Context: an optimization exercise on an open-source flow, tuned for small area. The choices shown serve that exercise and are no tape-out recipe.
RTL that was checked went through simulation tests only; none was proved equivalent to the original.
The series may have gaps, and a smaller design here may also do less where the tests do not look.
The RTL of runs 3 to 5 and 12 was laid out without a check of its function.
Power figures rest on the tool's default switching activity, not on a simulated workload.

### Met1 routing, run 1

Bar = 50 µm.
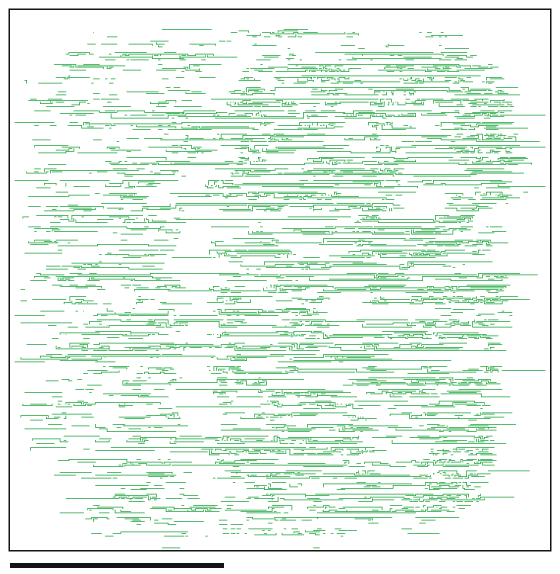
### Met3 routing, run 1

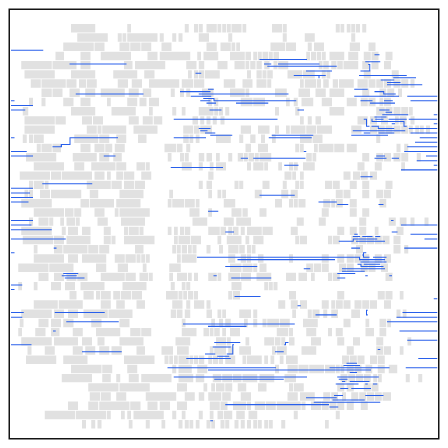
### Metal 4, run 1

Bar = 50 µm.
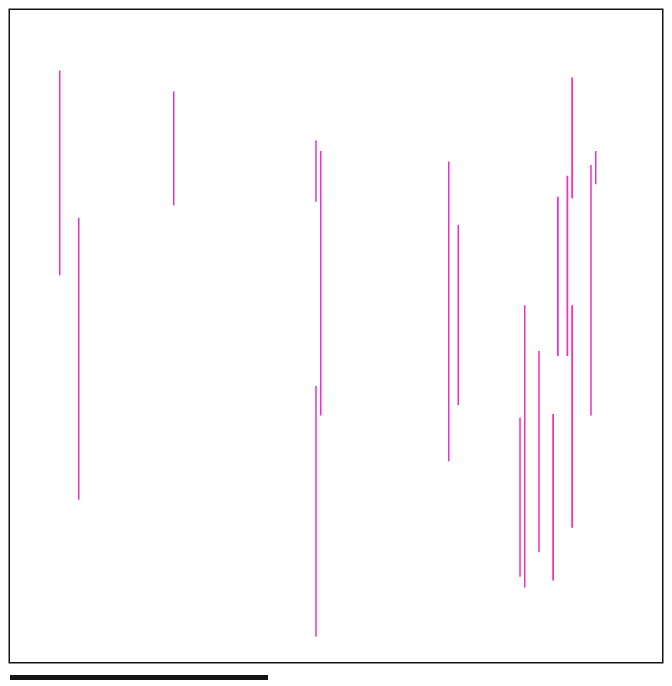
## flow/design.v in outline (module list and top-level ports)
// module c_xor2: 3 lines
// module c_xnor2: 3 lines
// module c_nand2: 3 lines
// module c_nor2: 3 lines
// module c_nand3: 3 lines
// module c_nand4: 3 lines
// module c_and2: 3 lines
// module c_or4: 3 lines
// module c_inv: 3 lines
// module c_a21o: 3 lines
// module c_a21oi: 3 lines
// module c_o21ai: 3 lines
// module c_o22ai: 3 lines
// module c_o22a: 3 lines
// module c_a222oi: 3 lines
// module c_mux2i: 3 lines
// module c_ha: 4 lines
// module ALU: 662 lines
// module ALU_ft: 96 lines
module ALU_ft (
    input              clk,
    input              rst,
    input      [31:0]  A,
    input      [31:0]  B,
    input      [2:0]   ALUControl,
    output reg [31:0]  Result,
    output reg         Zero,
    output reg         Carry,
    output reg         OverFlow,
    output             Negative,
    output reg         fault_detected_out
);
  // ...
==> flow/flow/run.sh <==
#!/bin/bash
# Own flow: the standard layout (standard.sh, unchanged synthesis) with
#  - the synthesized netlist's combinational cells set to drive strength 1
#    (flow/downsize.py) before floorplanning; the flow's repair steps size
#    them up again where needed;
#  - port buffers made sky130_fd_sc_hd__buf_1 (BUFFER_PORTS_ARGS);
#  - clock tree synthesis without dummy loads, with clkbuf_4 buffers
#    (CTS_ARGS; the rest as cts.tcl sets them).
# Every tool's full output stays in orfs/logs/ under this folder; make's
# output goes to synth.log and layout.log here, downsize.py's to downsize.log.
set -euo pipefail
export BUFFER_PORTS_ARGS="-buffer_cell sky130_fd_sc_hd__buf_1"
export CTS_ARGS="-sink_clustering_enable -repair_clock_nets -buf_list sky130_fd_sc_hd__clkbuf_4 -sink_clustering_size 30 -dont_use_dummy_load"
res=orfs/results/$FLOW_PLATFORM/ALU_ft/base
bash standard.sh synth > synth.log 2>&1
python3 flow/downsize.py $res/1_2_yosys.v $FLOW_HOME/platforms/$FLOW_PLATFORM/lib/sky130_fd_sc_hd__tt_025C_1v80.lib > downsize.log 2>&1
touch $res/1_2_yosys.v $res/1_2_yosys.sdc
rm -f $res/1_synth.odb $res/1_synth.sdc
bash standard.sh finish > layout.log 2>&1
test -f out/final.def
==> flow/flow/downsize.py <==
#!/usr/bin/env python3
"""Sets every combinational cell of a synthesized netlist to its drive
strength 1 variant (same function and pins), when the platform has one.
Flip-flops, latches, tie cells and other special cells are left alone.
The layout flow's repair steps upsize cells again where timing, slew or
capacitance need it.  Usage: downsize.py NETLIST LIBERTY"""
import re, sys

net, lib = sys.argv[1], sys.argv[2]
cells = set(re.findall(r'^\s*cell\s*\(\s*"?(sky130_fd_sc_hd__\w+?)"?\s*\)', open(lib).read(), re.M))
skip = re.compile(r'sky130_fd_sc_hd__(df|edf|sdf|sedf|dl|conb|tap|fill|decap|diode|probe|lpflow|clk)')
pat = re.compile(r'^(\s*)(sky130_fd_sc_hd__[a-z0-9]+?)_(\d+)(\s)', re.M)
count = {}
def repl(m):
    base, size = m.group(2), m.group(3)
    if skip.match(base + '_') or size == '1' or base + '_1' not in cells:
        return m.group(0)
    key = f'{base}_{size}'
    count[key] = count.get(key, 0) + 1
    return f'{m.group(1)}{base}_1{m.group(4)}'
text = pat.sub(repl, open(net).read())
open(net, 'w').write(text)
for k, v in sorted(count.items()):
    print(f'downsized {v} x {k}')
==> flow/standard.sh <==
#!/bin/bash
# synth_recipe.tcl (not shown) runs the flow's synth.tcl, then flattens the netlist and writes it again
# the make line also repeats each setting of config.mk as NAME=value (left out here)
make -C /OpenROAD-flow-scripts/flow DESIGN_CONFIG=/design/flow/config.mk WORK_HOME=/design/flow/orfs CLKGATE_MAP_FILE= SYNTH_SCRIPT=/design/flow/synth_recipe.tcl "${@:-finish}"
==> flow/config.mk <==
export PLATFORM = sky130hd
export DESIGN_NAME = ALU_ft
export DESIGN_NICKNAME = ALU_ft
export VERILOG_FILES = /design/flow/design.v
export SDC_FILE = /design/flow/constraint.sdc
export NUM_CORES = 4
export LEC_CHECK = 0
export CAP_MARGIN = 10
export CORE_MARGIN = 2
export CORE_UTILIZATION = 40
export SLEW_MARGIN = 10
export SYNTH_HIERARCHICAL = 1
==> flow/constraint.sdc <==
create_clock -name core_clock -period 6.0 [get_ports {clk}]
set_input_delay 1.2000 -clock core_clock [delete_from_list [all_inputs] [get_ports {clk}]]
set_output_delay 1.2000 -clock core_clock [all_outputs]
set_load 0.01 [all_outputs]
==> summary.txt, run 1 <==
CTS
The number of levels the H-tree was split into is 3. After clock tree synthesis, the setup repair step added 0 buffers. The number of clock sinks is 71. In this run, post-CTS repair resized a total of 0 instances. The CTS tree is built. The number of hold buffers added after CTS is 0.

The clock passes through at most 2 buffers. The cell at the root of the clock tree is clkbuf_4. The clock insertion delay at the later pin of the skew report is 0.41 ns. After clock tree synthesis, the clock-pin slew on the worst setup and hold paths is 0.09 ns.

Counting the buffers created by CTS gives 9.

Cells and area
From synthesis to final layout, the design area changed by 14.71%. The proportion of layout cells with a drive suffix above 1 is 0.04598. 0 antenna diodes ended up in the layout.

The finished cells cover 6880 µm². The total number of nets in the final design is 973.

Route
The wire length on met3 is 1467 µm. The sum of met2 wire segment lengths after detailed routing is 10,180 µm. After detailed routing, the number of remaining DRC violations is 0.

Before antenna repair, the detailed router went through 9 iterations. The met1 wire length is 10,120 µm. In this run the remaining antenna-violating nets after routing total 0. The via total after detailed routing is 6,887. The detailed router finished its first iteration with 730 violations.

The final layout contains routed wiring with a total length of 22,430 µm. The average detailed-routed wire length per instance is 21.28 µm. The routed via count divided by cell count is 6.534.

Global route
The initial antenna violation count was 0. For this run the aggregate overflow at the end of global routing stands at 0. The via count of the first global-routing pass is 6,463. The first global-routing pass estimated 34,490 µm of wire. Entering global routing, the biggest net connects 39 pins.

Worst hold path
The class of the tightest hold or removal check is flop to flop. The depth of the worst hold-timing path is 1.

Power and ir drop
VDD sags by at most 293.5 µV. The leakage power is 2.647 nW.

Worst setup path
Data arrives at the worst endpoint at 5.65 ns. By instance count, the cell type seen most on the critical path is a21oi_2. The number of cells on the worst reg-to-reg path is 4.

The setup slack of the worst register-to-register path is 4.10 ns. STA classifies the critical path endpoint as a flop. STA puts the critical path data required time at 6.29 ns. The type of the setup path with the least slack is input pin to flop. Along the worst path, the maximum fanout reaches 10.

Run
Max-cap violations in this run came to 0.

Place
The wire-length estimate of the detail-placed layout is 17,300 µm. The placed cell area is 6813 µm². The final estimated routing congestion in global placement is 0.9320.

Synthesis
The synthesized area is 5998 µm². The count of mapped cells out of synthesis is 740. The average cell area after synthesis is 8.106 µm². The net count after synthesis is 841.

The yosys synthesis warning count is 7.

Timing
The number of endpoints failing setup at the final stage is 0. In the final timing run, aggregate negative setup slack is 0 ns. The final worst-path cycle share is 0.8917. The measured slew at the worst slew-check pin is 1.238 ns. Measured against its own limit, the worst slew margin works out to 0.1749.

Floorplanning
The core area is 14,590 µm². The number of rows in the core area is 44. The die is 126.5 µm wide. The number of top-level design ports is 106. The die outline height is 126.5 µm.

Status
The flow ran to the end and the layout has no timing, DRC or antenna violations.
-- 'Met1 routing' (at the start) --
longest straight run: 45.5 µm
wire length on this layer: 10,100 µm
nets with wire on the layer: 909
share of all routed wire: 45%
main direction: horizontal

-- 'Met3 routing' (at the start) --
main direction: horizontal
nets with wire on the layer: 151

-- 'Metal 4' (at the start) --
nets with wire on the layer: 17
longest straight run: 57.8 µm
share of all routed wire: 2.9%
wire length on this layer: 660 µm

[run 1: critical path: cells and delay by family]
| kind | cells | cell delay, ns |
|---|---|---|
| buffers and inverters | 4 | 0.59 |
| XOR/XNOR | 2 | 0.35 |
| adder cells (fa/ha/maj) | 1 | 0.34 |
| AND/OR/NAND/NOR | 7 | 1.17 |
| AO/OA/AOI/OAI | 11 | 1.99 |
[run 1: metrics by stage]
step	setup WS [ns]	hold slack [ns]	utilization	cells
6_report	0.6499	0.4895	0.4716	1054
5_1_grt	0.3056	0.5124	0.4716	1054
4_1_cts	0.7018	0.4937	0.4716	1054
3_5_place_dp	0.2755	0.4728	0.4670	1045
3_3_place_gp	0.3935	0.4654	0.4670	1045
2_1_floorplan	0.04181	0.4475	-	740
[run 1: report_power, final]
part / leakage, nW / internal [mW] / total (mW) / switching, mW
logic: 1.86 / 0.569 / 1.28 / 0.711
registers: 0.742 / 0.708 / 0.846 / 0.138
clock network: 0.0414 / 0.0697 / 0.206 / 0.137
[run 1: cells in the final DEF (no fill, tap or decap), drive strengths merged]
cell type and count:
o22ai 161, buf 121, nand2 106, o22a 68, nor2 61, xor2 53
xnor2 44, a21oi 41, dfrtp 38, dfxtp 33, ha 32, a222oi 32
inv 20, o21ai 19, clkbuf 10, nand4 9, or4 8, o21a 2
and3 2, nor3b 1, nor3 1, and2 1, clkinvlp 1, nor2b 1
a21o 1, a21boi 1, mux2 1, nand3 1, conb 1
[run 1: per-layer routing]
metal,vias up,track usage
met4,0,0.1028
met2,330,0.4332
met1,3305,0.3657
li1,3212,-
met5,-,0
met3,40,0.03374
[run 1: cell type report]
class                           instances  area (µm²)  share of cell area
Multi-Input combinational cell        647        4353              0.6327
Sequential cell                        71        1612              0.2342
Timing Repair Buffer                  122       535.5             0.07783
Tap cell                              184       230.2             0.03346
Inverter                               21       82.58             0.01200
Clock buffer                            9       67.56            0.009820
### Supply voltage drop heat map, run 1

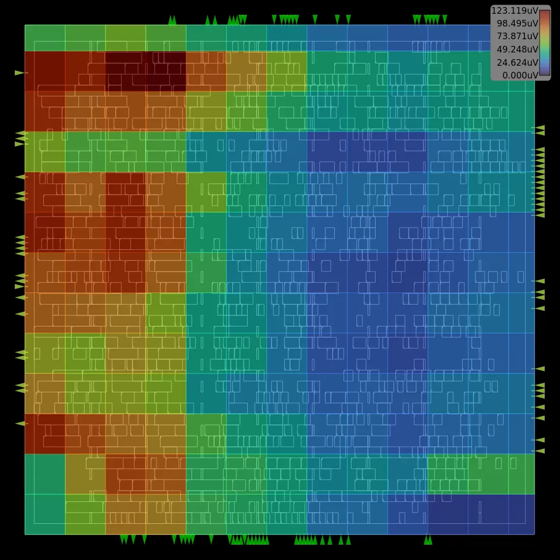

==> run 2: changes to the inputs <==
==> flow/flow/downsize.py (replaced) <==
#!/usr/bin/env python3
"""Sets every combinational cell of a synthesized netlist to its smallest
drive strength variant (same function and pins).
Flip-flops, latches, tie cells and other special cells are left alone.
The layout flow's repair steps upsize cells again where timing, slew or
capacitance need it.  Usage: downsize.py NETLIST LIBERTY"""
import re, sys

net, lib = sys.argv[1], sys.argv[2]
area = {}
text = open(lib).read()
heads = [(m.start(), m.group(1)) for m in re.finditer(r'^\s*cell\s*\(\s*"?(sky130_fd_sc_hd__\w+?)"?\s*\)', text, re.M)]
for k, (pos, name) in enumerate(heads):
    end = heads[k + 1][0] if k + 1 < len(heads) else len(text)
    m = re.search(r'\barea\s*:\s*([0-9.]+)', text[pos:end])
    if m:
        area[name] = float(m.group(1))
variants = {}
for name in area:
    m = re.match(r'(sky130_fd_sc_hd__[a-z0-9]+?)_(\d+)$', name)
    if m:
        variants.setdefault(m.group(1), []).append(m.group(2))
skip = re.compile(r'sky130_fd_sc_hd__(df|edf|sdf|sedf|dl|conb|tap|fill|decap|diode|probe|lpflow|clk)')
pat = re.compile(r'^(\s*)(sky130_fd_sc_hd__[a-z0-9]+?)_(\d+)(\s)', re.M)
count = {}
def repl(m):
    base, size = m.group(2), m.group(3)
    cur = f'{base}_{size}'
    if skip.match(base + '_') or cur not in area:
        return m.group(0)
    # smallest variant; on a tie keep the current one, else prefer _1
    best = min(variants[base], key=lambda v: (area[f'{base}_{v}'], v != size, v != '1'))
    if best == size:
        return m.group(0)
    count[cur] = count.get(cur, 0) + 1
    return f'{m.group(1)}{base}_{best}{m.group(4)}'
text = pat.sub(repl, open(net).read())
open(net, 'w').write(text)
for k, v in sorted(count.items()):
    print(f'downsized {v} x {k}')
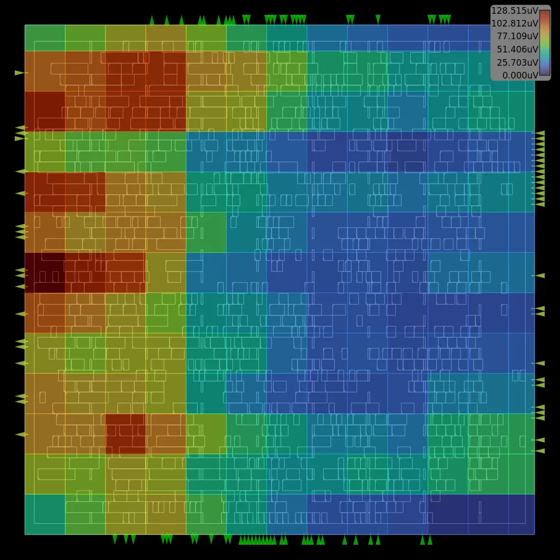
*Supply voltage drop heat map, run 2*
total chip power: 2.344 mW
internal power: 1.351 mW
sw power: 992.3 µW
total power per unit cell area: 341.4 nW/µm²

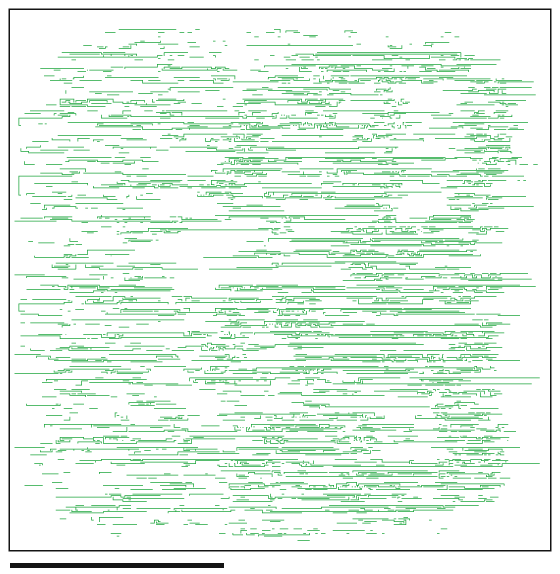
*Met1 routing, run 2*
Bar = 50 µm.
wire length on this layer: 9,990 µm
longest straight run: 51.1 µm
share of all routed wire: 44%
main direction: horizontal
nets with wire on the layer: 904

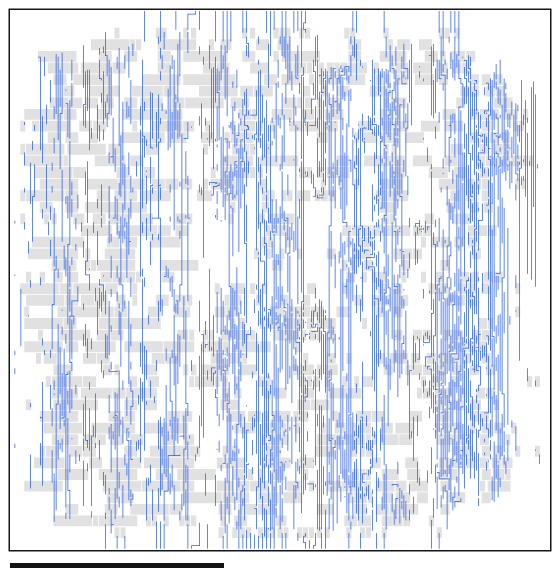
*Met2 routing, run 2*
Bar = 50 µm.
nets with wire on the layer: 866
main direction: vertical
share of all routed wire: 46%

==> run 2 against run 1 <==
Compared with the run above: fmax is 3.9% lower; hold slack worse by 0.0077 ns; largest cell class unchanged; clock-buffer cell count stayed put; critical endpoint unchanged; largest power group unchanged; utilization is 0.11 points lower; register-to-register slack worse by 0.07 ns; highest routed layer unchanged; sequential share of layout area is 0.056 points higher; clock skew is 0.014 ns higher; critical path type unchanged; non-clock buffer count is 4 higher; via count hardly changed.
==> summary.txt, run 2 <==
Timing
After layout, the minimum clock period comes to 5.565 ns. On the final layout, the worst clock skew is 0.02884 ns. The measured slew at the worst slew-check pin came to 1.200 ns (-0.03785 ns).

The maximum achievable frequency is 0.1797 GHz. The worst slew margin relative to its limit was 0.2002 (+0.02523). The setup TNS is 0 ns (unchanged). Setup repair after global routing left no endpoint under its margin.

The smallest setup slack after layout is 0.4354 ns (-0.2144 ns). The number of endpoints failing setup at the final stage is 0 (unchanged). The number of pins with negative max-slew slack in the final report is 0. The final hold violation count is 0. The final worst-path cycle share was 0.9274 (+0.03574).

Cells and area
The cell area after layout is 6864 µm² (-0.24%). The total number of nets in the final design is 977 (+0.41%). The total area of multi-input combinational cells is 4323 µm² (-0.69%). The layout-stage area growth over the synthesis result is 14.43%. The area of all sequential standard cells came to 1612 µm² (unchanged). The fill cell instance count of the final layout is 1,466. In the layout the commonest cells are o22ai_1 (161), nand2_1 (106), buf_1 (104), o22a_1 (68), nor2_1 (60). The leading cell type in the layout, fill and taps excluded is o22ai_1. The proportion of layout cells with a drive suffix above 1 is 0.04348 (-0.002499). The diode insertion count for antenna repair came to 0 (unchanged).

Floorplanning
The number of top-level design ports is 106 (unchanged). The die area is 15,990 µm². For this configuration, the core starts out at a cell density of 0.4111. The number of rows in the core area came to 44 (unchanged). The core area came to 14,590 µm² (unchanged). The x dimension of the die was 126.5 µm (unchanged). The die outline height was 126.5 µm (unchanged).

CTS
TritonCTS built the clock tree. The number of buffers inserted to repair setup after CTS is 0 (unchanged). The quantity of gates resized following cts was 0 (unchanged).

In this run the clock root is driven by a clkbuf_4. The clock edge transition at the registers on the reported setup and hold paths is 0.10 ns (about the same). The number of clock sinks is 71 (unchanged). The clock insertion delay at the later pin of the skew report was 0.42 ns (about the same). The maximum number of buffers from clock root to sink is 2 (unchanged).

The number of levels the H-tree was split into is 3 (unchanged). The number of hold buffers added after CTS is 0 (unchanged). The number of buffers created by CTS is 9 (unchanged).

Run
The max capacitance violation total was 0 (unchanged).

Place
The placed cell area came to 6795 µm² (-0.26%). The detailed-placement wirelength estimate is 17,230 µm (-0.45%). The post-placement setup slack came to 0.1198 ns (-0.1557 ns).

The number of buffers inserted by port buffering is 105. The final estimated routing congestion in global placement came to 0.9711 (+4.2%).

Synthesis
The net count after synthesis is 841 (unchanged). The synthesized area is 5998 µm² (unchanged). The count of mapped cells out of synthesis is 740 (unchanged). The yosys synthesis warning count is 7 (unchanged). The average cell area after synthesis came to 8.106 µm² (unchanged).

Worst setup path
The total buffers and inverters traversed by the critical path is 5 (+1). STA classifies the critical path endpoint as a flop. The largest fanout of any net on the critical path is 6 (-4). The category of the worst setup path launch point is an input pin.

The number of cells traversed by the worst register-to-register path is 4 (unchanged). The worst path required time is 6.29 ns (about the same). The most frequent cell on the critical path is a21oi_1. The arrival time at the worst endpoint is 5.85 ns (+0.20 ns).

The type of the setup path with the least slack is input pin to flop. In this design, the stage delay of the slowest critical-path cell is 0.51 ns. The setup slack of the worst register-to-register path was 4.03 ns (-0.07 ns).

The logic depth of the worst path, buffers included came to 26 (+4.0%). Grouping stages by cell kind, the critical path spends the most delay in compound AO/OA/AOI/OAI gates. Among all stages on the critical path, the largest delay is contributed by or4_1.

Power and ir drop
The share of power burned in combinational logic is 0.550 (about the same). The power share of the clock group is 0.088 (about the same). The share of power burned in registers is 0.362 (about the same).

The switching share of power is 0.4234 (+0.001066). The maximum VDD drop is 299.2 µV (+1.9%). The leakage power is 2.659 nW (+0.45%).

Global route
The global-route congestion overflow total is 0 (unchanged). The global-route wire length before repair is 35,310 µm (+2.4%). In the global route stage, overall resource usage came out at 0.2739.

The via count of the first global-routing pass is 6,460 (-0.046%). The initial antenna violation count is 0 (unchanged). The largest net degree at the start of global routing was 39 (unchanged).

Route
The number of optimization iterations in the first detailed-route pass is 12 (+3). The routed via count divided by cell count is 6.506 (-0.44%). The via total after detailed routing is 6,883 (-0.058%). The average detailed-routed wire length per instance is 21.35 µm (+0.33%). The violation count after the first detailed-route iteration is 873 (+20%). The number of design rule violations left after detail routing came to 0 (unchanged).

The final antenna-violating net count is 0 (unchanged). The aggregate routed wire length is 22,590 µm (+0.71%).

Status
The flow ran to the end and the layout has no timing, DRC or antenna violations.

Worst hold path
The depth of the worst hold-timing path was 1 (unchanged). The class of the tightest hold or removal check is flop to flop.
==> run 2: changes by cell type in the layout (fill, tap and decap cells not counted), sizes merged <==
| cell | delta |
|---|---|
| buf | +4 |
| clkinvlp | -1 |
| inv | +1 |
==> run 2: cell type report <==
class                           count  area share
Inverter                           21     0.01148
Timing Repair Buffer              126     0.08057
Tap cell                          184     0.03354
Multi-Input combinational cell    647      0.6298
Clock buffer                        9    0.009843
Sequential cell                    71      0.2348
==> run 2: power groups by stage <==
stage          Combinational [mW]  Clock [mW]  Sequential, mW
3_5_place_dp                 1.28           0           0.860
5_1_grt                      1.42       0.235           0.876
2_1_floorplan               0.838           0           0.893
6_report                     1.29       0.206           0.848
3_3_place_gp                 1.26           0           0.844
4_1_cts                      1.28       0.219           0.849
==> run 2: per-layer routing <==
| layer | wire length [µm] | share of wire | vias to the layer above | GRT usage |
|---|---|---|---|---|
| met4 | 479 | 0.021 | 0 | 0.07175 |
| met1 | 9985 | 0.44 | 3261 | 0.3849 |
| met3 | 1772 | 0.078 | 38 | 0.03416 |
| met5 | 0 | 0 | - | 0 |
| met2 | 10350 | 0.46 | 353 | 0.4461 |
| li1 | - | - | 3231 | - |
==> run 2: through the flow <==
step / std cells / hold WS, ns / utilization / total power [mW]
after global routing: 1058 / 0.5038 / 0.4705 / 2.534
after detailed placement: 1049 / 0.4606 / 0.4658 / 2.137
final: 1058 / 0.4817 / 0.4705 / 2.344
after floorplan: 740 / 0.4475 / - / 1.732
after CTS: 1058 / 0.4764 / 0.4704 / 2.353
after global placement: 1049 / 0.4642 / 0.4658 / 2.101
### Metal 4, run 2

Bar = 50 µm.
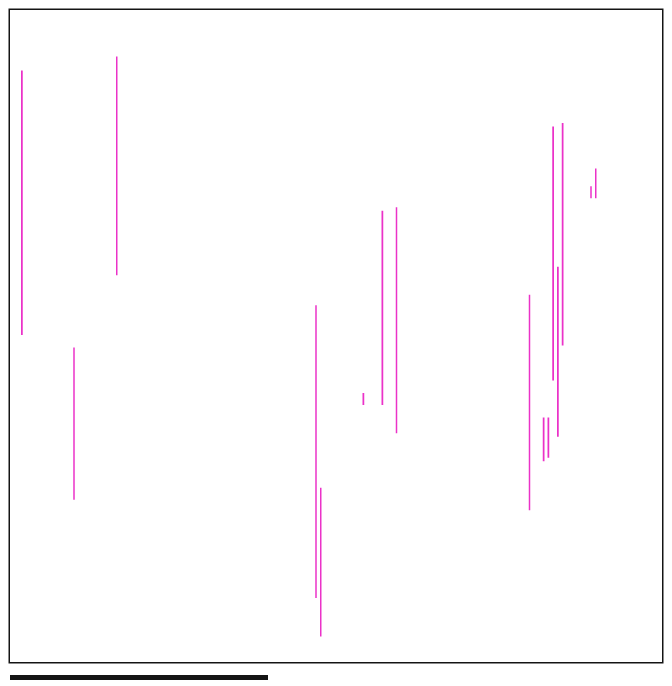

==> run 3: changes to the inputs <==
--- a/flow/design.v
+++ b/flow/design.v
@@ -23,4 +23,7 @@
     assign y = a | b | c | d;
 endmodule
+module c_nor4(input a, input b, input c, input d, output y);
+    assign y = ~(a | b | c | d);
+endmodule
 module c_inv(input a, output y);
     assign y = ~a;
@@ -692,24 +695,18 @@
     c_nand2 u479 (.a(sh[0]), .b(sell), .y(rb[31]));
     c_nand2 u480 (.a(ra[31]), .b(rb[31]), .y(res[31]));
-    wire [7:0] o4;
-    wire [3:0] z8;
-    wire [1:0] z16;
-    c_or4 u481 (.a(res[0]), .b(res[1]), .c(res[2]), .d(res[3]), .y(o4[0]));
-    c_or4 u482 (.a(res[4]), .b(res[5]), .c(res[6]), .d(res[7]), .y(o4[1]));
-    c_or4 u483 (.a(res[8]), .b(res[9]), .c(res[10]), .d(res[11]), .y(o4[2]));
-    c_or4 u484 (.a(res[12]), .b(res[13]), .c(res[14]), .d(res[15]), .y(o4[3]));
-    c_or4 u485 (.a(res[16]), .b(res[17]), .c(res[18]), .d(res[19]), .y(o4[4]));
-    c_or4 u486 (.a(res[20]), .b(res[21]), .c(res[22]), .d(res[23]), .y(o4[5]));
-    c_or4 u487 (.a(res[24]), .b(res[25]), .c(res[26]), .d(res[27]), .y(o4[6]));
-    c_or4 u488 (.a(res[28]), .b(res[29]), .c(res[30]), .d(res[31]), .y(o4[7]));
-    c_nor2 u489 (.a(o4[0]), .b(o4[1]), .y(z8[0]));
-    c_nor2 u490 (.a(o4[2]), .b(o4[3]), .y(z8[1]));
-    c_nor2 u491 (.a(o4[4]), .b(o4[5]), .y(z8[2]));
-    c_nor2 u492 (.a(o4[6]), .b(o4[7]), .y(z8[3]));
-    wire n16a, n16b;
-    c_nand2 u493 (.a(z8[0]), .b(z8[1]), .y(n16a));
-    c_nand2 u494 (.a(z8[2]), .b(z8[3]), .y(n16b));
-    c_nor2 u495 (.a(n16a), .b(n16b), .y(z));
-    c_inv u496 (.a(z), .y(nz));
+    wire [7:0] z4;
+    wire [1:0] zn16;
+    c_nor4 u481 (.a(res[0]), .b(res[1]), .c(res[2]), .d(res[3]), .y(z4[0]));
+    c_nor4 u482 (.a(res[4]), .b(res[5]), .c(res[6]), .d(res[7]), .y(z4[1]));
+    c_nor4 u483 (.a(res[8]), .b(res[9]), .c(res[10]), .d(res[11]), .y(z4[2]));
+    c_nor4 u484 (.a(res[12]), .b(res[13]), .c(res[14]), .d(res[15]), .y(z4[3]));
+    c_nor4 u485 (.a(res[16]), .b(res[17]), .c(res[18]), .d(res[19]), .y(z4[4]));
+    c_nor4 u486 (.a(res[20]), .b(res[21]), .c(res[22]), .d(res[23]), .y(z4[5]));
+    c_nor4 u487 (.a(res[24]), .b(res[25]), .c(res[26]), .d(res[27]), .y(z4[6]));
+    c_nor4 u488 (.a(res[28]), .b(res[29]), .c(res[30]), .d(res[31]), .y(z4[7]));
+    c_nand4 u489 (.a(z4[0]), .b(z4[1]), .c(z4[2]), .d(z4[3]), .y(zn16[0]));
+    c_nand4 u490 (.a(z4[4]), .b(z4[5]), .c(z4[6]), .d(z4[7]), .y(zn16[1]));
+    c_nor2 u491 (.a(zn16[0]), .b(zn16[1]), .y(z));
+    c_inv u492 (.a(z), .y(nz));
 endmodule
 `timescale 1ns / 1ps
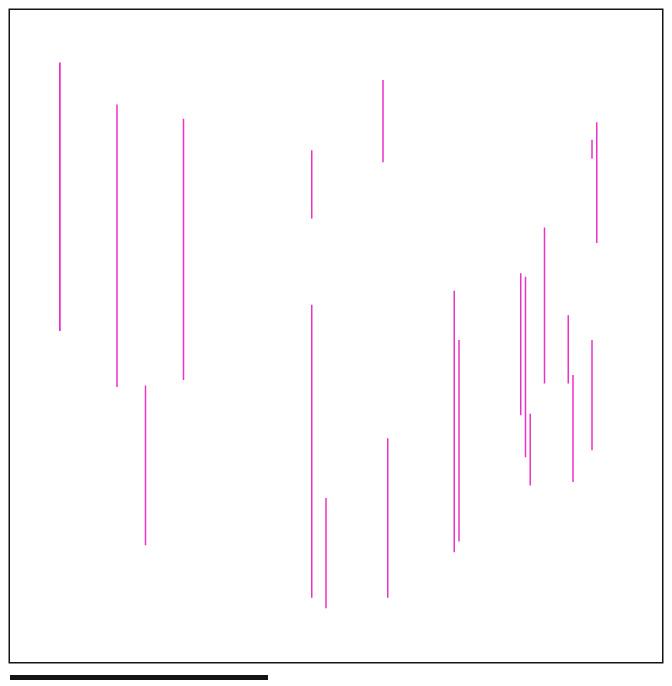
*Metal 4, run 3*
Bar = 50 µm.
wire length on this layer: 599 µm
share of all routed wire: 2.6%
longest straight run: 56.4 µm

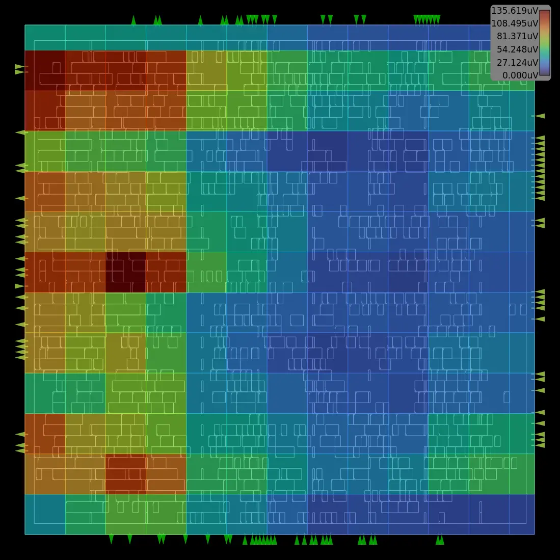
*Supply voltage drop heat map, run 3*
sw power: 997.5 µW
total power per unit cell area: 341.7 nW/µm²
total chip power: 2.345 mW

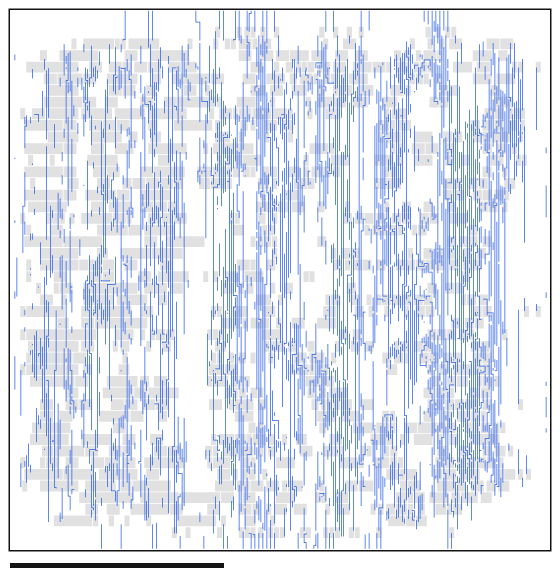
*Met2 routing, run 3*
Bar = 50 µm.
wire length on this layer: 10,300 µm
longest straight run: 92.1 µm
main direction: vertical
nets with wire on the layer: 867
share of all routed wire: 45%

==> run 3 against run 2 <==
Compared with the run above: still clean; clock-buffer cell count is the same; fmax grew 2.8%; non-clock buffer count grew 1; final cell count shrank 0.28%; die area shrank 0.32%; largest cell class unchanged.
==> summary.txt, run 3 <==
Worst setup path
The endpoint type of the worst setup path is a flop. The arrival time at the worst endpoint came to 5.70 ns (-0.15 ns). The critical path is of the input pin to flop type. The category of the worst setup path launch point is an input pin.

The setup slack of the worst register-to-register path is 3.30 ns (-0.73 ns). The worst path required time is 6.29 ns (about the same). The number of cells traversed by the worst register-to-register path is 3 (-1).

Global route
The via count of the first global-routing pass is 6,491 (+0.48%). The global-route wire length before repair came to 35,450 µm (+0.37%). The initial antenna violation count is 0 (unchanged).

Timing
The worst hold slack was 0.4867 ns (+0.004916 ns). The final worst-path cycle share is 0.9022 (-0.02519). The measured slew at the worst slew-check pin is 1.182 ns (-0.01772 ns). The maximum achievable frequency is 0.1847 GHz (+2.8%).

The worst slew margin relative to its limit was 0.2120 (+0.01181). The final worst clock skew is 0.02970 ns (+0.0008606 ns). The shortest clock period the worst path allows after layout is 5.413 ns (-0.1511 ns). The number of endpoints failing setup at the final stage is 0 (unchanged). Setup repair after global routing left no endpoint under its margin. The smallest setup slack after layout is 0.5865 ns (+0.1511 ns).

Route
The aggregate routed wire length is 22,830 µm (+1.1%). The number of optimization iterations in the first detailed-route pass is 9 (-3). The average detailed-routed wire length per instance was 21.64 µm (+1.3%). The via total after detailed routing is 6,922 (+0.57%). The violation count after the first detailed-route iteration came to 826 (-5.4%). The routed via count divided by cell count is 6.561 (+0.85%).

The final antenna-violating net count is 0 (unchanged). The number of design rule violations left after detail routing is 0 (unchanged).

Floorplanning
The initial core utilization came to 0.4098 (-0.001372). The die area is 15,940 µm² (-0.32%). The die outline height is 126.3 µm (-0.16%). The core area came to 14,590 µm² (unchanged).

The x dimension of the die is 126.3 µm (-0.16%).

Cells and area
The fill cell instance count of the final layout was 1,461 (-0.34%). The total number of nets in the final design came to 974 (-0.31%). The diode insertion count for antenna repair is 0 (unchanged). In the layout the commonest cells are o22ai_1 (161), nand2_1 (104), buf_1 (104), o22a_1 (68), nor2_1 (56). The total area of multi-input combinational cells was 4303 µm² (-0.46%). The area of all sequential standard cells is 1612 µm² (unchanged). The proportion of layout cells with a drive suffix above 1 is 0.04478 (+0.001298). The area growth from synthesis to layout is 14.82%.

Synthesis
The yosys synthesis warning count is 7 (unchanged). The count of mapped cells out of synthesis is 736 (-0.54%).

CTS
The number of hold buffers added after CTS is 0 (unchanged). The clock insertion delay at the later pin of the skew report came to 0.42 ns (about the same). The tree is rooted in a clkbuf_4. The number of levels the H-tree was split into is 3 (unchanged).

The number of buffers inserted to repair setup after CTS is 0 (unchanged). The number of clock sinks is 71 (unchanged). The clock edge transition at the registers on the reported setup and hold paths is 0.08 ns (-0.02 ns). The number of buffers created by CTS is 9 (unchanged).

The quantity of gates resized following cts is 0 (unchanged). TritonCTS built the clock tree.

Power and ir drop
The leakage power was 2.657 nW (about the same). The internal power contribution is 1.348 mW (-0.28%). The share of power burned in registers is 0.363 (about the same).

The share of power burned in combinational logic is 0.549 (about the same). The switching share of power was 0.4253 (+0.001961). The power share of the clock group is 0.087 (about the same).

Place
The final estimated routing congestion in global placement is 0.9848 (+1.4%). The placed cell count is 1,046 (-0.29%). The detailed-placement wirelength estimate is 17,640 µm (+2.4%).

The post-placement setup slack is 0.2671 ns (+0.1473 ns).

Status
The run finished with no timing, DRC or antenna violations.

Run
The max capacitance violation total is 0 (unchanged).

Worst hold path
The depth of the worst hold-timing path was 1 (unchanged). The class of the tightest hold or removal check is flop to flop.
run 3: power groups by stage:
stage,clock [mW],combinational [mW],sequential (mW)
after global placement,0,1.27,0.849
after floorplan,0,0.840,0.893
after CTS,0.217,1.28,0.854
after detailed placement,0,1.28,0.864
final,0.205,1.29,0.852
after global routing,0.231,1.41,0.882
run 3: cell type report:
type                       instances  area share
inverter                          21     0.01148
clock buffer                       9    0.009843
multi-input combinational        643      0.6269
timing repair buffer             127     0.08349
sequential                        71      0.2348
tap                              184     0.03354
run 3: worst max-delay path, cell delays in order:
cell and delay, ns:
buf_1 0.11, inv_2 0.06, nor2_4 0.16, xor2_1 0.19, ha_1 0.28, a21oi_1 0.20, inv_1 0.06, a21oi_1 0.22
o21ai_1 0.15, a21oi_1 0.32, o21ai_1 0.22, inv_1 0.13, o21ai_1 0.16, a21oi_1 0.29, o21ai_1 0.14, a21oi_1 0.17
nor2_1 0.07, xor2_1 0.17, a222oi_1 0.33, nand2_1 0.19, nor4_1 0.36, nand4_1 0.14, nor2_1 0.17, inv_1 0.05
o22a_1 0.15
run 3: metal layers:
metal / GRT usage / share of wire / up-vias / wire [µm]
li1: - / - / 3213 / -
met3: 0.02634 / 0.074 / 45 / 1692
met1: 0.4028 / 0.45 / 3286 / 10210
met5: 0 / 0 / - / 0
met4: 0.08920 / 0.026 / 0 / 599
met2: 0.4349 / 0.45 / 378 / 10330
run 3: stage by stage:
| step | util | cell area (µm²) | power (mW) |
|---|---|---|---|
| 3_3_place_gp | 0.4658 | 6795 | 2.116 |
| 6_report | 0.4705 | 6864 | 2.345 |
| 4_1_cts | 0.4704 | 6863 | 2.353 |
| 2_1_floorplan | - | 5986 | 1.733 |
| 5_1_grt | 0.4705 | 6864 | 2.523 |
| 3_5_place_dp | 0.4658 | 6795 | 2.139 |
### Met3 routing, run 3

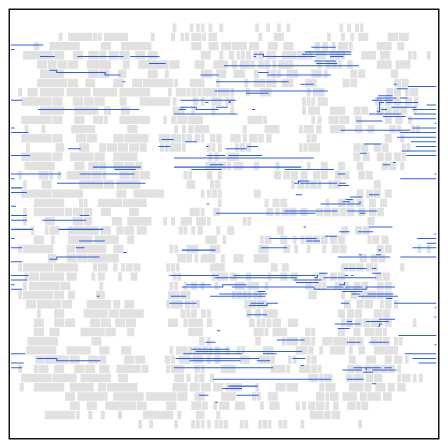

==> run 4: changes to the inputs <==
--- a/flow/config.mk
+++ b/flow/config.mk
@@ -9,4 +9,5 @@
 export CORE_MARGIN = 2
 export CORE_UTILIZATION = 40
+export GPL_TIMING_DRIVEN = 0
 export SLEW_MARGIN = 10
 export SYNTH_HIERARCHICAL = 1
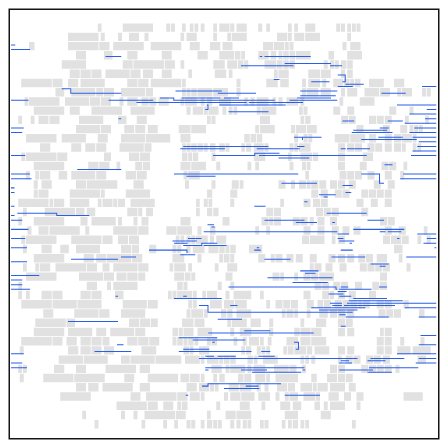
*Met3 routing, run 4*
main direction: horizontal
longest straight run: 46.5 µm
wire length on this layer: 1,660 µm
share of all routed wire: 7.6%
nets with wire on the layer: 152

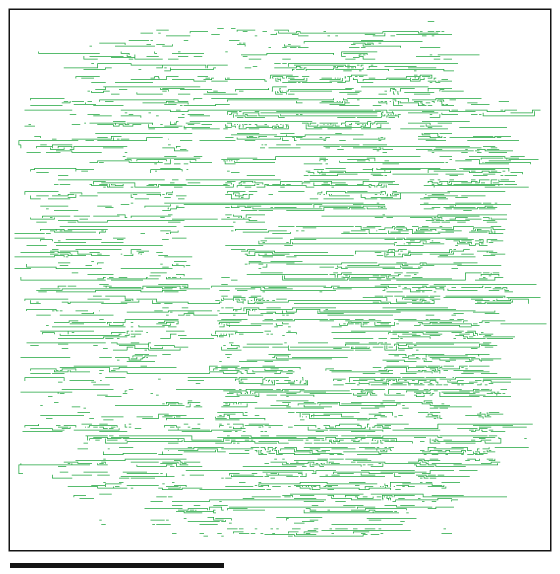
*Met1 routing, run 4*
Bar = 50 µm.
wire length on this layer: 9,600 µm
main direction: horizontal
share of all routed wire: 44%
longest straight run: 46.5 µm
nets with wire on the layer: 880

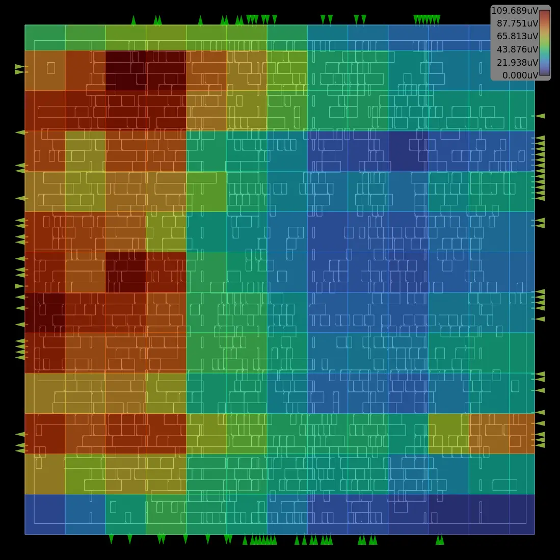
*Supply voltage drop heat map, run 4*
total chip power: 2.334 mW
sw power: 990.1 µW
total power per unit cell area: 341.1 nW/µm²

==> run 4 against run 3 <==
Compared with the run above: power is 0.49% lower; largest power group unchanged; clock-buffer cell count did not move; utilization is 0.15 points lower; via count down 1.1%; critical endpoint unchanged; largest cell class unchanged; global-route usage decreased by 1.7 points; hold slack better by 0.0040 ns; routed wire length decreased by 4.5%; non-clock buffer count shrank 16; setup slack got worse by 0.26 ns.
==> summary.txt, run 4 <==
Status
The flow ran to the end and the layout has no timing, DRC or antenna violations.

Route
The final antenna-violating net count is 0 (unchanged). The violation count after the first detailed-route iteration is 852 (+3.1%). The number of optimization iterations in the first detailed-route pass is 7 (-2).

The number of design rule violations left after detail routing is 0 (unchanged). The routed via count divided by cell count came to 6.586 (+0.37%). The via total after detailed routing is 6,849 (-1.1%). The aggregate routed wire length came to 21,790 µm (-4.5%). The average detailed-routed wire length per instance is 20.95 µm (-3.2%).

Worst setup path
For this design, the slowest cell found on the critical path is o21ai_1. The total buffers and inverters traversed by the critical path is 5 (unchanged). The logic depth of the worst path, buffers included is 24 (-4.0%).

The largest stage delay on the critical path is 0.41 ns (+0.05 ns). The critical path is of the input pin to flop type. The category of the worst setup path launch point is an input pin. The cell family contributing the most delay on the critical path is compound AO/OA/AOI/OAI gates. The setup slack of the worst register-to-register path was 3.31 ns (about the same). The most frequent cell on the critical path is o21ai_1. The arrival time at the worst endpoint is 5.97 ns (+0.27 ns).

Cells and area
The total number of nets in the final design is 959 (-1.5%). The cell area after layout is 6842 µm² (-0.33%). The top cell types in the final layout, fill and taps aside, are o22ai_1 (161), nand2_1 (103), buf_1 (98), o22a_1 (68), nor2_1 (56). The fill cell instance count of the final layout is 1,479 (+1.2%). The total area of multi-input combinational cells is 4369 µm² (+1.5%).

The proportion of layout cells with a drive suffix above 1 is 0.04322 (-0.001552). The diode insertion count for antenna repair was 0 (unchanged). The layout-stage area growth over the synthesis result is 14.44%.

The area of all sequential standard cells is 1612 µm² (unchanged).

Floorplanning
The initial core utilization came to 0.4098 (unchanged). The core area was 14,590 µm² (unchanged). The x dimension of the die was 126.3 µm (unchanged). The die area is 15,940 µm² (unchanged).

The die outline height is 126.3 µm (unchanged). The number of rows in the core area is 44.

Place
The placed cell count is 1,026 (-1.9%). The final estimated routing congestion in global placement is 0.9430 (-4.2%). The detailed-placement wirelength estimate is 16,290 µm (-7.7%). The placed cell area is 6655 µm² (-2.1%).

Timing
The measured slew at the worst slew-check pin is 1.306 ns (+0.1237 ns). The number of endpoints failing setup at the final stage is 0 (unchanged). Setup repair after global routing left no endpoint under its margin.

The worst slew margin relative to its limit is 0.1295 (-0.08250). The shortest clock period the worst path allows after layout is 5.677 ns (+0.2636 ns). The maximum achievable frequency is 0.1761 GHz (-4.6%).

The final worst-path cycle share is 0.9462 (+0.04393).

CTS
The number of clock sinks was 71 (unchanged). The number of levels the H-tree was split into came to 3 (unchanged). The number of buffers created by CTS is 9 (unchanged). The clock edge transition at the registers on the reported setup and hold paths is 0.09 ns (about the same). The root buffer cell chosen for the clock tree is clkbuf_4. The clock insertion delay at the later pin of the skew report is 0.41 ns (about the same). The CTS tree is built.

Global route
The via count of the first global-routing pass is 6,312 (-2.8%). The global-route wire length before repair is 33,400 µm (-5.8%). The initial antenna violation count came to 0 (unchanged).

Worst hold path
The depth of the worst hold-timing path is 1 (unchanged). In this run the worst hold path is classified as flop to flop.

Run
The max capacitance violation total is 0 (unchanged).

Power and ir drop
The worst-case IR drop observed on VDD is 256.5 µV. The leakage power is 2.622 nW (-1.3%).

Synthesis
The yosys synthesis warning count is 7 (unchanged). The number of nets handed over by synthesis was 837. The count of mapped cells out of synthesis is 736 (unchanged).
## run 4: layout make-up
class,count,area share
plain buffers,1,0.0005486
clock buffers,9,0.009876
inverters,21,0.01335
multi-input cells,644,0.6386
flip-flops and latches,71,0.2356
well taps,184,0.03365
repair buffers,110,0.06840
## run 4: timing repair
action                                  4_1_cts  5_1_grt
endpoints found under the setup margin       43        2
gates resized for setup                      11       16
setup buffers                                 3        1
pin swaps                                     1        1
gates cloned                                  1        0
## run 4: metal layers
layer | global-route usage | vias to the layer above | wire [µm]
li1 | - | 3188 | -
met1 | 0.3661 | 3281 | 9604
met2 | 0.4083 | 338 | 9927
met3 | 0.03186 | 42 | 1663
met4 | 0.1015 | 0 | 593
met5 | 0 | - | 0
## run 4: metrics by stage
step                      setup WS (ns)  utilization  hold slack [ns]
after CTS                       0.05681       0.4659           0.4923
final                            0.3229       0.4690           0.4907
after detailed placement         -2.080       0.4562           0.4640
after floorplan                  0.3133            -           0.4475
after global routing           0.005050       0.4690           0.5121
after global placement           -2.797       0.4531           0.4635
## run 4: power by group
part	leakage (nW)	switching (mW)	internal, mW
combinational	1.84	0.712	0.565
sequential	0.742	0.143	0.709
clock	0.0414	0.135	0.0697
## run 4: worst reg2reg max path, cell delays in order, from the launching register on
cell	delay (ns)
dfrtp_1	0.46
and2_1	0.95
inv_1	0.80
o22a_1	0.37
### Top view of the die, run 4

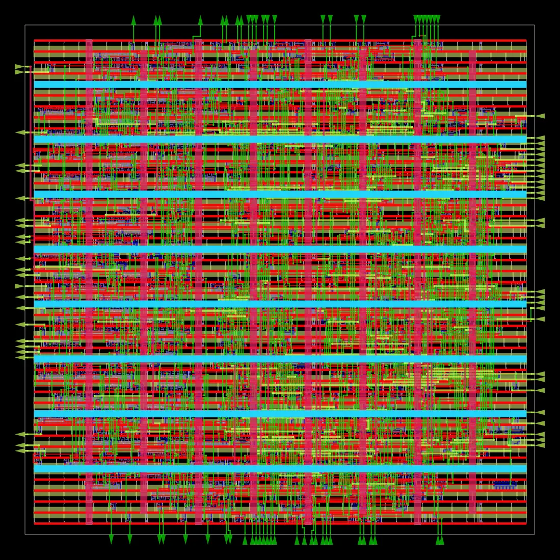

==> run 5: changes to the inputs <==
--- a/flow/flow/run.sh
+++ b/flow/flow/run.sh
@@ -11,5 +11,5 @@
 set -euo pipefail
 export BUFFER_PORTS_ARGS="-buffer_cell sky130_fd_sc_hd__buf_1"
-export CTS_ARGS="-sink_clustering_enable -repair_clock_nets -buf_list sky130_fd_sc_hd__clkbuf_4 -sink_clustering_size 30 -dont_use_dummy_load"
+export CTS_ARGS="-sink_clustering_enable -repair_clock_nets -buf_list sky130_fd_sc_hd__clkbuf_4 -sink_clustering_size 20 -sink_clustering_max_diameter 60 -dont_use_dummy_load"
 res=orfs/results/$FLOW_PLATFORM/ALU_ft/base
 bash standard.sh synth > synth.log 2>&1
--- a/flow/config.mk
+++ b/flow/config.mk
@@ -9,5 +9,4 @@
 export CORE_MARGIN = 2
 export CORE_UTILIZATION = 40
-export GPL_TIMING_DRIVEN = 0
 export SLEW_MARGIN = 10
 export SYNTH_HIERARCHICAL = 1
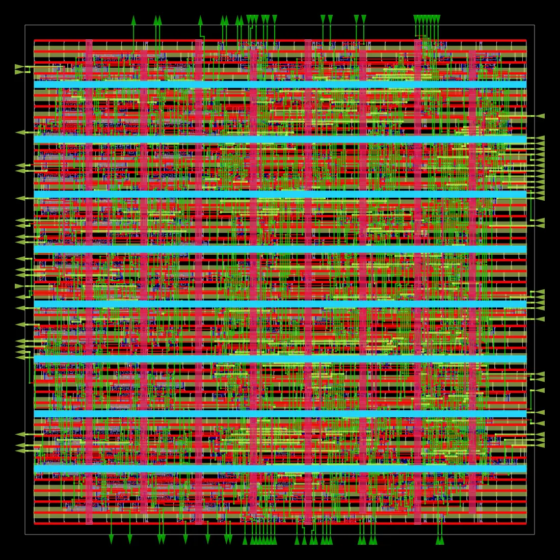
*Top view of the die, run 5*
total detailed-routing wirelength: 22,830 µm
die area: 15,940 µm²

==> run 5 against run 4 <==
Compared with the run above: still clean on timing, DRC and antenna; sequential share of layout area shrank 0.077 points; hold slack worse by 0.0040 ns; cell area increased by 0.33%; via count up 1.1%; die area unchanged; clock power hardly changed; flip-flop and latch count unchanged; area after synthesis did not move; critical endpoint unchanged.
==> summary.txt, run 5 <==
Timing
Setup repair after global routing left no endpoint under its margin. The final worst-path cycle share was 0.9022 (-0.04393). The shortest clock period the worst path allows after layout came to 5.413 ns (-0.2636 ns). The measured slew at the worst slew-check pin is 1.182 ns (-0.1237 ns). The maximum achievable frequency was 0.1847 GHz (+4.9%). The number of pins with negative max-slew slack in the final report is 0.

The number of endpoints failing setup at the final stage came to 0 (unchanged). The worst slew margin relative to its limit is 0.2120 (+0.08250). The setup TNS is 0 ns.

The smallest setup slack after layout is 0.5865 ns (+0.2636 ns). On the final layout, the worst clock skew is 0.02970 ns. The final hold violation count is 0.

CTS
The quantity of gates resized following cts is 0 (-11). The number of buffers inserted to repair setup after CTS was 0 (-3). The number of buffers created by CTS was 9 (unchanged). Clock tree synthesis selected as its root buffer the cell clkbuf_4. The number of levels the H-tree was split into is 3 (unchanged). The clock edge transition at the registers on the reported setup and hold paths is 0.08 ns (about the same). The number of clock sinks is 71 (unchanged). After clock tree synthesis, the flow added hold-fix buffers numbering 0.

The CTS tree is built. The longest clock path from root to sink contains 2 buffers. The clock insertion delay at the later pin of the skew report is 0.42 ns (about the same).

Worst hold path
The worst hold path belongs to the class flop to flop. The depth of the worst hold-timing path is 1 (unchanged).

Worst setup path
The number of cells traversed by the worst register-to-register path is 3. The arrival time at the worst endpoint is 5.70 ns (-0.27 ns). The endpoint type of the worst setup path is a flop. STA classifies the critical path startpoint as an input pin. The setup slack of the worst register-to-register path came to 3.30 ns (about the same). Data on the critical path is required at its endpoint by 6.29 ns. The type of the setup path with the least slack is input pin to flop. The largest fanout of any net on the critical path is 5.

Place
The final estimated routing congestion in global placement is 0.9848 (+4.4%). The placed cell area is 6795 µm² (+2.1%). The detailed-placement wirelength estimate is 17,640 µm (+8.3%). The post-placement setup slack was 0.2671 ns (+2.347 ns). The number of buffers inserted by port buffering is 105.

Run
The max capacitance violation total came to 0 (unchanged).

Route
The final antenna-violating net count is 0 (unchanged). The number of design rule violations left after detail routing is 0 (unchanged). The violation count after the first detailed-route iteration is 826 (-3.1%). The average detailed-routed wire length per instance was 21.64 µm (+3.3%). The routed via count divided by cell count is 6.561 (-0.37%).

The via total after detailed routing was 6,922 (+1.1%). The number of optimization iterations in the first detailed-route pass is 9 (+2).

Synthesis
The average cell area after synthesis is 8.123 µm². After synthesis the cells add up to 5978 µm². The count of mapped cells out of synthesis was 736 (unchanged). The yosys synthesis warning count is 7 (unchanged). The net count after synthesis is 837 (unchanged).

Status
The flow ran to the end and the layout has no timing, DRC or antenna violations.

Floorplanning
The x dimension of the die was 126.3 µm (unchanged). The initial core utilization is 0.4098 (unchanged). During I/O placement, the number of pins put on the boundary was 106. The die outline height was 126.3 µm (unchanged). The number of rows in the core area is 44 (unchanged). The core area is 14,590 µm² (unchanged).

Global route
The global-route wire length before repair is 35,450 µm (+6.1%). The via count of the first global-routing pass is 6,491 (+2.8%). Across every metal layer, demand over resource in global routing totals 0.2775. The initial antenna violation count is 0 (unchanged). The largest net degree at the start of global routing is 39. Global routing finished with a remaining overflow of 0.

Cells and area
The total number of nets in the final design is 974 (+1.6%). The proportion of layout cells with a drive suffix above 1 is 0.04478 (+0.001552). The core utilization of the finished layout was 0.4705 (+0.001543). The cell area after layout is 6864 µm² (+0.33%). In the layout the commonest cells are o22ai_1 (161), nand2_1 (104), buf_1 (104), o22a_1 (68), nor2_1 (56). The diode insertion count for antenna repair is 0 (unchanged).

The area growth from synthesis to layout is 14.82%. The library cell used most frequently in the layout, excluding fill and tap cells, is o22ai_1.

Power and ir drop
The leakage power is 2.657 nW (+1.3%). The maximum VDD drop came to 341.2 µV (+33%). The power per cell area is 341.7 nW/µm² (+0.16%).
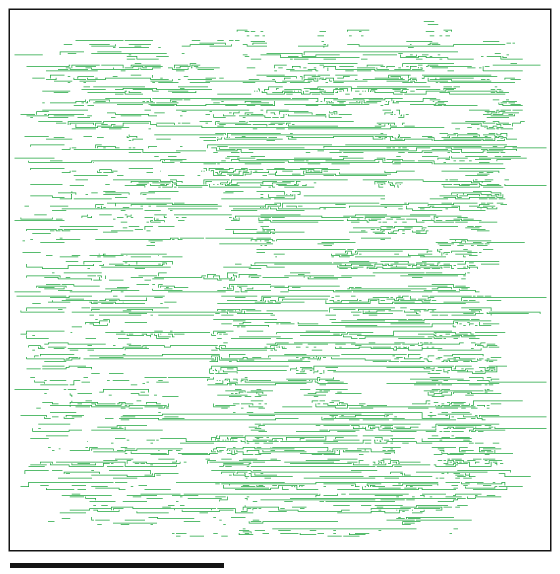
*Met1 routing, run 5*
Bar = 50 µm.
main direction: horizontal
share of all routed wire: 45%

## run 5: cell types whose count changed in the layout (fill, tap and decap cells not counted), moves of 2 or more
cell     delta
buf_2       -3
buf_1       +6
buf_4      +17
a21oi_1     +2
buf_8       -2
a21oi_2     -2
nor4_1      +2
## run 5: metrics by stage
stage / total power [mW] / hold slack, ns / std cells
6_report: 2.345 / 0.4867 / 1055
5_1_grt: 2.523 / 0.5102 / 1055
4_1_cts: 2.353 / 0.4904 / 1055
3_5_place_dp: 2.139 / 0.4719 / 1046
3_3_place_gp: 2.116 / 0.4641 / 1046
2_1_floorplan: 1.733 / 0.4475 / 736
## run 5: layer usage
layer / wire [µm] / GRT usage / vias up
li1: - / - / 3213
met3: 1692 / 0.02634 / 45
met1: 10210 / 0.4028 / 3286
met5: 0 / 0 / -
met4: 599 / 0.08920 / 0
met2: 10330 / 0.4349 / 378
## run 5: critical path: stages
cell,delay (ns)
buf_1,0.11
inv_2,0.06
nor2_4,0.16
xor2_1,0.19
ha_1,0.28
a21oi_1,0.20
inv_1,0.06
a21oi_1,0.22
o21ai_1,0.15
a21oi_1,0.32
o21ai_1,0.22
inv_1,0.13
o21ai_1,0.16
a21oi_1,0.29
o21ai_1,0.14
a21oi_1,0.17
nor2_1,0.07
xor2_1,0.17
a222oi_1,0.33
nand2_1,0.19
nor4_1,0.36
nand4_1,0.14
nor2_1,0.17
inv_1,0.05
o22a_1,0.15
## run 5: report_power, final
part | leakage, nW | internal (mW) | total, mW | switching, mW
Sequential | 0.742 | 0.709 | 0.852 | 0.144
Clock | 0.0414 | 0.0696 | 0.205 | 0.135
Combinational | 1.87 | 0.569 | 1.29 | 0.719
## run 5: final cells by class
cell class,instances,area [µm²]
fillers,1461,7725
multi-input cells,643,4303
clock buffers,9,67.56
inverters,21,78.83
flip-flops and latches,71,1612
repair buffers,127,573.1
well taps,184,230.2
==> run 6: changes to the inputs <==
--- a/flow/design.v
+++ b/flow/design.v
@@ -737,5 +737,4 @@
     );
     reg        q;
-    reg        t2_valid;
     reg        mism;
     reg [31:0] t2;
@@ -759,10 +758,11 @@
         end
     endgenerate
-    wire zero_d, carry_d, ovf_d, mism_d;
-    wire nt2v = ~t2_valid;
+    wire zero_d, carry_d, ovf_d, mism_d, cmp_r;
+    wire nmism = ~mism;
     c_o22a u_zd (.a1(z), .a2(nload), .b1(Zero), .b2(load), .y(zero_d));
     c_o22a u_cd (.a1(arith & cout), .a2(nload), .b1(Carry), .b2(load), .y(carry_d));
     c_o22a u_vd (.a1(arith & (cout ^ c31)), .a2(nload), .b1(OverFlow), .b2(load), .y(ovf_d));
-    c_o22a u_md (.a1(ne), .a2(nt2v), .b1(nz), .b2(t2_valid), .y(mism_d));
+    c_o22a u_mc (.a1(ne), .a2(mism), .b1(nz), .b2(nmism), .y(cmp_r));
+    assign mism_d = ~q & cmp_r;
     wire [31:0] eq;
     wire [7:0]  e4n;
@@ -785,5 +785,4 @@
             q                  <= 1'b0;
             fault_detected_out <= 1'b0;
-            t2_valid           <= 1'b0;
             Result             <= 32'b0;
             Zero               <= 1'b0;
@@ -794,5 +793,4 @@
             q                  <= ~q | (~f & mism);
             fault_detected_out <= q & (f | mism);
-            t2_valid           <= 1'b1;
             Result             <= r_d;
             Zero               <= zero_d;
@@ -801,7 +799,12 @@
         end
     end
+    always @(posedge clk or negedge rst) begin
+        if (!rst)
+            mism <= 1'b1;
+        else
+            mism <= mism_d;
+    end
     always @(posedge clk) begin
-        mism <= mism_d;
-        t2   <= t2_d;
+        t2 <= t2_d;
     end
     assign Negative = Result[31];
--- a/flow/flow/run.sh
+++ b/flow/flow/run.sh
@@ -11,5 +11,5 @@
 set -euo pipefail
 export BUFFER_PORTS_ARGS="-buffer_cell sky130_fd_sc_hd__buf_1"
-export CTS_ARGS="-sink_clustering_enable -repair_clock_nets -buf_list sky130_fd_sc_hd__clkbuf_4 -sink_clustering_size 20 -sink_clustering_max_diameter 60 -dont_use_dummy_load"
+export CTS_ARGS="-sink_clustering_enable -repair_clock_nets -buf_list sky130_fd_sc_hd__clkbuf_4 -sink_clustering_size 30 -dont_use_dummy_load"
 res=orfs/results/$FLOW_PLATFORM/ALU_ft/base
 bash standard.sh synth > synth.log 2>&1
--- a/flow/config.mk
+++ b/flow/config.mk
@@ -9,4 +9,5 @@
 export CORE_MARGIN = 2
 export CORE_UTILIZATION = 40
+export GPL_TIMING_DRIVEN = 0
 export SLEW_MARGIN = 10
 export SYNTH_HIERARCHICAL = 1
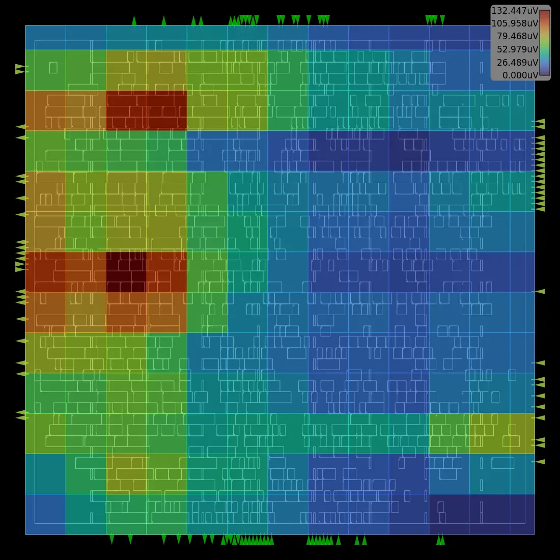
*Supply voltage drop heat map, run 6*
total chip power: 2.054 mW
internal power: 1.183 mW
sw power: 871.2 µW
total power per unit cell area: 299.0 nW/µm²

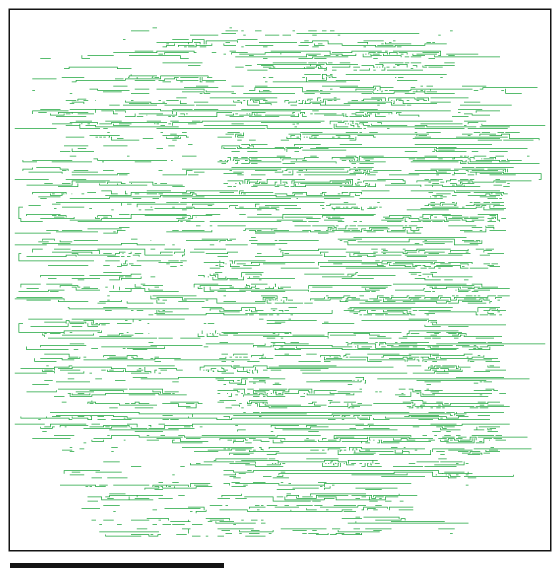
*Met1 routing, run 6*
Bar = 50 µm.
nets with wire on the layer: 888
wire length on this layer: 9,850 µm
longest straight run: 43.2 µm

==> run 6 against run 5 <==
Compared with the run above: still clean; critical path depth decreased by 2; combinational power decreased by 14%; die area decreased by 0.30%; synthesized cell count decreased by 0.27%; power decreased by 12%; critical endpoint is now mism.
==> summary.txt, run 6 <==
Status
The flow ran to the end and the layout has no timing, DRC or antenna violations.

Floorplanning
The die outline height is 126.1 µm (-0.15%). The die area was 15,890 µm² (-0.30%). The x dimension of the die is 126.1 µm (-0.15%). The core area was 14,530 µm² (-0.38%).

The number of rows in the core area came to 44 (unchanged). The initial core utilization is 0.4100 (about the same). The number of top-level design ports is 106 (unchanged).

Timing
The worst slew margin relative to its limit came to 0.1416 (-0.07041). The setup TNS is 0 ns (unchanged). The final worst clock skew was 0.01762 ns (-0.01208 ns). The final worst-path cycle share was 0.9346 (+0.03233). The maximum achievable frequency is 0.1783 GHz (-3.5%). The smallest setup slack after layout was 0.3925 ns (-0.1940 ns). The number of pins with negative max-slew slack in the final report came to 0 (unchanged).

The number of endpoints failing setup at the final stage was 0 (unchanged). The final hold violation count is 0 (unchanged). The measured slew at the worst slew-check pin was 1.288 ns (+0.1056 ns). Setup repair after global routing left no endpoint under its margin. The shortest clock period the worst path allows after layout is 5.607 ns (+0.1940 ns).

Power and ir drop
The switching share of power is 0.4241 (-0.001248). The share of power burned in registers came to 0.359 (-0.004). The leakage power is 2.623 nW (-1.3%). The share of power burned in combinational logic is 0.541 (-0.008). The power share of the clock group is 0.100 (+0.013). The maximum VDD drop is 211.3 µV (-38%).

CTS
The clock edge transition at the registers on the reported setup and hold paths is 0.10 ns (+0.02 ns). The number of clock sinks is 70 (-1.4%). The number of hold buffers added after CTS is 0 (unchanged). The cell at the root of the clock tree is clkbuf_4. The CTS tree is built. The clock insertion delay at the later pin of the skew report is 0.40 ns (-0.02 ns).

The number of buffers created by CTS is 9 (unchanged). The number of levels the H-tree was split into is 3 (unchanged). The maximum number of buffers from clock root to sink was 2 (unchanged).

Global route
The largest net degree at the start of global routing is 39 (unchanged). The via count of the first global-routing pass was 6,379 (-1.7%). The initial antenna violation count is 1 (+1). The global-route congestion overflow total was 0 (unchanged).

The aggregate global-route resource usage is 0.2678 (-0.009691). The global-route wire length before repair is 34,420 µm (-2.9%).

Cells and area
The proportion of layout cells with a drive suffix above 1 was 0.04901 (+0.004232). The leading cell type in the layout, fill and taps excluded is o22ai_1. The total number of nets in the final design was 960 (-1.4%). Leaving out fill and tap cells, the most frequent cells in the layout are o22ai_1 (161), nand2_1 (104), buf_1 (99), o22a_1 (68), nor2_1 (56). The core utilization of the finished layout is 0.4727 (+0.002213). The layout-stage area growth over the synthesis result is 15.28%.

Synthesis
The count of mapped cells out of synthesis was 734 (-0.27%). The average cell area after synthesis is 8.119 µm² (about the same). The net count after synthesis came to 835 (-0.24%). The synthesized area is 5959 µm² (-0.31%). The yosys synthesis warning count was 7 (unchanged).

Route
The average detailed-routed wire length per instance is 21.45 µm (-0.86%). The routed via count divided by cell count came to 6.534 (-0.42%). The violation count after the first detailed-route iteration is 912 (+10%).

The final antenna-violating net count came to 0 (unchanged). The number of design rule violations left after detail routing came to 0 (unchanged). The via total after detailed routing is 6,808 (-1.6%).

The aggregate routed wire length is 22,350 µm (-2.1%). The number of optimization iterations in the first detailed-route pass is 11 (+2).

Place
The number of buffers inserted by port buffering is 105 (unchanged). The detailed-placement wirelength estimate came to 16,750 µm (-5.1%). The post-placement setup slack is -2.256 ns (-2.523 ns). The final estimated routing congestion in global placement came to 0.9395 (-4.6%).

Worst setup path
The number of cells traversed by the worst register-to-register path is 3 (unchanged). The type of the setup path with the least slack is input pin to flop. Counting stages on the worst path, the most repeated cell is a21oi_1. The arrival time at the worst endpoint was 5.95 ns (+0.25 ns).

The setup slack of the worst register-to-register path came to 3.20 ns (-0.10 ns). The largest stage delay on the critical path is 0.59 ns (+0.23 ns). The worst-path cell with the longest stage delay is nor2_4. The category of the worst setup path launch point is an input pin. STA classifies the critical path endpoint as a flop.

The worst path required time is 6.34 ns (+0.05 ns). The largest fanout of any net on the critical path was 38 (+33). The signal on the critical path passes through buf_8 -> inv_8 -> nor2_4 -> xor2_1 -> ha_1 -> a21oi_1 -> o21ai_1 -> a21oi_1 -> o21ai_4 -> a21oi_4 -> o21ai_1 -> a21oi_1 -> nor2_1 -> xor2_1 -> a222oi_1 -> nand2_1 -> buf_4 -> xnor2_1 -> nand4_1 -> nor2_1 -> nand4_1 -> o22a_1 -> and2b_1.

Run
The max capacitance violation total is 0 (unchanged).

Worst hold path
The depth of the worst hold-timing path is 1 (unchanged). The tightest min-delay check is of the flop to flop type.
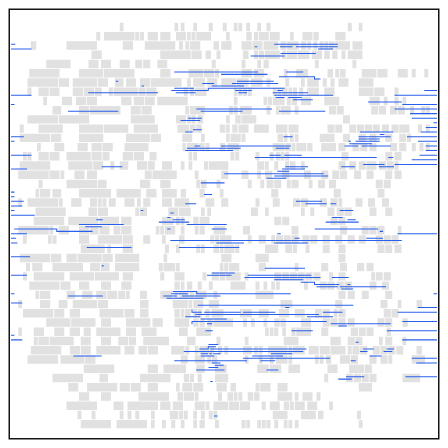
*Met3 routing, run 6*
nets with wire on the layer: 160
wire length on this layer: 1,680 µm
main direction: horizontal
share of all routed wire: 7.5%
longest straight run: 67.9 µm

run 6: stage by stage:
stage / area (µm²) / power (mW) / hold WS, ns / instances
6_report: 6870 / 2.054 / 0.4862 / 1042
5_1_grt: 6870 / 2.202 / 0.5058 / 1042
4_1_cts: 6799 / 2.039 / 0.4913 / 1038
3_5_place_dp: 6646 / 1.816 / 0.4719 / 1025
3_3_place_gp: 6591 / 1.777 / 0.4648 / 1023
2_1_floorplan: 5967 / 1.484 / 0.4581 / 734
run 6: per-layer routing:
layer,GRT usage,routed length (µm),up-vias
li1,-,-,3184
met1,0.3736,9849,3210
met2,0.4219,10140,365
met3,0.03441,1680,49
met4,0.1047,677,0
met5,0,0,-
run 6: power groups by stage:
stage               Sequential (mW)  Clock [mW]  Combinational [mW]
global placement              0.736           0                1.04
floorplan                     0.779           0               0.704
finish                        0.738       0.205                1.11
detailed placement            0.750           0                1.07
global route                  0.760       0.231                1.21
CTS                           0.739       0.215                1.09
run 6: critical path: cells and delay by family:
family | cells | cell delay, ns
simple gates | 7 | 1.43
buf+inv | 3 | 0.54
compound gates | 9 | 1.89
xor+xnor | 3 | 0.50
fa+ha+maj | 1 | 0.35
run 6: what timing repair did:
item                       4_1_cts  5_1_grt
buffers inserted                 3        3
pin swaps                        2        1
cloned                           1        0
setup endpoints to repair       43        2
hold endpoints to repair         0        0
gates resized for setup         15       13
run 6: final cells by class:
cell class                      instances  area [µm²]
Sequential cell                        70        1593
Multi-Input combinational cell        644        4400
Fill cell                            1537        7664
Timing Repair Buffer                  113       490.5
Buffer                                  1       3.754
Tap cell                              184       230.2
Inverter                               20       82.58
Antenna cell                            1       2.502
Clock buffer                            9       67.56
### Met2 routing, run 6

Bar = 50 µm.
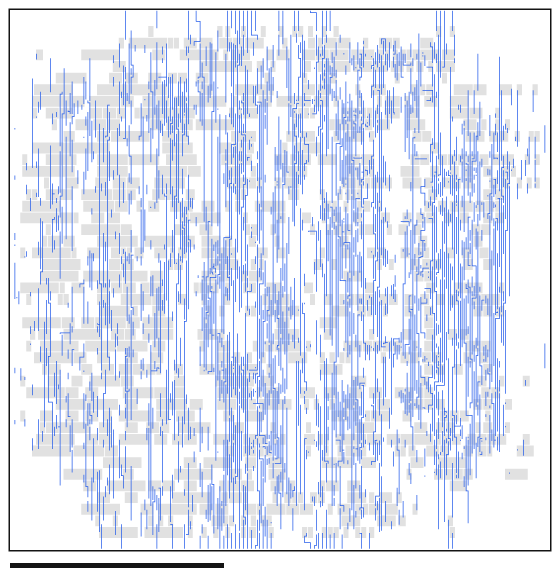

==> run 7: changes to the inputs <==
--- a/flow/config.mk
+++ b/flow/config.mk
@@ -10,4 +10,5 @@
 export CORE_UTILIZATION = 40
 export GPL_TIMING_DRIVEN = 0
+export PLACE_DENSITY = 0.75
 export SLEW_MARGIN = 10
 export SYNTH_HIERARCHICAL = 1
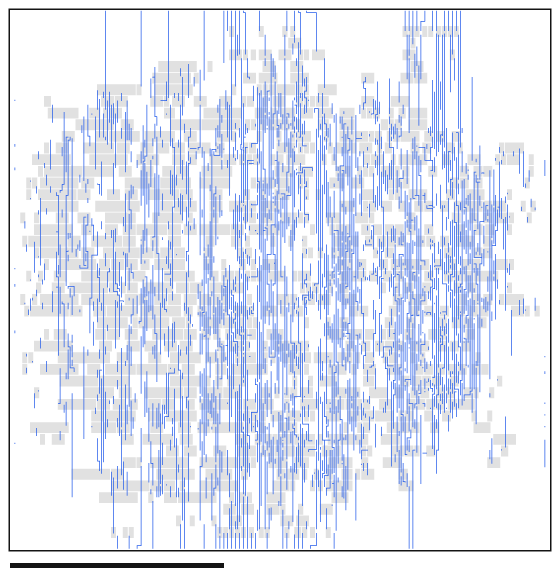
*Met2 routing, run 7*
Bar = 50 µm.
nets with wire on the layer: 846
longest straight run: 51.7 µm
share of all routed wire: 44%

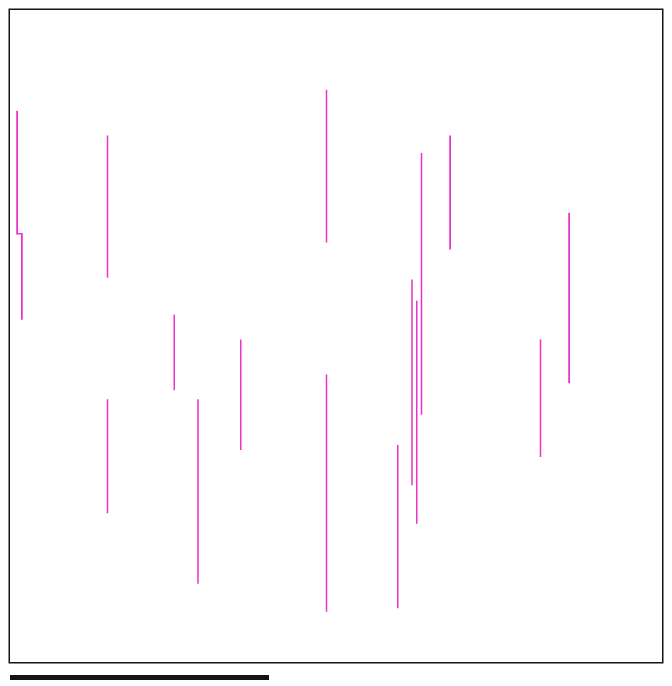
*Metal 4, run 7*
Bar = 50 µm.
share of all routed wire: 2.4%
main direction: vertical

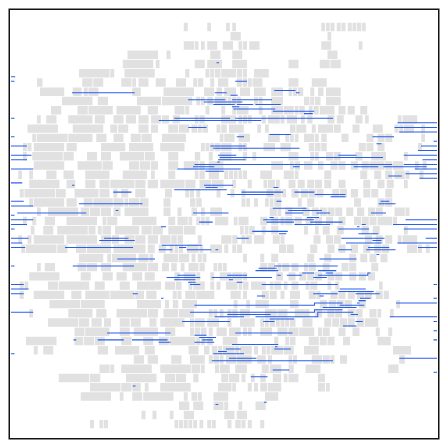
*Met3 routing, run 7*
main direction: horizontal
longest straight run: 58.0 µm

==> run 7 against run 6 <==
Compared with the run above: still clean; power is 0.81% lower; cell area is 0.13% lower; sequential share of layout area hardly changed.
==> summary.txt, run 7 <==
Status
The run finished with no timing, DRC or antenna violations.

Route
The via total after detailed routing is 6,672 (-2.0%). The number of optimization iterations in the first detailed-route pass is 7 (-4). The final antenna-violating net count came to 0 (unchanged). The number of design rule violations left after detail routing is 0 (unchanged).

The sum of met2 wire segment lengths after detailed routing was 8843 µm (-13%). The met1 wire length is 9010 µm (-8.5%). The violation count after the first detailed-route iteration is 1,004 (+10%). The aggregate routed wire length is 19,920 µm (-11%). The routed via count divided by cell count is 6.415 (-1.8%). The wire length on met3 is 1590 µm (-5.4%).

Routed signal wires occupy layers up through met4. The average detailed-routed wire length per instance was 19.15 µm (-11%).

CTS
The clock edge transition at the registers on the reported setup and hold paths came to 0.09 ns (about the same). The number of hold buffers added after CTS is 0 (unchanged). The maximum number of buffers from clock root to sink is 2 (unchanged). The clock insertion delay at the later pin of the skew report came to 0.40 ns (about the same). The number of buffers created by CTS came to 9 (unchanged).

The CTS tree is built. The number of levels the H-tree was split into came to 3 (unchanged). The number of clock sinks is 70 (unchanged). Clock tree synthesis selected as its root buffer the cell clkbuf_4.

Place
The post-placement setup slack is -1.977 ns (+0.2793 ns). The detailed-placement wirelength estimate is 15,010 µm (-10%). The final estimated routing congestion in global placement is 0.9551 (+1.7%). The number of buffers inserted by port buffering was 105 (unchanged).

Floorplanning
The die area came to 15,890 µm² (unchanged). The x dimension of the die is 126.1 µm (unchanged). The number of top-level design ports is 106 (unchanged). The number of rows in the core area is 44 (unchanged). The core area was 14,530 µm² (unchanged). The initial core utilization is 0.4100 (unchanged). The die outline height is 126.1 µm (unchanged).

Worst setup path
The setup slack of the worst register-to-register path came to 3.26 ns (+0.06 ns). STA classifies the critical path endpoint as a flop. The arrival time at the worst endpoint is 6.03 ns (+0.08 ns). The critical path is of the input pin to flop type.

The largest fanout of any net on the critical path was 38 (unchanged). Counting stages on the worst path, the most repeated cell is o21ai_1. The category of the worst setup path launch point is an input pin. The number of cells traversed by the worst register-to-register path is 3 (unchanged). For this design, the slowest cell found on the critical path is a222oi_1. The worst path required time came to 6.34 ns (about the same). The largest stage delay on the critical path is 0.41 ns (-0.18 ns).

Run
The max capacitance violation total is 0 (unchanged).

Global route
The global-route congestion overflow total came to 0 (unchanged). The initial antenna violation count is 0 (-1). The largest net degree at the start of global routing was 39 (unchanged). The aggregate global-route resource usage is 0.2415 (-0.02631). The via count of the first global-routing pass was 5,815 (-8.8%). The global-route wire length before repair came to 31,040 µm (-9.8%).

Cells and area
The total area of multi-input combinational cells is 4372 µm² (-0.65%). The area of all sequential standard cells came to 1593 µm² (unchanged). The total number of nets in the final design is 959 (-0.10%). Leaving out fill and tap cells, the most frequent cells in the layout are o22ai_1 (161), nand2_1 (103), buf_1 (98), o22a_1 (68), nor2_1 (55). The leading cell type in the layout, fill and taps excluded is o22ai_1. Compared with the post-synthesis result, the final layout area differs by 15.14%. The diode insertion count for antenna repair came to 0 (-1). The fill cell instance count of the final layout was 1,530 (-0.46%).

The proportion of layout cells with a drive suffix above 1 was 0.04907 (+0.00005725).

Timing
The number of endpoints failing setup at the final stage is 0 (unchanged). The number of pins with negative max-slew slack in the final report is 0 (unchanged). The final hold violation count is 0 (unchanged). The final worst-path cycle share is 0.9484 (+0.01383). The smallest setup slack after layout is 0.3095 ns (-0.08301 ns).

The final worst clock skew is 0.02069 ns (+0.003068 ns). The worst slew margin relative to its limit is 0.1577 (+0.01614). The shortest clock period the worst path allows after layout is 5.690 ns (+0.08301 ns). Setup repair after global routing left no endpoint under its margin. The measured slew at the worst slew-check pin is 1.263 ns (-0.02420 ns). The maximum achievable frequency is 0.1757 GHz (-1.5%).

Synthesis
The net count after synthesis was 835 (unchanged). The count of mapped cells out of synthesis is 734 (unchanged). The average cell area after synthesis is 8.119 µm² (unchanged). The synthesized area is 5959 µm² (unchanged). The yosys synthesis warning count is 7 (unchanged).

Power and ir drop
The leakage power is 2.622 nW (about the same). The power after layout is 2.037 mW (-0.81%). The power per cell area is 296.9 nW/µm² (-0.69%).

The maximum VDD drop is 262.1 µV (+24%).

Worst hold path
The depth of the worst hold-timing path was 1 (unchanged). The class of the tightest hold or removal check is flop to flop.
## run 7: cell types whose count changed in the layout (fill, tap and decap cells not counted), sizes merged
cell,change
buf,-4
clkbuf,+2
clkdlybuf4s15,+1
diode,-1
## run 7: through the flow
stage                     setup TNS, ns  cells  utilization  area (µm²)  hold slack (ns)
after global placement           -76.48   1023       0.4535        6591           0.4651
after detailed placement         -31.14   1027       0.4595        6678           0.4719
final                                 0   1040       0.4721        6862           0.4911
after floorplan                       0    734            -        5967           0.4581
after CTS                             0   1039       0.4685        6809           0.4925
after global routing                  0   1040       0.4721        6862           0.5056
## run 7: layer usage
metal,up-vias,track usage
li1,3192,-
met1,3087,0.3515
met2,361,0.3697
met3,32,0.02761
met4,0,0.08597
met5,-,0
## run 7: what timing repair did
item	4_1_cts	5_1_grt
buffers inserted	2	1
pin swaps	1	1
setup endpoints to repair	37	2
resized for setup	12	15
cloned	1	0
## run 7: area by class of cell
type                       count  share of cell area
multi-input combinational    644              0.6371
inverter                      20             0.01167
clock buffer                   9            0.009847
buffer                         1           0.0005470
timing repair buffer         112             0.07513
sequential                    70              0.2321
tap                          184             0.03355
## run 7: power by group
| part | switching (mW) | total [mW] | internal [mW] |
|---|---|---|---|
| sequential | 0.102 | 0.740 | 0.638 |
| clock | 0.135 | 0.205 | 0.0697 |
| combinational | 0.616 | 1.09 | 0.476 |
## run 7: worst max-delay path, delay by kind of cell
family | cells | cell delay [ns]
AO/OA/AOI/OAI | 9 | 1.87
adder cells (fa/ha/maj) | 1 | 0.38
AND/OR/NAND/NOR | 8 | 1.27
XOR/XNOR | 2 | 0.29
buffers and inverters | 6 | 0.97
### Supply voltage drop heat map, run 7

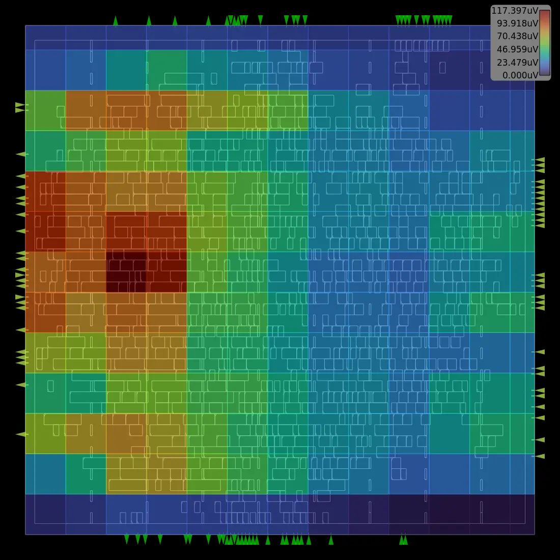

==> run 8: changes to the inputs <==
--- a/flow/config.mk
+++ b/flow/config.mk
@@ -9,6 +9,4 @@
 export CORE_MARGIN = 2
 export CORE_UTILIZATION = 40
-export GPL_TIMING_DRIVEN = 0
-export PLACE_DENSITY = 0.75
 export SLEW_MARGIN = 10
 export SYNTH_HIERARCHICAL = 1
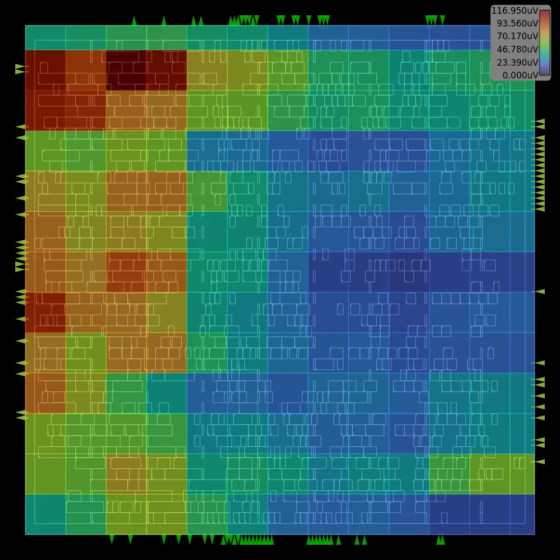
*Supply voltage drop heat map, run 8*
total chip power: 2.053 mW
total power per unit cell area: 299.8 nW/µm²
internal power: 1.180 mW

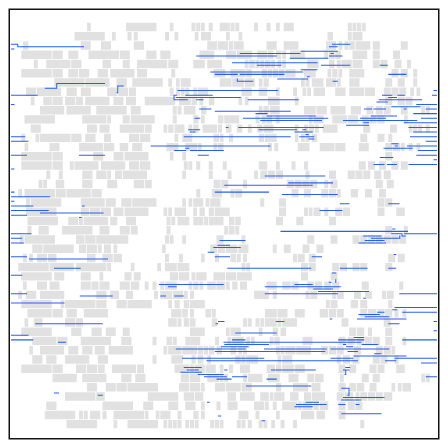
*Met3 routing, run 8*
longest straight run: 44.4 µm
share of all routed wire: 7.6%
wire length on this layer: 1,760 µm

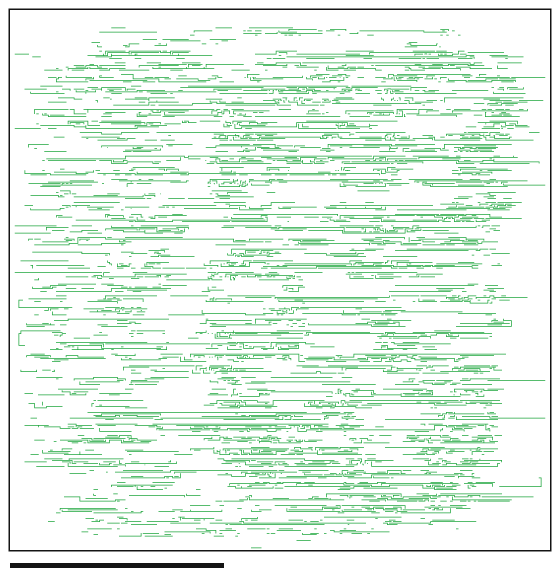
*Met1 routing, run 8*
Bar = 50 µm.
main direction: horizontal
wire length on this layer: 10,200 µm
longest straight run: 51.1 µm
nets with wire on the layer: 907
share of all routed wire: 44%

==> run 8 against run 7 <==
Compared with the run above: still clean on timing, DRC and antenna; global-route usage increased by 4.0 points; utilization is 0.095 points lower; routed wire length is 17% higher; critical path depth is the same; area after synthesis stayed put; setup slack improved by 0.081 ns; synthesized cell count did not move; largest power group unchanged; clock power hardly changed; clock-buffer cell count stayed put; combinational power is essentially flat; fmax rose by 1.4%.
==> summary.txt, run 8 <==
Place
The post-placement setup slack is 0.03353 ns (+2.011 ns). The placed cell area was 6779 µm² (+1.5%). The detailed-placement wirelength estimate is 17,990 µm (+20%).

The final estimated routing congestion in global placement is 0.9684 (+1.4%). The number of buffers inserted by port buffering is 105 (unchanged).

Route
The number of design rule violations left after detail routing is 0 (unchanged). The violation count after the first detailed-route iteration is 915 (-8.9%). The via total after detailed routing is 6,986 (+4.7%). The final antenna-violating net count is 0 (unchanged). The number of optimization iterations in the first detailed-route pass was 7 (unchanged). The aggregate routed wire length is 23,270 µm (+17%). The routed via count divided by cell count is 6.622 (+3.2%). The average detailed-routed wire length per instance came to 22.06 µm (+15%).

Run
The max capacitance violation total is 0 (unchanged).

Power and ir drop
The leakage power is 2.650 nW (+1.1%). The maximum VDD drop is 220.6 µV (-16%).

Worst setup path
STA classifies the critical path endpoint as a flop. The critical path is of the input pin to flop type. The arrival time at the worst endpoint was 5.95 ns (-0.08 ns). The setup slack of the worst register-to-register path is 3.31 ns (+0.05 ns). The worst path required time is 6.34 ns (about the same).

The category of the worst setup path launch point is an input pin. The number of cells traversed by the worst register-to-register path came to 3 (unchanged). The largest fanout of any net on the critical path is 4 (-89%).

Global route
The initial antenna violation count is 0 (unchanged). The largest net degree at the start of global routing is 39 (unchanged). The global-route congestion overflow total came to 0 (unchanged). The aggregate global-route resource usage is 0.2811 (+0.03964).

The global-route wire length before repair was 35,650 µm (+15%). The via count of the first global-routing pass was 6,493 (+12%).

Floorplanning
The initial core utilization came to 0.4100 (unchanged). The die area is 15,890 µm² (unchanged). The x dimension of the die is 126.1 µm (unchanged). The core area came to 14,530 µm² (unchanged).

The die outline height is 126.1 µm (unchanged). The number of rows in the core area was 44 (unchanged). The number of top-level design ports is 106 (unchanged).

Cells and area
The area growth from synthesis to layout is 14.91%. The top cell types in the final layout, fill and taps aside, are o22ai_1 (161), nand2_1 (104), buf_1 (104), o22a_1 (68), nor2_1 (56). The leading cell type in the layout, fill and taps excluded is o22ai_1. The proportion of layout cells with a drive suffix above 1 was 0.04822 (-0.0008450). The area of all sequential standard cells is 1593 µm² (unchanged). The diode insertion count for antenna repair is 0 (unchanged). The core utilization of the finished layout is 0.4712 (-0.0009470). The fill cell instance count of the final layout is 1,536 (+0.39%).

The total number of nets in the final design came to 974 (+1.6%). The cell area after layout was 6848 µm² (-0.20%). The total area of multi-input combinational cells is 4307 µm² (-1.5%).

CTS
The number of levels the H-tree was split into was 3 (unchanged). The number of hold buffers added after CTS was 0 (unchanged). The number of clock sinks is 70 (unchanged).

The quantity of gates resized following cts is 0 (-12). The clock insertion delay at the later pin of the skew report is 0.41 ns (about the same). CTS placed an instance of clkbuf_4 at the clock tree root. The number of buffers created by CTS was 9 (unchanged). The number of buffers inserted to repair setup after CTS came to 0 (-2). TritonCTS built the clock tree.

The clock edge transition at the registers on the reported setup and hold paths is 0.09 ns (about the same). The maximum number of buffers from clock root to sink is 2 (unchanged).

Synthesis
The net count after synthesis is 835 (unchanged). The average cell area after synthesis is 8.119 µm² (unchanged). The count of mapped cells out of synthesis is 734 (unchanged). The synthesized area is 5959 µm² (unchanged). The yosys synthesis warning count came to 7 (unchanged).

Timing
The worst slew margin relative to its limit is 0.1913 (+0.03356). The smallest setup slack after layout is 0.3908 ns (+0.08128 ns). The final worst-path cycle share is 0.9349 (-0.01355). The maximum achievable frequency is 0.1783 GHz (+1.4%). The setup TNS is 0 ns (unchanged).

The measured slew at the worst slew-check pin is 1.208 ns (-0.05581 ns). The final worst clock skew was 0.02700 ns (+0.006310 ns). The final hold violation count is 0 (unchanged).

The number of endpoints failing setup at the final stage is 0 (unchanged). Setup repair after global routing left no endpoint under its margin. The number of pins with negative max-slew slack in the final report came to 0 (unchanged). The shortest clock period the worst path allows after layout was 5.609 ns (-0.08128 ns).

Status
The flow ran to the end and the layout has no timing, DRC or antenna violations.

Worst hold path
The class of the tightest hold or removal check is flop to flop. The depth of the worst hold-timing path was 1 (unchanged).
[run 8: cell type report]
type | count | area share
Inverter | 20 | 0.01096
Tap cell | 184 | 0.03362
Sequential cell | 70 | 0.2326
Timing Repair Buffer | 129 | 0.08405
Multi-Input combinational cell | 643 | 0.6289
Clock buffer | 9 | 0.009867
[run 8: per-layer routing]
layer / routed length [µm] / up-vias / global-route usage
li1: - / 3227 / -
met1: 10200 / 3328 / 0.3925
met2: 10580 / 376 / 0.4443
met3: 1763 / 55 / 0.03526
met4: 728 / 0 / 0.1073
met5: 0 / - / 0
[run 8: worst max-delay path, cell delays in order]
cell	delay [ns]
buf_1	0.11
inv_2	0.07
nor2_4	0.12
xor2_1	0.17
ha_1	0.27
a21oi_1	0.23
inv_1	0.08
a21oi_1	0.23
o21ai_1	0.21
a21oi_1	0.29
buf_4	0.18
inv_1	0.04
a21oi_1	0.28
o21ai_1	0.15
a21oi_1	0.17
nor2_1	0.07
xor2_1	0.19
a222oi_1	0.35
nand2_1	0.22
nor4_1	0.49
buf_4	0.19
nand4_1	0.09
nor2_1	0.16
inv_1	0.06
o22a_1	0.15
and2b_1	0.15
[run 8: where the power goes]
group          internal (mW)  switching (mW)  total (mW)
Sequential             0.638           0.102       0.739
Clock                 0.0697           0.135       0.205
Combinational          0.472           0.636        1.11
[run 8: metrics by stage]
stage                     power [mW]  cells  hold WS (ns)
after floorplan                1.484    734        0.4581
after global placement         1.812   1046        0.4642
after detailed placement       1.839   1046        0.4721
after CTS                      2.056   1055        0.4922
after global routing           2.198   1055        0.5152
final                          2.053   1055        0.4892
### Top view of the die, run 8

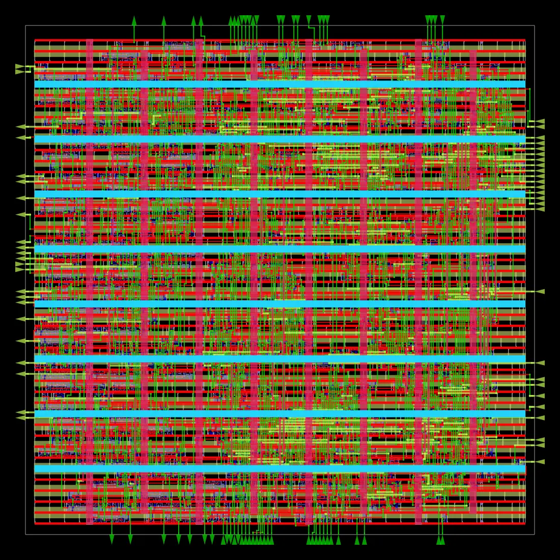

==> run 9: changes to the inputs <==
--- a/flow/flow/run.sh
+++ b/flow/flow/run.sh
@@ -11,5 +11,5 @@
 set -euo pipefail
 export BUFFER_PORTS_ARGS="-buffer_cell sky130_fd_sc_hd__buf_1"
-export CTS_ARGS="-sink_clustering_enable -repair_clock_nets -buf_list sky130_fd_sc_hd__clkbuf_4 -sink_clustering_size 30 -dont_use_dummy_load"
+export CTS_ARGS="-repair_clock_nets -buf_list sky130_fd_sc_hd__clkbuf_16 -dont_use_dummy_load"
 res=orfs/results/$FLOW_PLATFORM/ALU_ft/base
 bash standard.sh synth > synth.log 2>&1
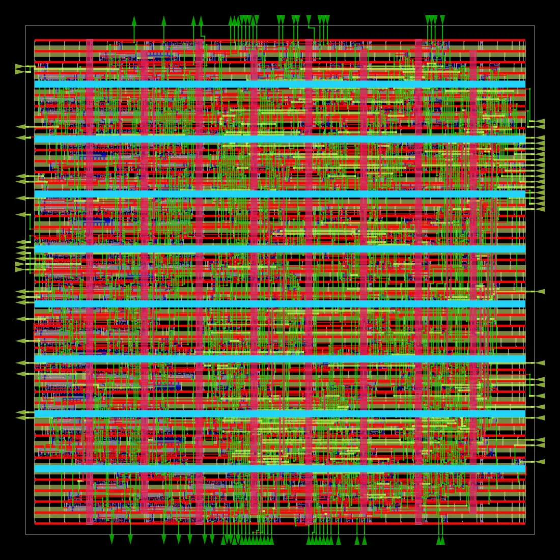
*Top view of the die, run 9*
FP Rows: 44
utilization after layout: 0.4824
total detailed-routing wirelength: 23,420 µm
chip height: 126.1 µm

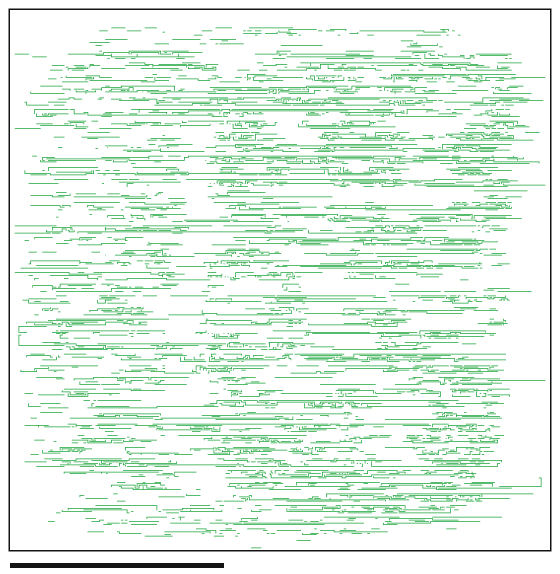
*Met1 routing, run 9*
Bar = 50 µm.
wire length on this layer: 10,200 µm
nets with wire on the layer: 905
longest straight run: 46.5 µm
main direction: horizontal

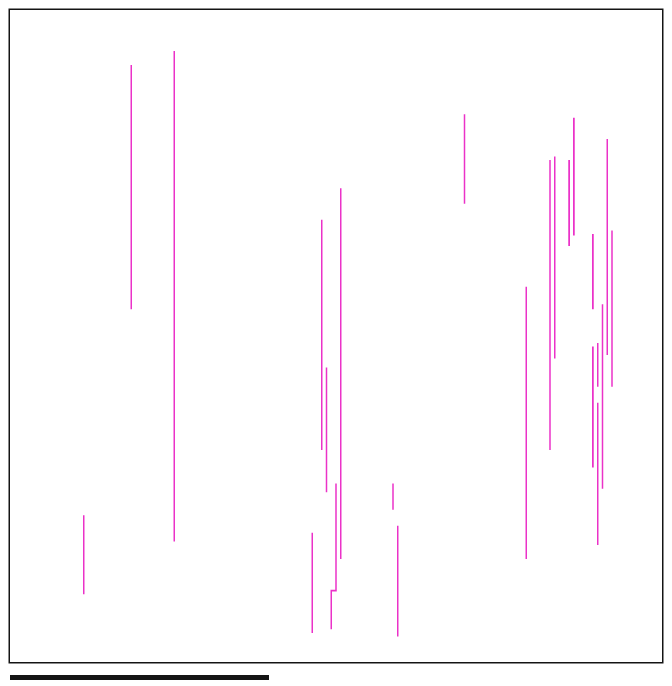
*Metal 4, run 9*
Bar = 50 µm.
nets with wire on the layer: 22
wire length on this layer: 752 µm
main direction: vertical
share of all routed wire: 3.2%

==> run 9 against run 8 <==
Compared with the run above: flip-flop and latch count unchanged; non-clock buffer count stayed put; sequential power about the same; area after synthesis unchanged; fmax grew 0.48%; clock skew down 0.017 ns; critical path depth stayed put; utilization up 1.1 points; die area did not move; critical path type unchanged; highest routed layer unchanged.
==> summary.txt, run 9 <==
Global route
The initial antenna violation count is 0 (unchanged). The via count of the first global-routing pass is 6,517 (+0.37%). The aggregate global-route resource usage was 0.2820 (+0.0008695). The global-route wire length before repair is 35,780 µm (+0.39%).

The global-route congestion overflow total is 0 (unchanged). The largest net degree at the start of global routing came to 39 (unchanged).

Route
The final antenna-violating net count is 0 (unchanged). The violation count after the first detailed-route iteration is 816 (-11%). The average detailed-routed wire length per instance is 22.20 µm (+0.64%).

The number of design rule violations left after detail routing came to 0 (unchanged). The via total after detailed routing is 6,927 (-0.84%). The number of optimization iterations in the first detailed-route pass was 9 (+2). The routed via count divided by cell count is 6.566 (-0.84%).

Timing
The final hold violation count came to 0 (unchanged). The final worst clock skew came to 0.01029 ns (-0.01670 ns). The maximum achievable frequency is 0.1791 GHz (+0.48%).

The number of pins with negative max-slew slack in the final report is 0 (unchanged). The setup TNS is 0 ns (unchanged). The worst slew margin relative to its limit was 0.1728 (-0.01842). The measured slew at the worst slew-check pin was 1.241 ns (+0.03310 ns). Setup repair after global routing left no endpoint under its margin. The number of endpoints failing setup at the final stage is 0 (unchanged). The smallest setup slack after layout was 0.4179 ns (+0.02707 ns).

The final worst-path cycle share is 0.9304 (-0.004511). The shortest clock period the worst path allows after layout is 5.582 ns (-0.02707 ns).

Floorplanning
The number of top-level design ports was 106 (unchanged). The core area is 14,530 µm² (unchanged). The x dimension of the die came to 126.1 µm (unchanged). The initial core utilization was 0.4100 (unchanged). The die area is 15,890 µm² (unchanged).

CTS
TritonCTS built the clock tree. Clock tree synthesis selected as its root buffer the cell clkbuf_16. The clock edge transition at the registers on the reported setup and hold paths was 0.05 ns (-0.04 ns). The number of buffers created by CTS is 9 (unchanged). The number of buffers inserted to repair setup after CTS is 0 (unchanged). The number of levels the H-tree was split into is 3 (unchanged). The maximum number of buffers from clock root to sink is 2 (unchanged). The number of clock sinks is 70 (unchanged). The clock insertion delay at the later pin of the skew report came to 0.33 ns (-0.08 ns).

Synthesis
The yosys synthesis warning count was 7 (unchanged). The synthesized area is 5959 µm² (unchanged). The average cell area after synthesis is 8.119 µm² (unchanged). The count of mapped cells out of synthesis was 734 (unchanged). The net count after synthesis is 835 (unchanged).

Worst setup path
The setup slack of the worst register-to-register path is 3.23 ns (-0.08 ns). The worst path required time is 6.25 ns (-0.09 ns). The number of cells traversed by the worst register-to-register path is 3 (unchanged).

The endpoint type of the worst setup path is a flop. The type of the setup path with the least slack is input pin to flop. The arrival time at the worst endpoint is 5.84 ns (-0.11 ns). The worst setup path is launched from an input pin. The largest fanout of any net on the critical path came to 4 (unchanged).

Cells and area
The proportion of layout cells with a drive suffix above 1 is 0.04937 (+0.001148). The total number of nets in the final design was 974 (unchanged). The layout-stage area growth over the synthesis result is 17.66%. The total area of multi-input combinational cells came to 4313 µm² (+0.15%). The area of all sequential standard cells is 1593 µm² (unchanged).

In the layout the commonest cells are o22ai_1 (161), nand2_1 (104), buf_1 (104), o22a_1 (68), nor2_1 (56). The diode insertion count for antenna repair came to 0 (unchanged). The leading cell type in the layout, fill and taps excluded is o22ai_1. The fill cell instance count of the final layout is 1,515 (-1.4%).

Power and ir drop
The power after layout is 2.278 mW (+11%). The maximum VDD drop is 251.4 µV (+14%). The leakage power is 2.720 nW (+2.7%). The power per cell area was 324.9 nW/µm² (+8.4%).

Place
The final estimated routing congestion in global placement is 0.9684 (unchanged). The number of buffers inserted by port buffering came to 105 (unchanged). The detailed-placement wirelength estimate was 17,990 µm (unchanged). The post-placement setup slack came to 0.03353 ns (unchanged).

Worst hold path
The class of the tightest hold or removal check is flop to flop. The depth of the worst hold-timing path is 1 (unchanged).

Run
The max capacitance violation total is 0 (unchanged).

Status
The run finished with no timing, DRC or antenna violations.
==> run 9: per-stage QoR <==
stage | hold slack, ns | std cells | cell area, µm² | util
after detailed placement | 0.4721 | 1046 | 6779 | 0.4664
after CTS | 0.4829 | 1055 | 7004 | 0.4819
after global placement | 0.4642 | 1046 | 6779 | 0.4664
final | 0.4813 | 1055 | 7012 | 0.4824
after floorplan | 0.4581 | 734 | 5967 | -
after global routing | 0.5046 | 1055 | 7012 | 0.4824
==> run 9: worst max-delay path: stages <==
cell,delay [ns]
buf_1,0.11
inv_2,0.07
nor2_4,0.12
xor2_1,0.17
ha_1,0.27
a21oi_1,0.23
inv_1,0.08
a21oi_1,0.22
o21ai_1,0.21
a21oi_1,0.30
buf_4,0.18
inv_1,0.04
a21oi_1,0.29
o21ai_1,0.16
a21oi_1,0.16
nor2_1,0.06
xor2_1,0.19
a222oi_1,0.36
nand2_1,0.24
nor4_2,0.38
buf_4,0.17
nand4_1,0.09
nor2_1,0.16
inv_1,0.06
o22a_1,0.15
and2b_1,0.15
==> run 9: per-layer routing <==
| layer | part of all wire | vias up | track usage |
|---|---|---|---|
| li1 | - | 3218 | - |
| met2 | 0.45 | 350 | 0.4478 |
| met5 | 0 | - | 0 |
| met1 | 0.43 | 3307 | 0.3929 |
| met4 | 0.032 | 0 | 0.1151 |
| met3 | 0.079 | 52 | 0.02889 |
==> run 9: power breakdown <==
group          total (mW)  leakage [nW]  switching [mW]  internal [mW]
registers           0.742         0.736           0.101          0.641
clock network       0.425         0.111           0.163          0.262
logic                1.11          1.87           0.639          0.473
total                2.28          2.72           0.903           1.38
==> run 9: timing repair <==
item,CTS,global route
endpoints found under the setup margin,0,1
hold buffers,0,0
hold endpoints to repair,0,0
resized for setup,0,1
==> run 9: cell type report <==
type / count / share of cell area
Clock buffer: 9 / 0.03212
Inverter: 20 / 0.01071
Multi-Input combinational cell: 643 / 0.6151
Sequential cell: 70 / 0.2272
Tap cell: 184 / 0.03283
Timing Repair Buffer: 129 / 0.08208
### Met3 routing, run 9

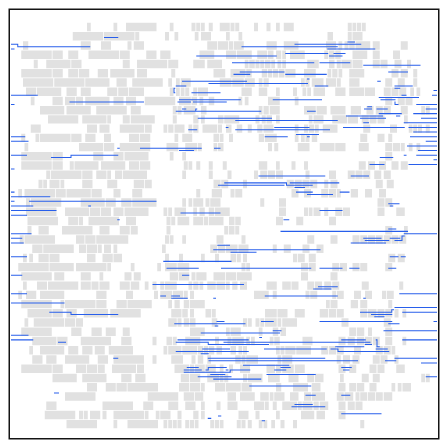

==> run 10: changes to the inputs <==
--- a/flow/flow/run.sh
+++ b/flow/flow/run.sh
@@ -11,5 +11,5 @@
 set -euo pipefail
 export BUFFER_PORTS_ARGS="-buffer_cell sky130_fd_sc_hd__buf_1"
-export CTS_ARGS="-repair_clock_nets -buf_list sky130_fd_sc_hd__clkbuf_16 -dont_use_dummy_load"
+export CTS_ARGS="-sink_clustering_enable -repair_clock_nets -buf_list sky130_fd_sc_hd__clkbuf_8 -sink_clustering_size 40 -sink_clustering_max_diameter 200 -dont_use_dummy_load"
 res=orfs/results/$FLOW_PLATFORM/ALU_ft/base
 bash standard.sh synth > synth.log 2>&1
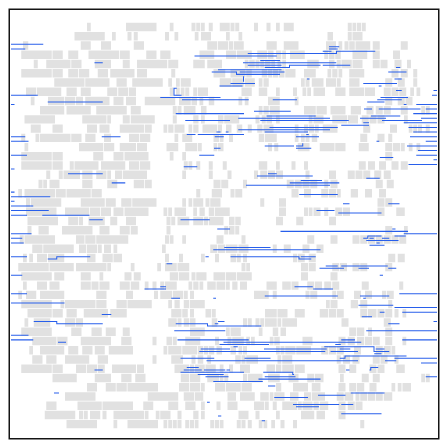
*Met3 routing, run 10*
nets with wire on the layer: 169
wire length on this layer: 1,770 µm
main direction: horizontal

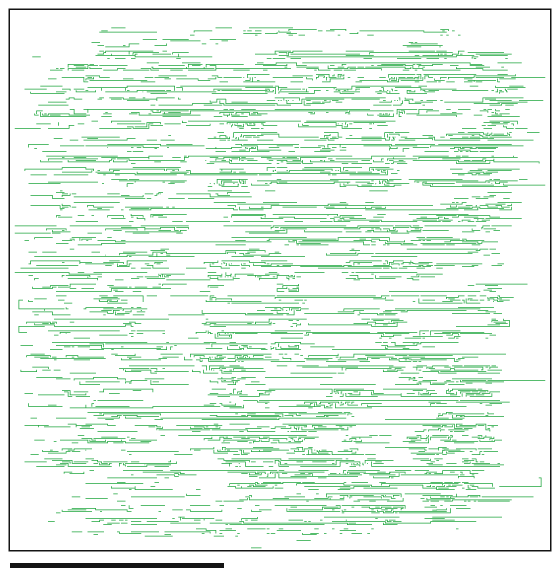
*Met1 routing, run 10*
Bar = 50 µm.
wire length on this layer: 10,100 µm
longest straight run: 51.1 µm
nets with wire on the layer: 901

==> run 10 against run 9 <==
Compared with the run above: still clean; final cell count is the same; clock skew grew 0.0070 ns; critical path depth did not move; sequential share of layout area increased by 0.35 points; flip-flop and latch count unchanged; die area unchanged; clock-buffer cell count unchanged; global-route usage is 0.16 points lower; non-clock buffer count did not move; setup slack got worse by 0.10 ns; synthesized cell count unchanged; first-iteration DRC count is 3.3% higher; critical path type unchanged.
==> summary.txt, run 10 <==
Status
The flow ran to the end and the layout has no timing, DRC or antenna violations.

Place
The final estimated routing congestion in global placement was 0.9684 (unchanged). The number of buffers inserted by port buffering came to 105 (unchanged). The detailed-placement wirelength estimate is 17,990 µm (unchanged).

The placed cell count is 1,046 (unchanged). The placed cell area is 6779 µm² (unchanged). The post-placement setup slack is 0.03353 ns (unchanged).

Cells and area
The number of standard cells in the layout, taps in and fillers out is 1,055 (unchanged). The fill cell instance count of the final layout is 1,528 (+0.86%). The diode insertion count for antenna repair is 0 (unchanged). The total number of nets in the final design came to 974 (unchanged).

The proportion of layout cells with a drive suffix above 1 was 0.04822 (-0.001148). The cell area after layout is 6904 µm² (-1.5%). Compared with the post-synthesis result, the final layout area differs by 15.85%. In the layout the commonest cells are o22ai_1 (161), nand2_1 (104), buf_1 (104), o22a_1 (68), nor2_1 (56). Leaving out fill and tap cells, the most frequent cell in the layout is o22ai_1.

Route
The final antenna-violating net count is 0 (unchanged). The routed via count divided by cell count is 6.574 (+0.13%). The average detailed-routed wire length per instance is 21.90 µm (-1.3%). The violation count after the first detailed-route iteration is 843 (+3.3%). The number of optimization iterations in the first detailed-route pass was 10 (+1). The number of design rule violations left after detail routing was 0 (unchanged). The aggregate routed wire length is 23,110 µm (-1.3%). The via total after detailed routing was 6,936 (+0.13%).

Timing
The setup TNS is 0 ns (unchanged). Setup repair after global routing left no endpoint under its margin. The final hold violation count came to 0 (unchanged). The number of pins with negative max-slew slack in the final report is 0 (unchanged).

The final worst-path cycle share was 0.9475 (+0.01714). The smallest setup slack after layout was 0.3150 ns (-0.1029 ns). The shortest clock period the worst path allows after layout is 5.685 ns (+0.1029 ns).

The measured slew at the worst slew-check pin came to 1.239 ns (-0.001960 ns). The final worst clock skew came to 0.01734 ns (+0.007043 ns). The worst slew margin relative to its limit is 0.1742 (+0.001307). The maximum achievable frequency is 0.1759 GHz (-1.8%).

The number of endpoints failing setup at the final stage was 0 (unchanged).

Floorplanning
The number of rows in the core area is 44 (unchanged). The core area came to 14,530 µm² (unchanged). The number of top-level design ports was 106 (unchanged). The die area was 15,890 µm² (unchanged). The initial core utilization was 0.4100 (unchanged).

The die outline height came to 126.1 µm (unchanged). The x dimension of the die is 126.1 µm (unchanged).

Global route
The largest net degree at the start of global routing is 39 (unchanged). The initial antenna violation count is 0 (unchanged). The global-route congestion overflow total is 0 (unchanged). The via count of the first global-routing pass is 6,482 (-0.54%).

The global-route wire length before repair is 35,650 µm (-0.39%). The aggregate global-route resource usage was 0.2803 (-0.001650).

CTS
The number of hold buffers added after CTS is 0 (unchanged). The quantity of gates resized following cts came to 0 (unchanged). The clock edge transition at the registers on the reported setup and hold paths is 0.06 ns (about the same).

The number of levels the H-tree was split into is 3 (unchanged). The clock insertion delay at the later pin of the skew report is 0.34 ns (about the same). The cell at the root of the clock tree is clkbuf_8.

The CTS tree is built. The number of buffers inserted to repair setup after CTS is 0 (unchanged). The maximum number of buffers from clock root to sink is 2 (unchanged). The number of clock sinks is 70 (unchanged). The number of buffers created by CTS is 9 (unchanged).

Synthesis
The average cell area after synthesis is 8.119 µm² (unchanged). The count of mapped cells out of synthesis is 734 (unchanged). The synthesized area is 5959 µm² (unchanged). The net count after synthesis came to 835 (unchanged). The yosys synthesis warning count is 7 (unchanged).

Worst setup path
The worst setup path is launched from an input pin. The arrival time at the worst endpoint is 5.96 ns (+0.12 ns). The number of cells traversed by the worst register-to-register path is 3 (unchanged). The most frequent cell on the critical path is a21oi_1. The kind of cell adding the most delay to the critical path is compound AO/OA/AOI/OAI gates.

The largest fanout of any net on the critical path came to 4 (unchanged). The total buffers and inverters traversed by the critical path is 7 (unchanged). The logic depth of the worst path, buffers included was 26 (unchanged). The largest stage delay on the critical path was 0.51 ns (+0.13 ns). The endpoint type of the worst setup path is a flop. The type of the setup path with the least slack is input pin to flop. The setup slack of the worst register-to-register path is 3.26 ns (+0.03 ns).

The worst-path cell with the longest stage delay is nor4_1. The worst path required time is 6.27 ns (+0.02 ns).

Power and ir drop
The maximum VDD drop is 229.6 µV (-8.7%). The leakage power was 2.673 nW (-1.7%).

Worst hold path
The path class of the tightest hold or removal check is flop to flop. The depth of the worst hold-timing path came to 1 (unchanged).

Run
The max capacitance violation total is 0 (unchanged).
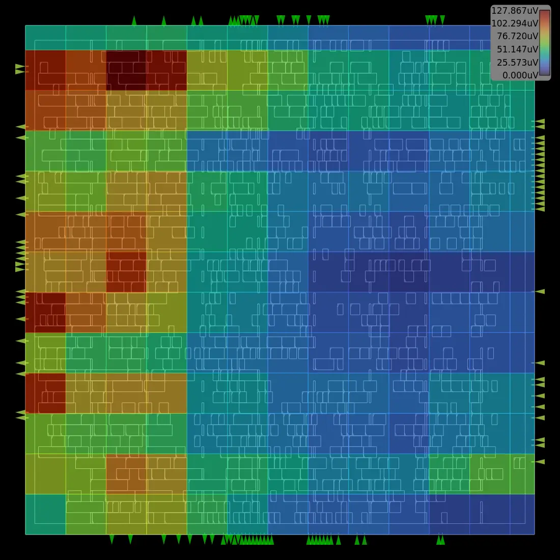
*Supply voltage drop heat map, run 10*
internal power: 1.245 mW
total chip power: 2.123 mW
sw power: 878.3 µW
total power per unit cell area: 307.5 nW/µm²

==> run 10: power breakdown <==
part / total (mW) / switching, mW / internal, mW
registers: 0.740 / 0.100 / 0.639
clock network: 0.278 / 0.144 / 0.133
logic: 1.11 / 0.634 / 0.472
total: 2.12 / 0.878 / 1.24
==> run 10: worst register-to-register path, stage by stage (launching register included) <==
cell	delay [ns]
dfrtp_1	0.41
and2_1	0.98
inv_1	0.85
o22a_1	0.39
==> run 10: per-stage QoR <==
step | hold WS, ns | util | power, mW
2_1_floorplan | 0.4581 | - | 1.484
3_3_place_gp | 0.4642 | 0.4664 | 1.812
3_5_place_dp | 0.4721 | 0.4664 | 1.839
4_1_cts | 0.4856 | 0.4749 | 2.129
5_1_grt | 0.5091 | 0.4750 | 2.269
6_report | 0.4835 | 0.4750 | 2.123
==> run 10: layout make-up <==
type / count / area (µm²) / share of cell area
clock buffers: 9 / 123.9 / 0.01794
inverters: 20 / 75.07 / 0.01087
multi-input cells: 643 / 4307 / 0.6238
flip-flops and latches: 70 / 1593 / 0.2307
well taps: 184 / 230.2 / 0.03335
repair buffers: 129 / 575.6 / 0.08336
==> run 10: per-layer routing <==
metal,global-route usage,part of all wire,up-vias
li1,-,-,3227
met1,0.3934,0.44,3296
met2,0.4447,0.45,358
met3,0.03229,0.077,55
met4,0.1034,0.033,0
met5,0,0,-
### Top view of the die, run 10

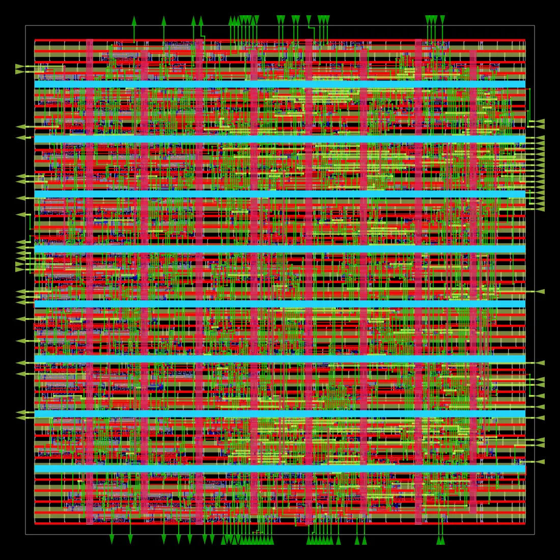

==> run 11: changes to the inputs <==
--- a/flow/flow/run.sh
+++ b/flow/flow/run.sh
@@ -6,10 +6,13 @@
 #  - port buffers made sky130_fd_sc_hd__buf_1 (BUFFER_PORTS_ARGS);
 #  - clock tree synthesis without dummy loads, with clkbuf_4 buffers
-#    (CTS_ARGS; the rest as cts.tcl sets them).
+#    (CTS_ARGS; the rest as cts.tcl sets them);
+#  - after global routing, repair_timing -recover_power 100 sizes cells on
+#    paths with positive slack back down (RECOVER_POWER).
 # Every tool's full output stays in orfs/logs/ under this folder; make's
 # output goes to synth.log and layout.log here, downsize.py's to downsize.log.
 set -euo pipefail
 export BUFFER_PORTS_ARGS="-buffer_cell sky130_fd_sc_hd__buf_1"
-export CTS_ARGS="-sink_clustering_enable -repair_clock_nets -buf_list sky130_fd_sc_hd__clkbuf_8 -sink_clustering_size 40 -sink_clustering_max_diameter 200 -dont_use_dummy_load"
+export CTS_ARGS="-sink_clustering_enable -repair_clock_nets -buf_list sky130_fd_sc_hd__clkbuf_4 -sink_clustering_size 30 -dont_use_dummy_load"
+export RECOVER_POWER=100
 res=orfs/results/$FLOW_PLATFORM/ALU_ft/base
 bash standard.sh synth > synth.log 2>&1
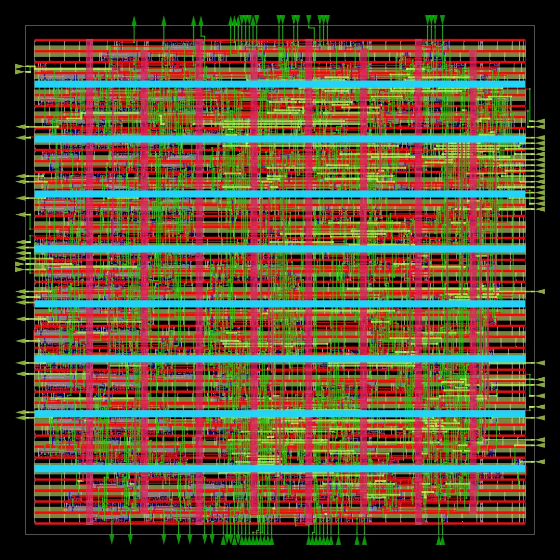
*Top view of the die, run 11*
number of top-level pins: 106
Final Instance Area: 6835 µm²
total detailed-routing wirelength: 23,240 µm
utilization after layout: 0.4703
fin cells: 1,055

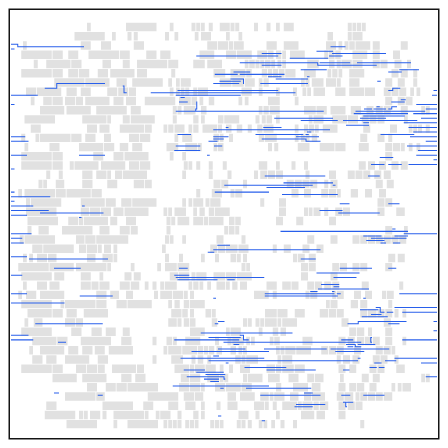
*Met3 routing, run 11*
nets with wire on the layer: 187
main direction: horizontal
share of all routed wire: 8.0%

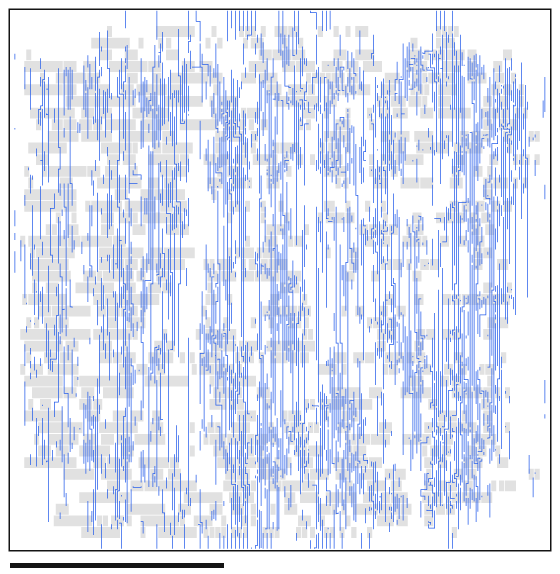
*Met2 routing, run 11*
Bar = 50 µm.
share of all routed wire: 45%
longest straight run: 67.0 µm
nets with wire on the layer: 865
main direction: vertical
wire length on this layer: 10,600 µm

==> run 11 against run 10 <==
Compared with the run above: now fails the layout checks on capacitance limit, slew limit; setup slack worse by 0.023 ns; critical path depth unchanged; via count up 0.68%; sequential share of layout area up 0.23 points; fmax down 0.40%; largest power group unchanged; highest routed layer unchanged.
==> summary.txt, run 11 <==
Global route
The global-route congestion overflow total is 0 (unchanged). In this run the most used layer during global routing was met2. The met3 usage in global routing came to 0.03526 (+0.002974). The largest net degree at the start of global routing is 39 (unchanged). The initial antenna violation count is 0 (unchanged). The aggregate global-route resource usage is 0.2811 (+0.0007801). The met2 track utilization from global routing is 0.4443 (about the same).

The global-route wire length before repair is 35,650 µm (unchanged). The via count of the first global-routing pass was 6,493 (+0.17%). The met1 routing resource usage after global routing was 0.3925 (-0.0008951).

CTS
The clock insertion delay at the later pin of the skew report is 0.41 ns (+0.07 ns). The CTS tree is built. The maximum number of buffers from clock root to sink was 2 (unchanged). The quantity of gates resized following cts is 0 (unchanged). The number of levels the H-tree was split into is 3 (unchanged). The number of buffers inserted to repair setup after CTS was 0 (unchanged). The number of hold buffers added after CTS is 0 (unchanged). The number of buffers created by CTS is 9 (unchanged). The cell at the root of the clock tree is clkbuf_4. The clock edge transition at the registers on the reported setup and hold paths is 0.09 ns (+0.03 ns). The number of clock sinks is 70 (unchanged).

Timing
The worst slew margin relative to its limit came to -0.3922 (-0.5664). The setup TNS is 0 ns (unchanged). The maximum achievable frequency is 0.1752 GHz (-0.40%). The worst hold slack is 0.4905 ns (+0.006916 ns). The measured slew at the worst slew-check pin is 2.088 ns (+0.8495 ns). The final worst-path cycle share was 0.9513 (+0.003776). The number of endpoints failing setup at the final stage is 0 (unchanged). Setup repair after global routing left no endpoint under its margin. The smallest setup slack after layout is 0.2924 ns (-0.02266 ns). The final worst clock skew is 0.02743 ns (+0.01010 ns). The final hold violation count was 0 (unchanged).

The number of pins with negative max-slew slack in the final report is 75 (+75). The shortest clock period the worst path allows after layout came to 5.708 ns (+0.02266 ns).

Worst hold path
The class of the tightest hold or removal check is flop to flop. The depth of the worst hold-timing path is 1 (unchanged).

Synthesis
The net count after synthesis was 835 (unchanged). The average cell area after synthesis is 8.119 µm² (unchanged). The count of mapped cells out of synthesis was 734 (unchanged). The synthesized area was 5959 µm² (unchanged). The yosys synthesis warning count came to 7 (unchanged).

Cells and area
The total number of nets in the final design was 974 (unchanged). The diode insertion count for antenna repair is 0 (unchanged). Leaving out fill and tap cells, the most frequent cells in the layout are o22ai_1 (161), nand2_1 (104), buf_1 (104), o22a_1 (68), nor2_1 (56). The area growth from synthesis to layout is 14.70%. The proportion of layout cells with a drive suffix above 1 was 0.04133 (-0.006889). The library cell used most frequently in the layout, excluding fill and tap cells, is o22ai_1.

Place
The number of buffers inserted by port buffering is 105 (unchanged). The placed cell count is 1,046 (unchanged). The placed cell area was 6779 µm² (unchanged).

The final estimated routing congestion in global placement is 0.9684 (unchanged). The detailed-placement wirelength estimate is 17,990 µm (unchanged). The post-placement setup slack is 0.03353 ns (unchanged).

Route
The via total after detailed routing is 6,983 (+0.68%). The violation count after the first detailed-route iteration is 962 (+14%). The number of design rule violations left after detail routing is 0 (unchanged). The routed via count divided by cell count was 6.619 (+0.68%).

The final antenna-violating net count is 0 (unchanged). The average detailed-routed wire length per instance is 22.03 µm (+0.59%). The number of optimization iterations in the first detailed-route pass is 10 (unchanged).

Floorplanning
The die area is 15,890 µm² (unchanged). The number of rows in the core area is 44 (unchanged). The core area is 14,530 µm² (unchanged). The initial core utilization is 0.4100 (unchanged). The x dimension of the die is 126.1 µm (unchanged). The die outline height is 126.1 µm (unchanged).

Worst setup path
The largest stage delay on the critical path was 0.50 ns (about the same). The slowest stage of the critical path is the nor4_1 cell. The largest fanout of any net on the critical path is 4 (unchanged).

In this design, the critical path's most frequently occurring cell is a21oi_1. The endpoint type of the worst setup path is a flop. The number of cells traversed by the worst register-to-register path is 3 (unchanged).

The worst path required time is 6.34 ns (+0.07 ns). The setup slack of the worst register-to-register path came to 3.29 ns (+0.03 ns). The kind of cell adding the most delay to the critical path is compound AO/OA/AOI/OAI gates. The arrival time at the worst endpoint is 6.05 ns (+0.09 ns). The logic depth of the worst path, buffers included is 26 (unchanged).

The total buffers and inverters traversed by the critical path is 7 (unchanged). The category of the worst setup path launch point is an input pin. The critical path in this run is classified as input pin to flop.

Status
The run finished, with violations left. The reasons given for failing layout checks are capacitance limit, slew limit.

Power and ir drop
The maximum VDD drop came to 220.6 µV (-3.9%). The power per cell area is 299.6 nW/µm² (-2.6%). The leakage power is 2.637 nW (-1.4%).

Run
The max capacitance violation total is 2 (+2).
## run 11: layer usage
| metal | share of wire | vias up |
|---|---|---|
| li1 | - | 3215 |
| met1 | 0.43 | 3333 |
| met2 | 0.45 | 383 |
| met3 | 0.080 | 52 |
| met4 | 0.032 | 0 |
| met5 | 0 | - |
## run 11: cell type report
type | count | area (µm²)
tap | 184 | 230.2
timing repair buffer | 129 | 563.0
sequential | 70 | 1593
fill | 1536 | 7699
clock buffer | 9 | 67.56
multi-input combinational | 643 | 4307
inverter | 20 | 75.07
## run 11: power breakdown
part | leakage [nW] | internal (mW) | total (mW) | switching (mW)
clock | 0.0414 | 0.0696 | 0.205 | 0.136
combinational | 1.86 | 0.468 | 1.10 | 0.635
sequential | 0.734 | 0.638 | 0.739 | 0.101
total | 2.64 | 1.18 | 2.05 | 0.872
## run 11: worst register-to-register path, stage by stage (launching register included)
cell and delay (ns):
dfrtp_1 0.41, and2_1 0.96, inv_1 0.84, o22a_1 0.38
## run 11: metrics by stage
| step | util | total power [mW] |
|---|---|---|
| after CTS | 0.4711 | 2.056 |
| final | 0.4703 | 2.048 |
| after global routing | 0.4703 | 2.193 |
| after global placement | 0.4664 | 1.812 |
| after detailed placement | 0.4664 | 1.839 |
| after floorplan | - | 1.484 |
### Met1 routing, run 11

Bar = 50 µm.
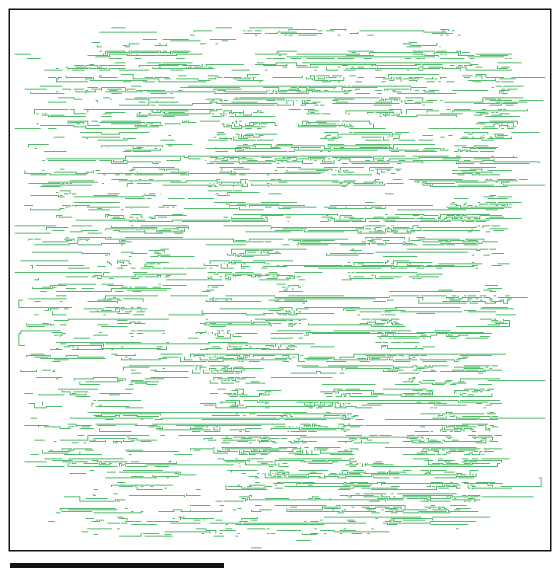

==> run 12: changes to the inputs <==
--- a/flow/design.v
+++ b/flow/design.v
@@ -767,5 +767,5 @@
     wire [31:0] eq;
     wire [7:0]  e4n;
-    wire [3:0]  e8;
+    wire [1:0]  e16;
     wire        ne;
     generate
@@ -776,9 +776,9 @@
             c_nand4 u_n (.a(eq[4*i]), .b(eq[4*i+1]), .c(eq[4*i+2]), .d(eq[4*i+3]), .y(e4n[i]));
         end
-        for (i = 0; i < 4; i = i + 1) begin : cmp8
-            c_nor2 u_r (.a(e4n[2*i]), .b(e4n[2*i+1]), .y(e8[i]));
+        for (i = 0; i < 2; i = i + 1) begin : cmp16
+            c_nor4 u_r (.a(e4n[4*i]), .b(e4n[4*i+1]), .c(e4n[4*i+2]), .d(e4n[4*i+3]), .y(e16[i]));
         end
     endgenerate
-    c_nand4 u_ne (.a(e8[0]), .b(e8[1]), .c(e8[2]), .d(e8[3]), .y(ne));
+    c_nand2 u_ne (.a(e16[0]), .b(e16[1]), .y(ne));
     always @(posedge clk or negedge rst) begin
         if (!rst) begin
--- a/flow/flow/run.sh
+++ b/flow/flow/run.sh
@@ -6,7 +6,5 @@
 #  - port buffers made sky130_fd_sc_hd__buf_1 (BUFFER_PORTS_ARGS);
 #  - clock tree synthesis without dummy loads, with clkbuf_4 buffers
-#    (CTS_ARGS; the rest as cts.tcl sets them);
-#  - after global routing, repair_timing -recover_power 100 sizes cells on
-#    paths with positive slack back down (RECOVER_POWER).
+#    (CTS_ARGS; the rest as cts.tcl sets them).
 # Every tool's full output stays in orfs/logs/ under this folder; make's
 # output goes to synth.log and layout.log here, downsize.py's to downsize.log.
@@ -14,5 +12,4 @@
 export BUFFER_PORTS_ARGS="-buffer_cell sky130_fd_sc_hd__buf_1"
 export CTS_ARGS="-sink_clustering_enable -repair_clock_nets -buf_list sky130_fd_sc_hd__clkbuf_4 -sink_clustering_size 30 -dont_use_dummy_load"
-export RECOVER_POWER=100
 res=orfs/results/$FLOW_PLATFORM/ALU_ft/base
 bash standard.sh synth > synth.log 2>&1
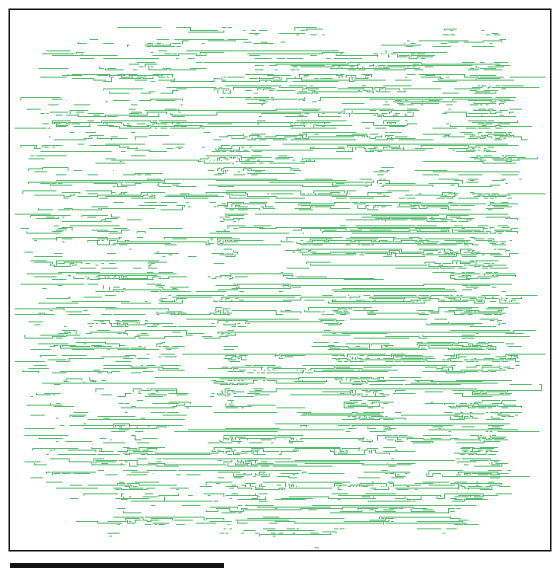
*Met1 routing, run 12*
Bar = 50 µm.
main direction: horizontal
nets with wire on the layer: 897
wire length on this layer: 10,200 µm
longest straight run: 69.0 µm

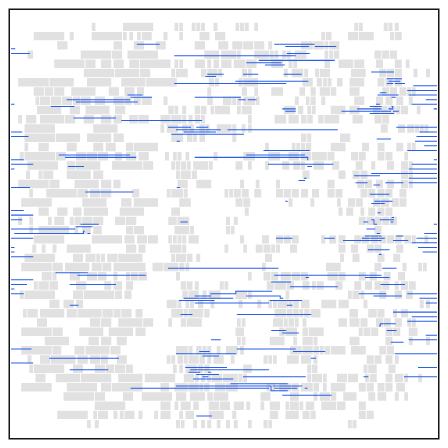
*Met3 routing, run 12*
wire length on this layer: 1,630 µm
main direction: horizontal
nets with wire on the layer: 161

==> run 12 against run 11 <==
Compared with the run above: the run now finishes clean; largest cell class unchanged; area after synthesis is essentially flat; combinational power is essentially flat; largest power group unchanged; critical path type unchanged; register-to-register slack gained 1.0 ns; critical path depth is the same.
==> summary.txt, run 12 <==
Synthesis
The count of mapped cells out of synthesis is 732 (-0.27%). The average cell area after synthesis is 8.135 µm² (+0.19%). The synthesized area is 5954 µm² (about the same). The net count after synthesis came to 833 (-0.24%).

Cells and area
The number of standard cells in the layout, taps in and fillers out came to 1,055 (unchanged). The area of all sequential standard cells is 1593 µm² (unchanged). The proportion of layout cells with a drive suffix above 1 came to 0.04943 (+0.008093).

The layout-stage area growth over the synthesis result is 15.09%. The leading cell type in the layout, fill and taps excluded is o22ai_1. The total area of multi-input combinational cells is 4302 µm² (-0.12%).

The fill cell instance count of the final layout is 1,482 (-3.5%).

Worst setup path
The endpoint type of the worst setup path is a flop. STA classifies the critical path startpoint as an input pin. The arrival time at the worst endpoint is 5.80 ns (-0.25 ns). The total buffers and inverters traversed by the critical path is 6 (-1). The worst path required time is 6.32 ns (-0.02 ns).

The setup slack of the worst register-to-register path is 4.29 ns (+1.00 ns). The kind of cell adding the most delay to the critical path is compound AO/OA/AOI/OAI gates.

CTS
The number of clock sinks came to 70 (unchanged). The CTS tree is built. The number of levels the H-tree was split into is 3 (unchanged).

The number of buffers created by CTS is 9 (unchanged). The quantity of gates resized following cts is 0 (unchanged). The number of buffers inserted to repair setup after CTS is 0 (unchanged). The clock edge transition at the registers on the reported setup and hold paths is 0.07 ns (-0.02 ns). The number of hold buffers added after CTS is 0 (unchanged). The maximum number of buffers from clock root to sink was 2 (unchanged).

Route
The average detailed-routed wire length per instance was 21.30 µm (-3.3%). The number of optimization iterations in the first detailed-route pass was 7 (-3). The violation count after the first detailed-route iteration is 760 (-21%). The number of design rule violations left after detail routing is 0 (unchanged). The routed via count divided by cell count was 6.466 (-2.3%). The via total after detailed routing is 6,822 (-2.3%). The final antenna-violating net count is 0 (unchanged).

Status
The run finished with no timing, DRC or antenna violations.

Place
The number of buffers inserted by port buffering is 105 (unchanged). The post-placement setup slack is 0.1610 ns (+0.1274 ns). The detailed-placement wirelength estimate came to 17,670 µm (-1.8%).

Worst hold path
The depth of the worst hold-timing path came to 1 (unchanged). The worst hold path belongs to the class flop to flop.

Global route
The global-route congestion overflow total is 0 (unchanged). The via count of the first global-routing pass is 6,405 (-1.4%). The aggregate global-route resource usage is 0.2726 (-0.008483). The largest net degree at the start of global routing is 39 (unchanged).

The initial antenna violation count is 1 (+1).

Power and ir drop
The power after layout was 2.050 mW (about the same). The power per cell area is 299.1 nW/µm² (-0.16%). The share of power burned in registers is 0.361 (about the same). The internal power contribution is 1.181 mW (+0.47%). The leakage power is 2.653 nW (+0.61%).

The share of power burned in combinational logic is 0.539 (about the same). The power share of the clock group came to 0.100 (about the same). The power dissipated by switching net loads came to 868.7 µW (-0.41%).

Timing
The smallest setup slack after layout came to 0.5158 ns (+0.2234 ns). The worst hold slack is 0.4856 ns (-0.004897 ns). The final hold violation count is 0 (unchanged). The shortest clock period the worst path allows after layout was 5.484 ns (-0.2234 ns).

The maximum achievable frequency came to 0.1823 GHz (+4.1%). The final worst-path cycle share is 0.9140 (-0.03724).

Run
The max capacitance violation total came to 0 (-2).

Floorplanning
The number of rows in the core area is 44 (unchanged). The number of top-level design ports came to 106 (unchanged).
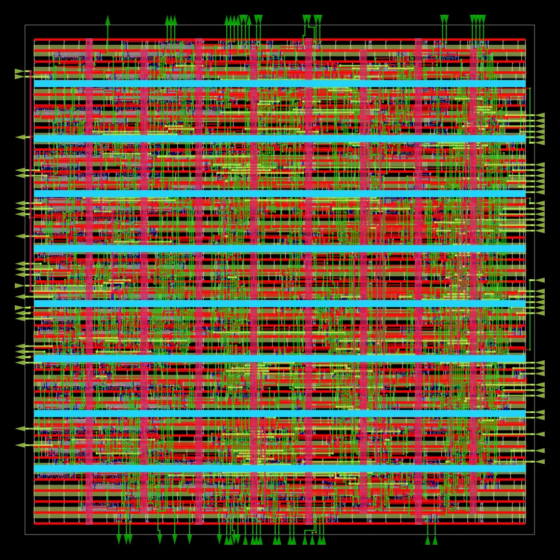
*Top view of the die, run 12*
chip height: 126.0 µm
utilization after layout: 0.4715
total detailed-routing wirelength: 22,470 µm
die area: 15,880 µm²
die width: 126.0 µm

-- run 12: layout make-up --
cell class	instances	share of cell area
Sequential cell	70	0.2324
Inverter	20	0.01095
Tap cell	184	0.03360
Antenna cell	1	0.0003652
Multi-Input combinational cell	641	0.6277
Timing Repair Buffer	130	0.08508
Clock buffer	9	0.009859
-- run 12: metrics by stage --
step / util / area, µm²
floorplan: - / 5962
detailed placement: 0.4666 / 6782
global route: 0.4715 / 6853
global placement: 0.4666 / 6782
finish: 0.4715 / 6853
CTS: 0.4712 / 6849
-- run 12: routing by layer --
metal | GRT usage | wire, µm | part of all wire
met5 | 0 | 0 | 0
met4 | 0.1034 | 670 | 0.030
met3 | 0.03526 | 1631 | 0.073
met2 | 0.4250 | 9956 | 0.44
met1 | 0.3857 | 10210 | 0.45
-- run 12: power by group through the flow --
stage          Combinational, mW  Clock, mW  Sequential, mW
2_1_floorplan              0.704          0           0.779
3_3_place_gp                1.08          0           0.739
3_5_place_dp                1.09          0           0.749
4_1_cts                     1.10      0.216           0.739
5_1_grt                     1.20      0.231           0.761
6_report                    1.10      0.205           0.740

static timing again, ports no longer ideal:
The flow's constraints put no driver on any port. The routed layouts listed below were extracted and timed again, unchanged, in two steps.
Step 1 (the two cells are an assumption about what drives the block):
set clk [get_ports {clk}]
set_driving_cell -lib_cell sky130_fd_sc_hd__clkbuf_16 $clk
set_driving_cell -lib_cell sky130_fd_sc_hd__buf_2 [delete_from_list [all_inputs] $clk]
Step 2 times the ports against the registers' clock, not the clock port: input delays grow and output delays shrink by t, the midpoint of the rising clock arrivals with the driver on.
Three values: ideal, step 1, step 2; two values: the first two.
run | t, ns | slack for setup (ns) | hold WS [ns]
run 1 | 0.426 | 0.650 / 0.653 / 0.227 | 0.489 / 0.489 / 0.489
run 2 | 0.425 | 0.435 / 0.433 / 0.008 | 0.482 / 0.482 / 0.482
run 3 | 0.426 | 0.587 / 0.589 / 0.162 | 0.487 / 0.487 / 0.487
run 4 | 0.421 | 0.323 / 0.300 / -0.122 | 0.491 / 0.491 / 0.491
run 5 | 0.426 | 0.587 / 0.589 / 0.162 | 0.487 / 0.487 / 0.487
run 6 | 0.422 | 0.393 / 0.368 / -0.054 | 0.486 / 0.486 / 0.486
run 7 | 0.415 | 0.310 / 0.289 / -0.126 | 0.491 / 0.491 / 0.491
run 8 | 0.422 | 0.391 / 0.397 / -0.025 | 0.489 / 0.489 / 0.489
run 9 | 0.356 | 0.418 / 0.431 / 0.075 | 0.481 / 0.481 / 0.481
run 10 | 0.365 | 0.315 / 0.324 / -0.041 | 0.484 / 0.484 / 0.484
run 11 | 0.423 | 0.292 / 0.298 / -0.125 | 0.490 / 0.490 / 0.490
run 12 | 0.417 | 0.516 / 0.513 / 0.096 | 0.486 / 0.486 / 0.486
The setup slack of run 6, which loses most, moves by -0.025 ns with the drivers and by -0.447 ns with both steps.
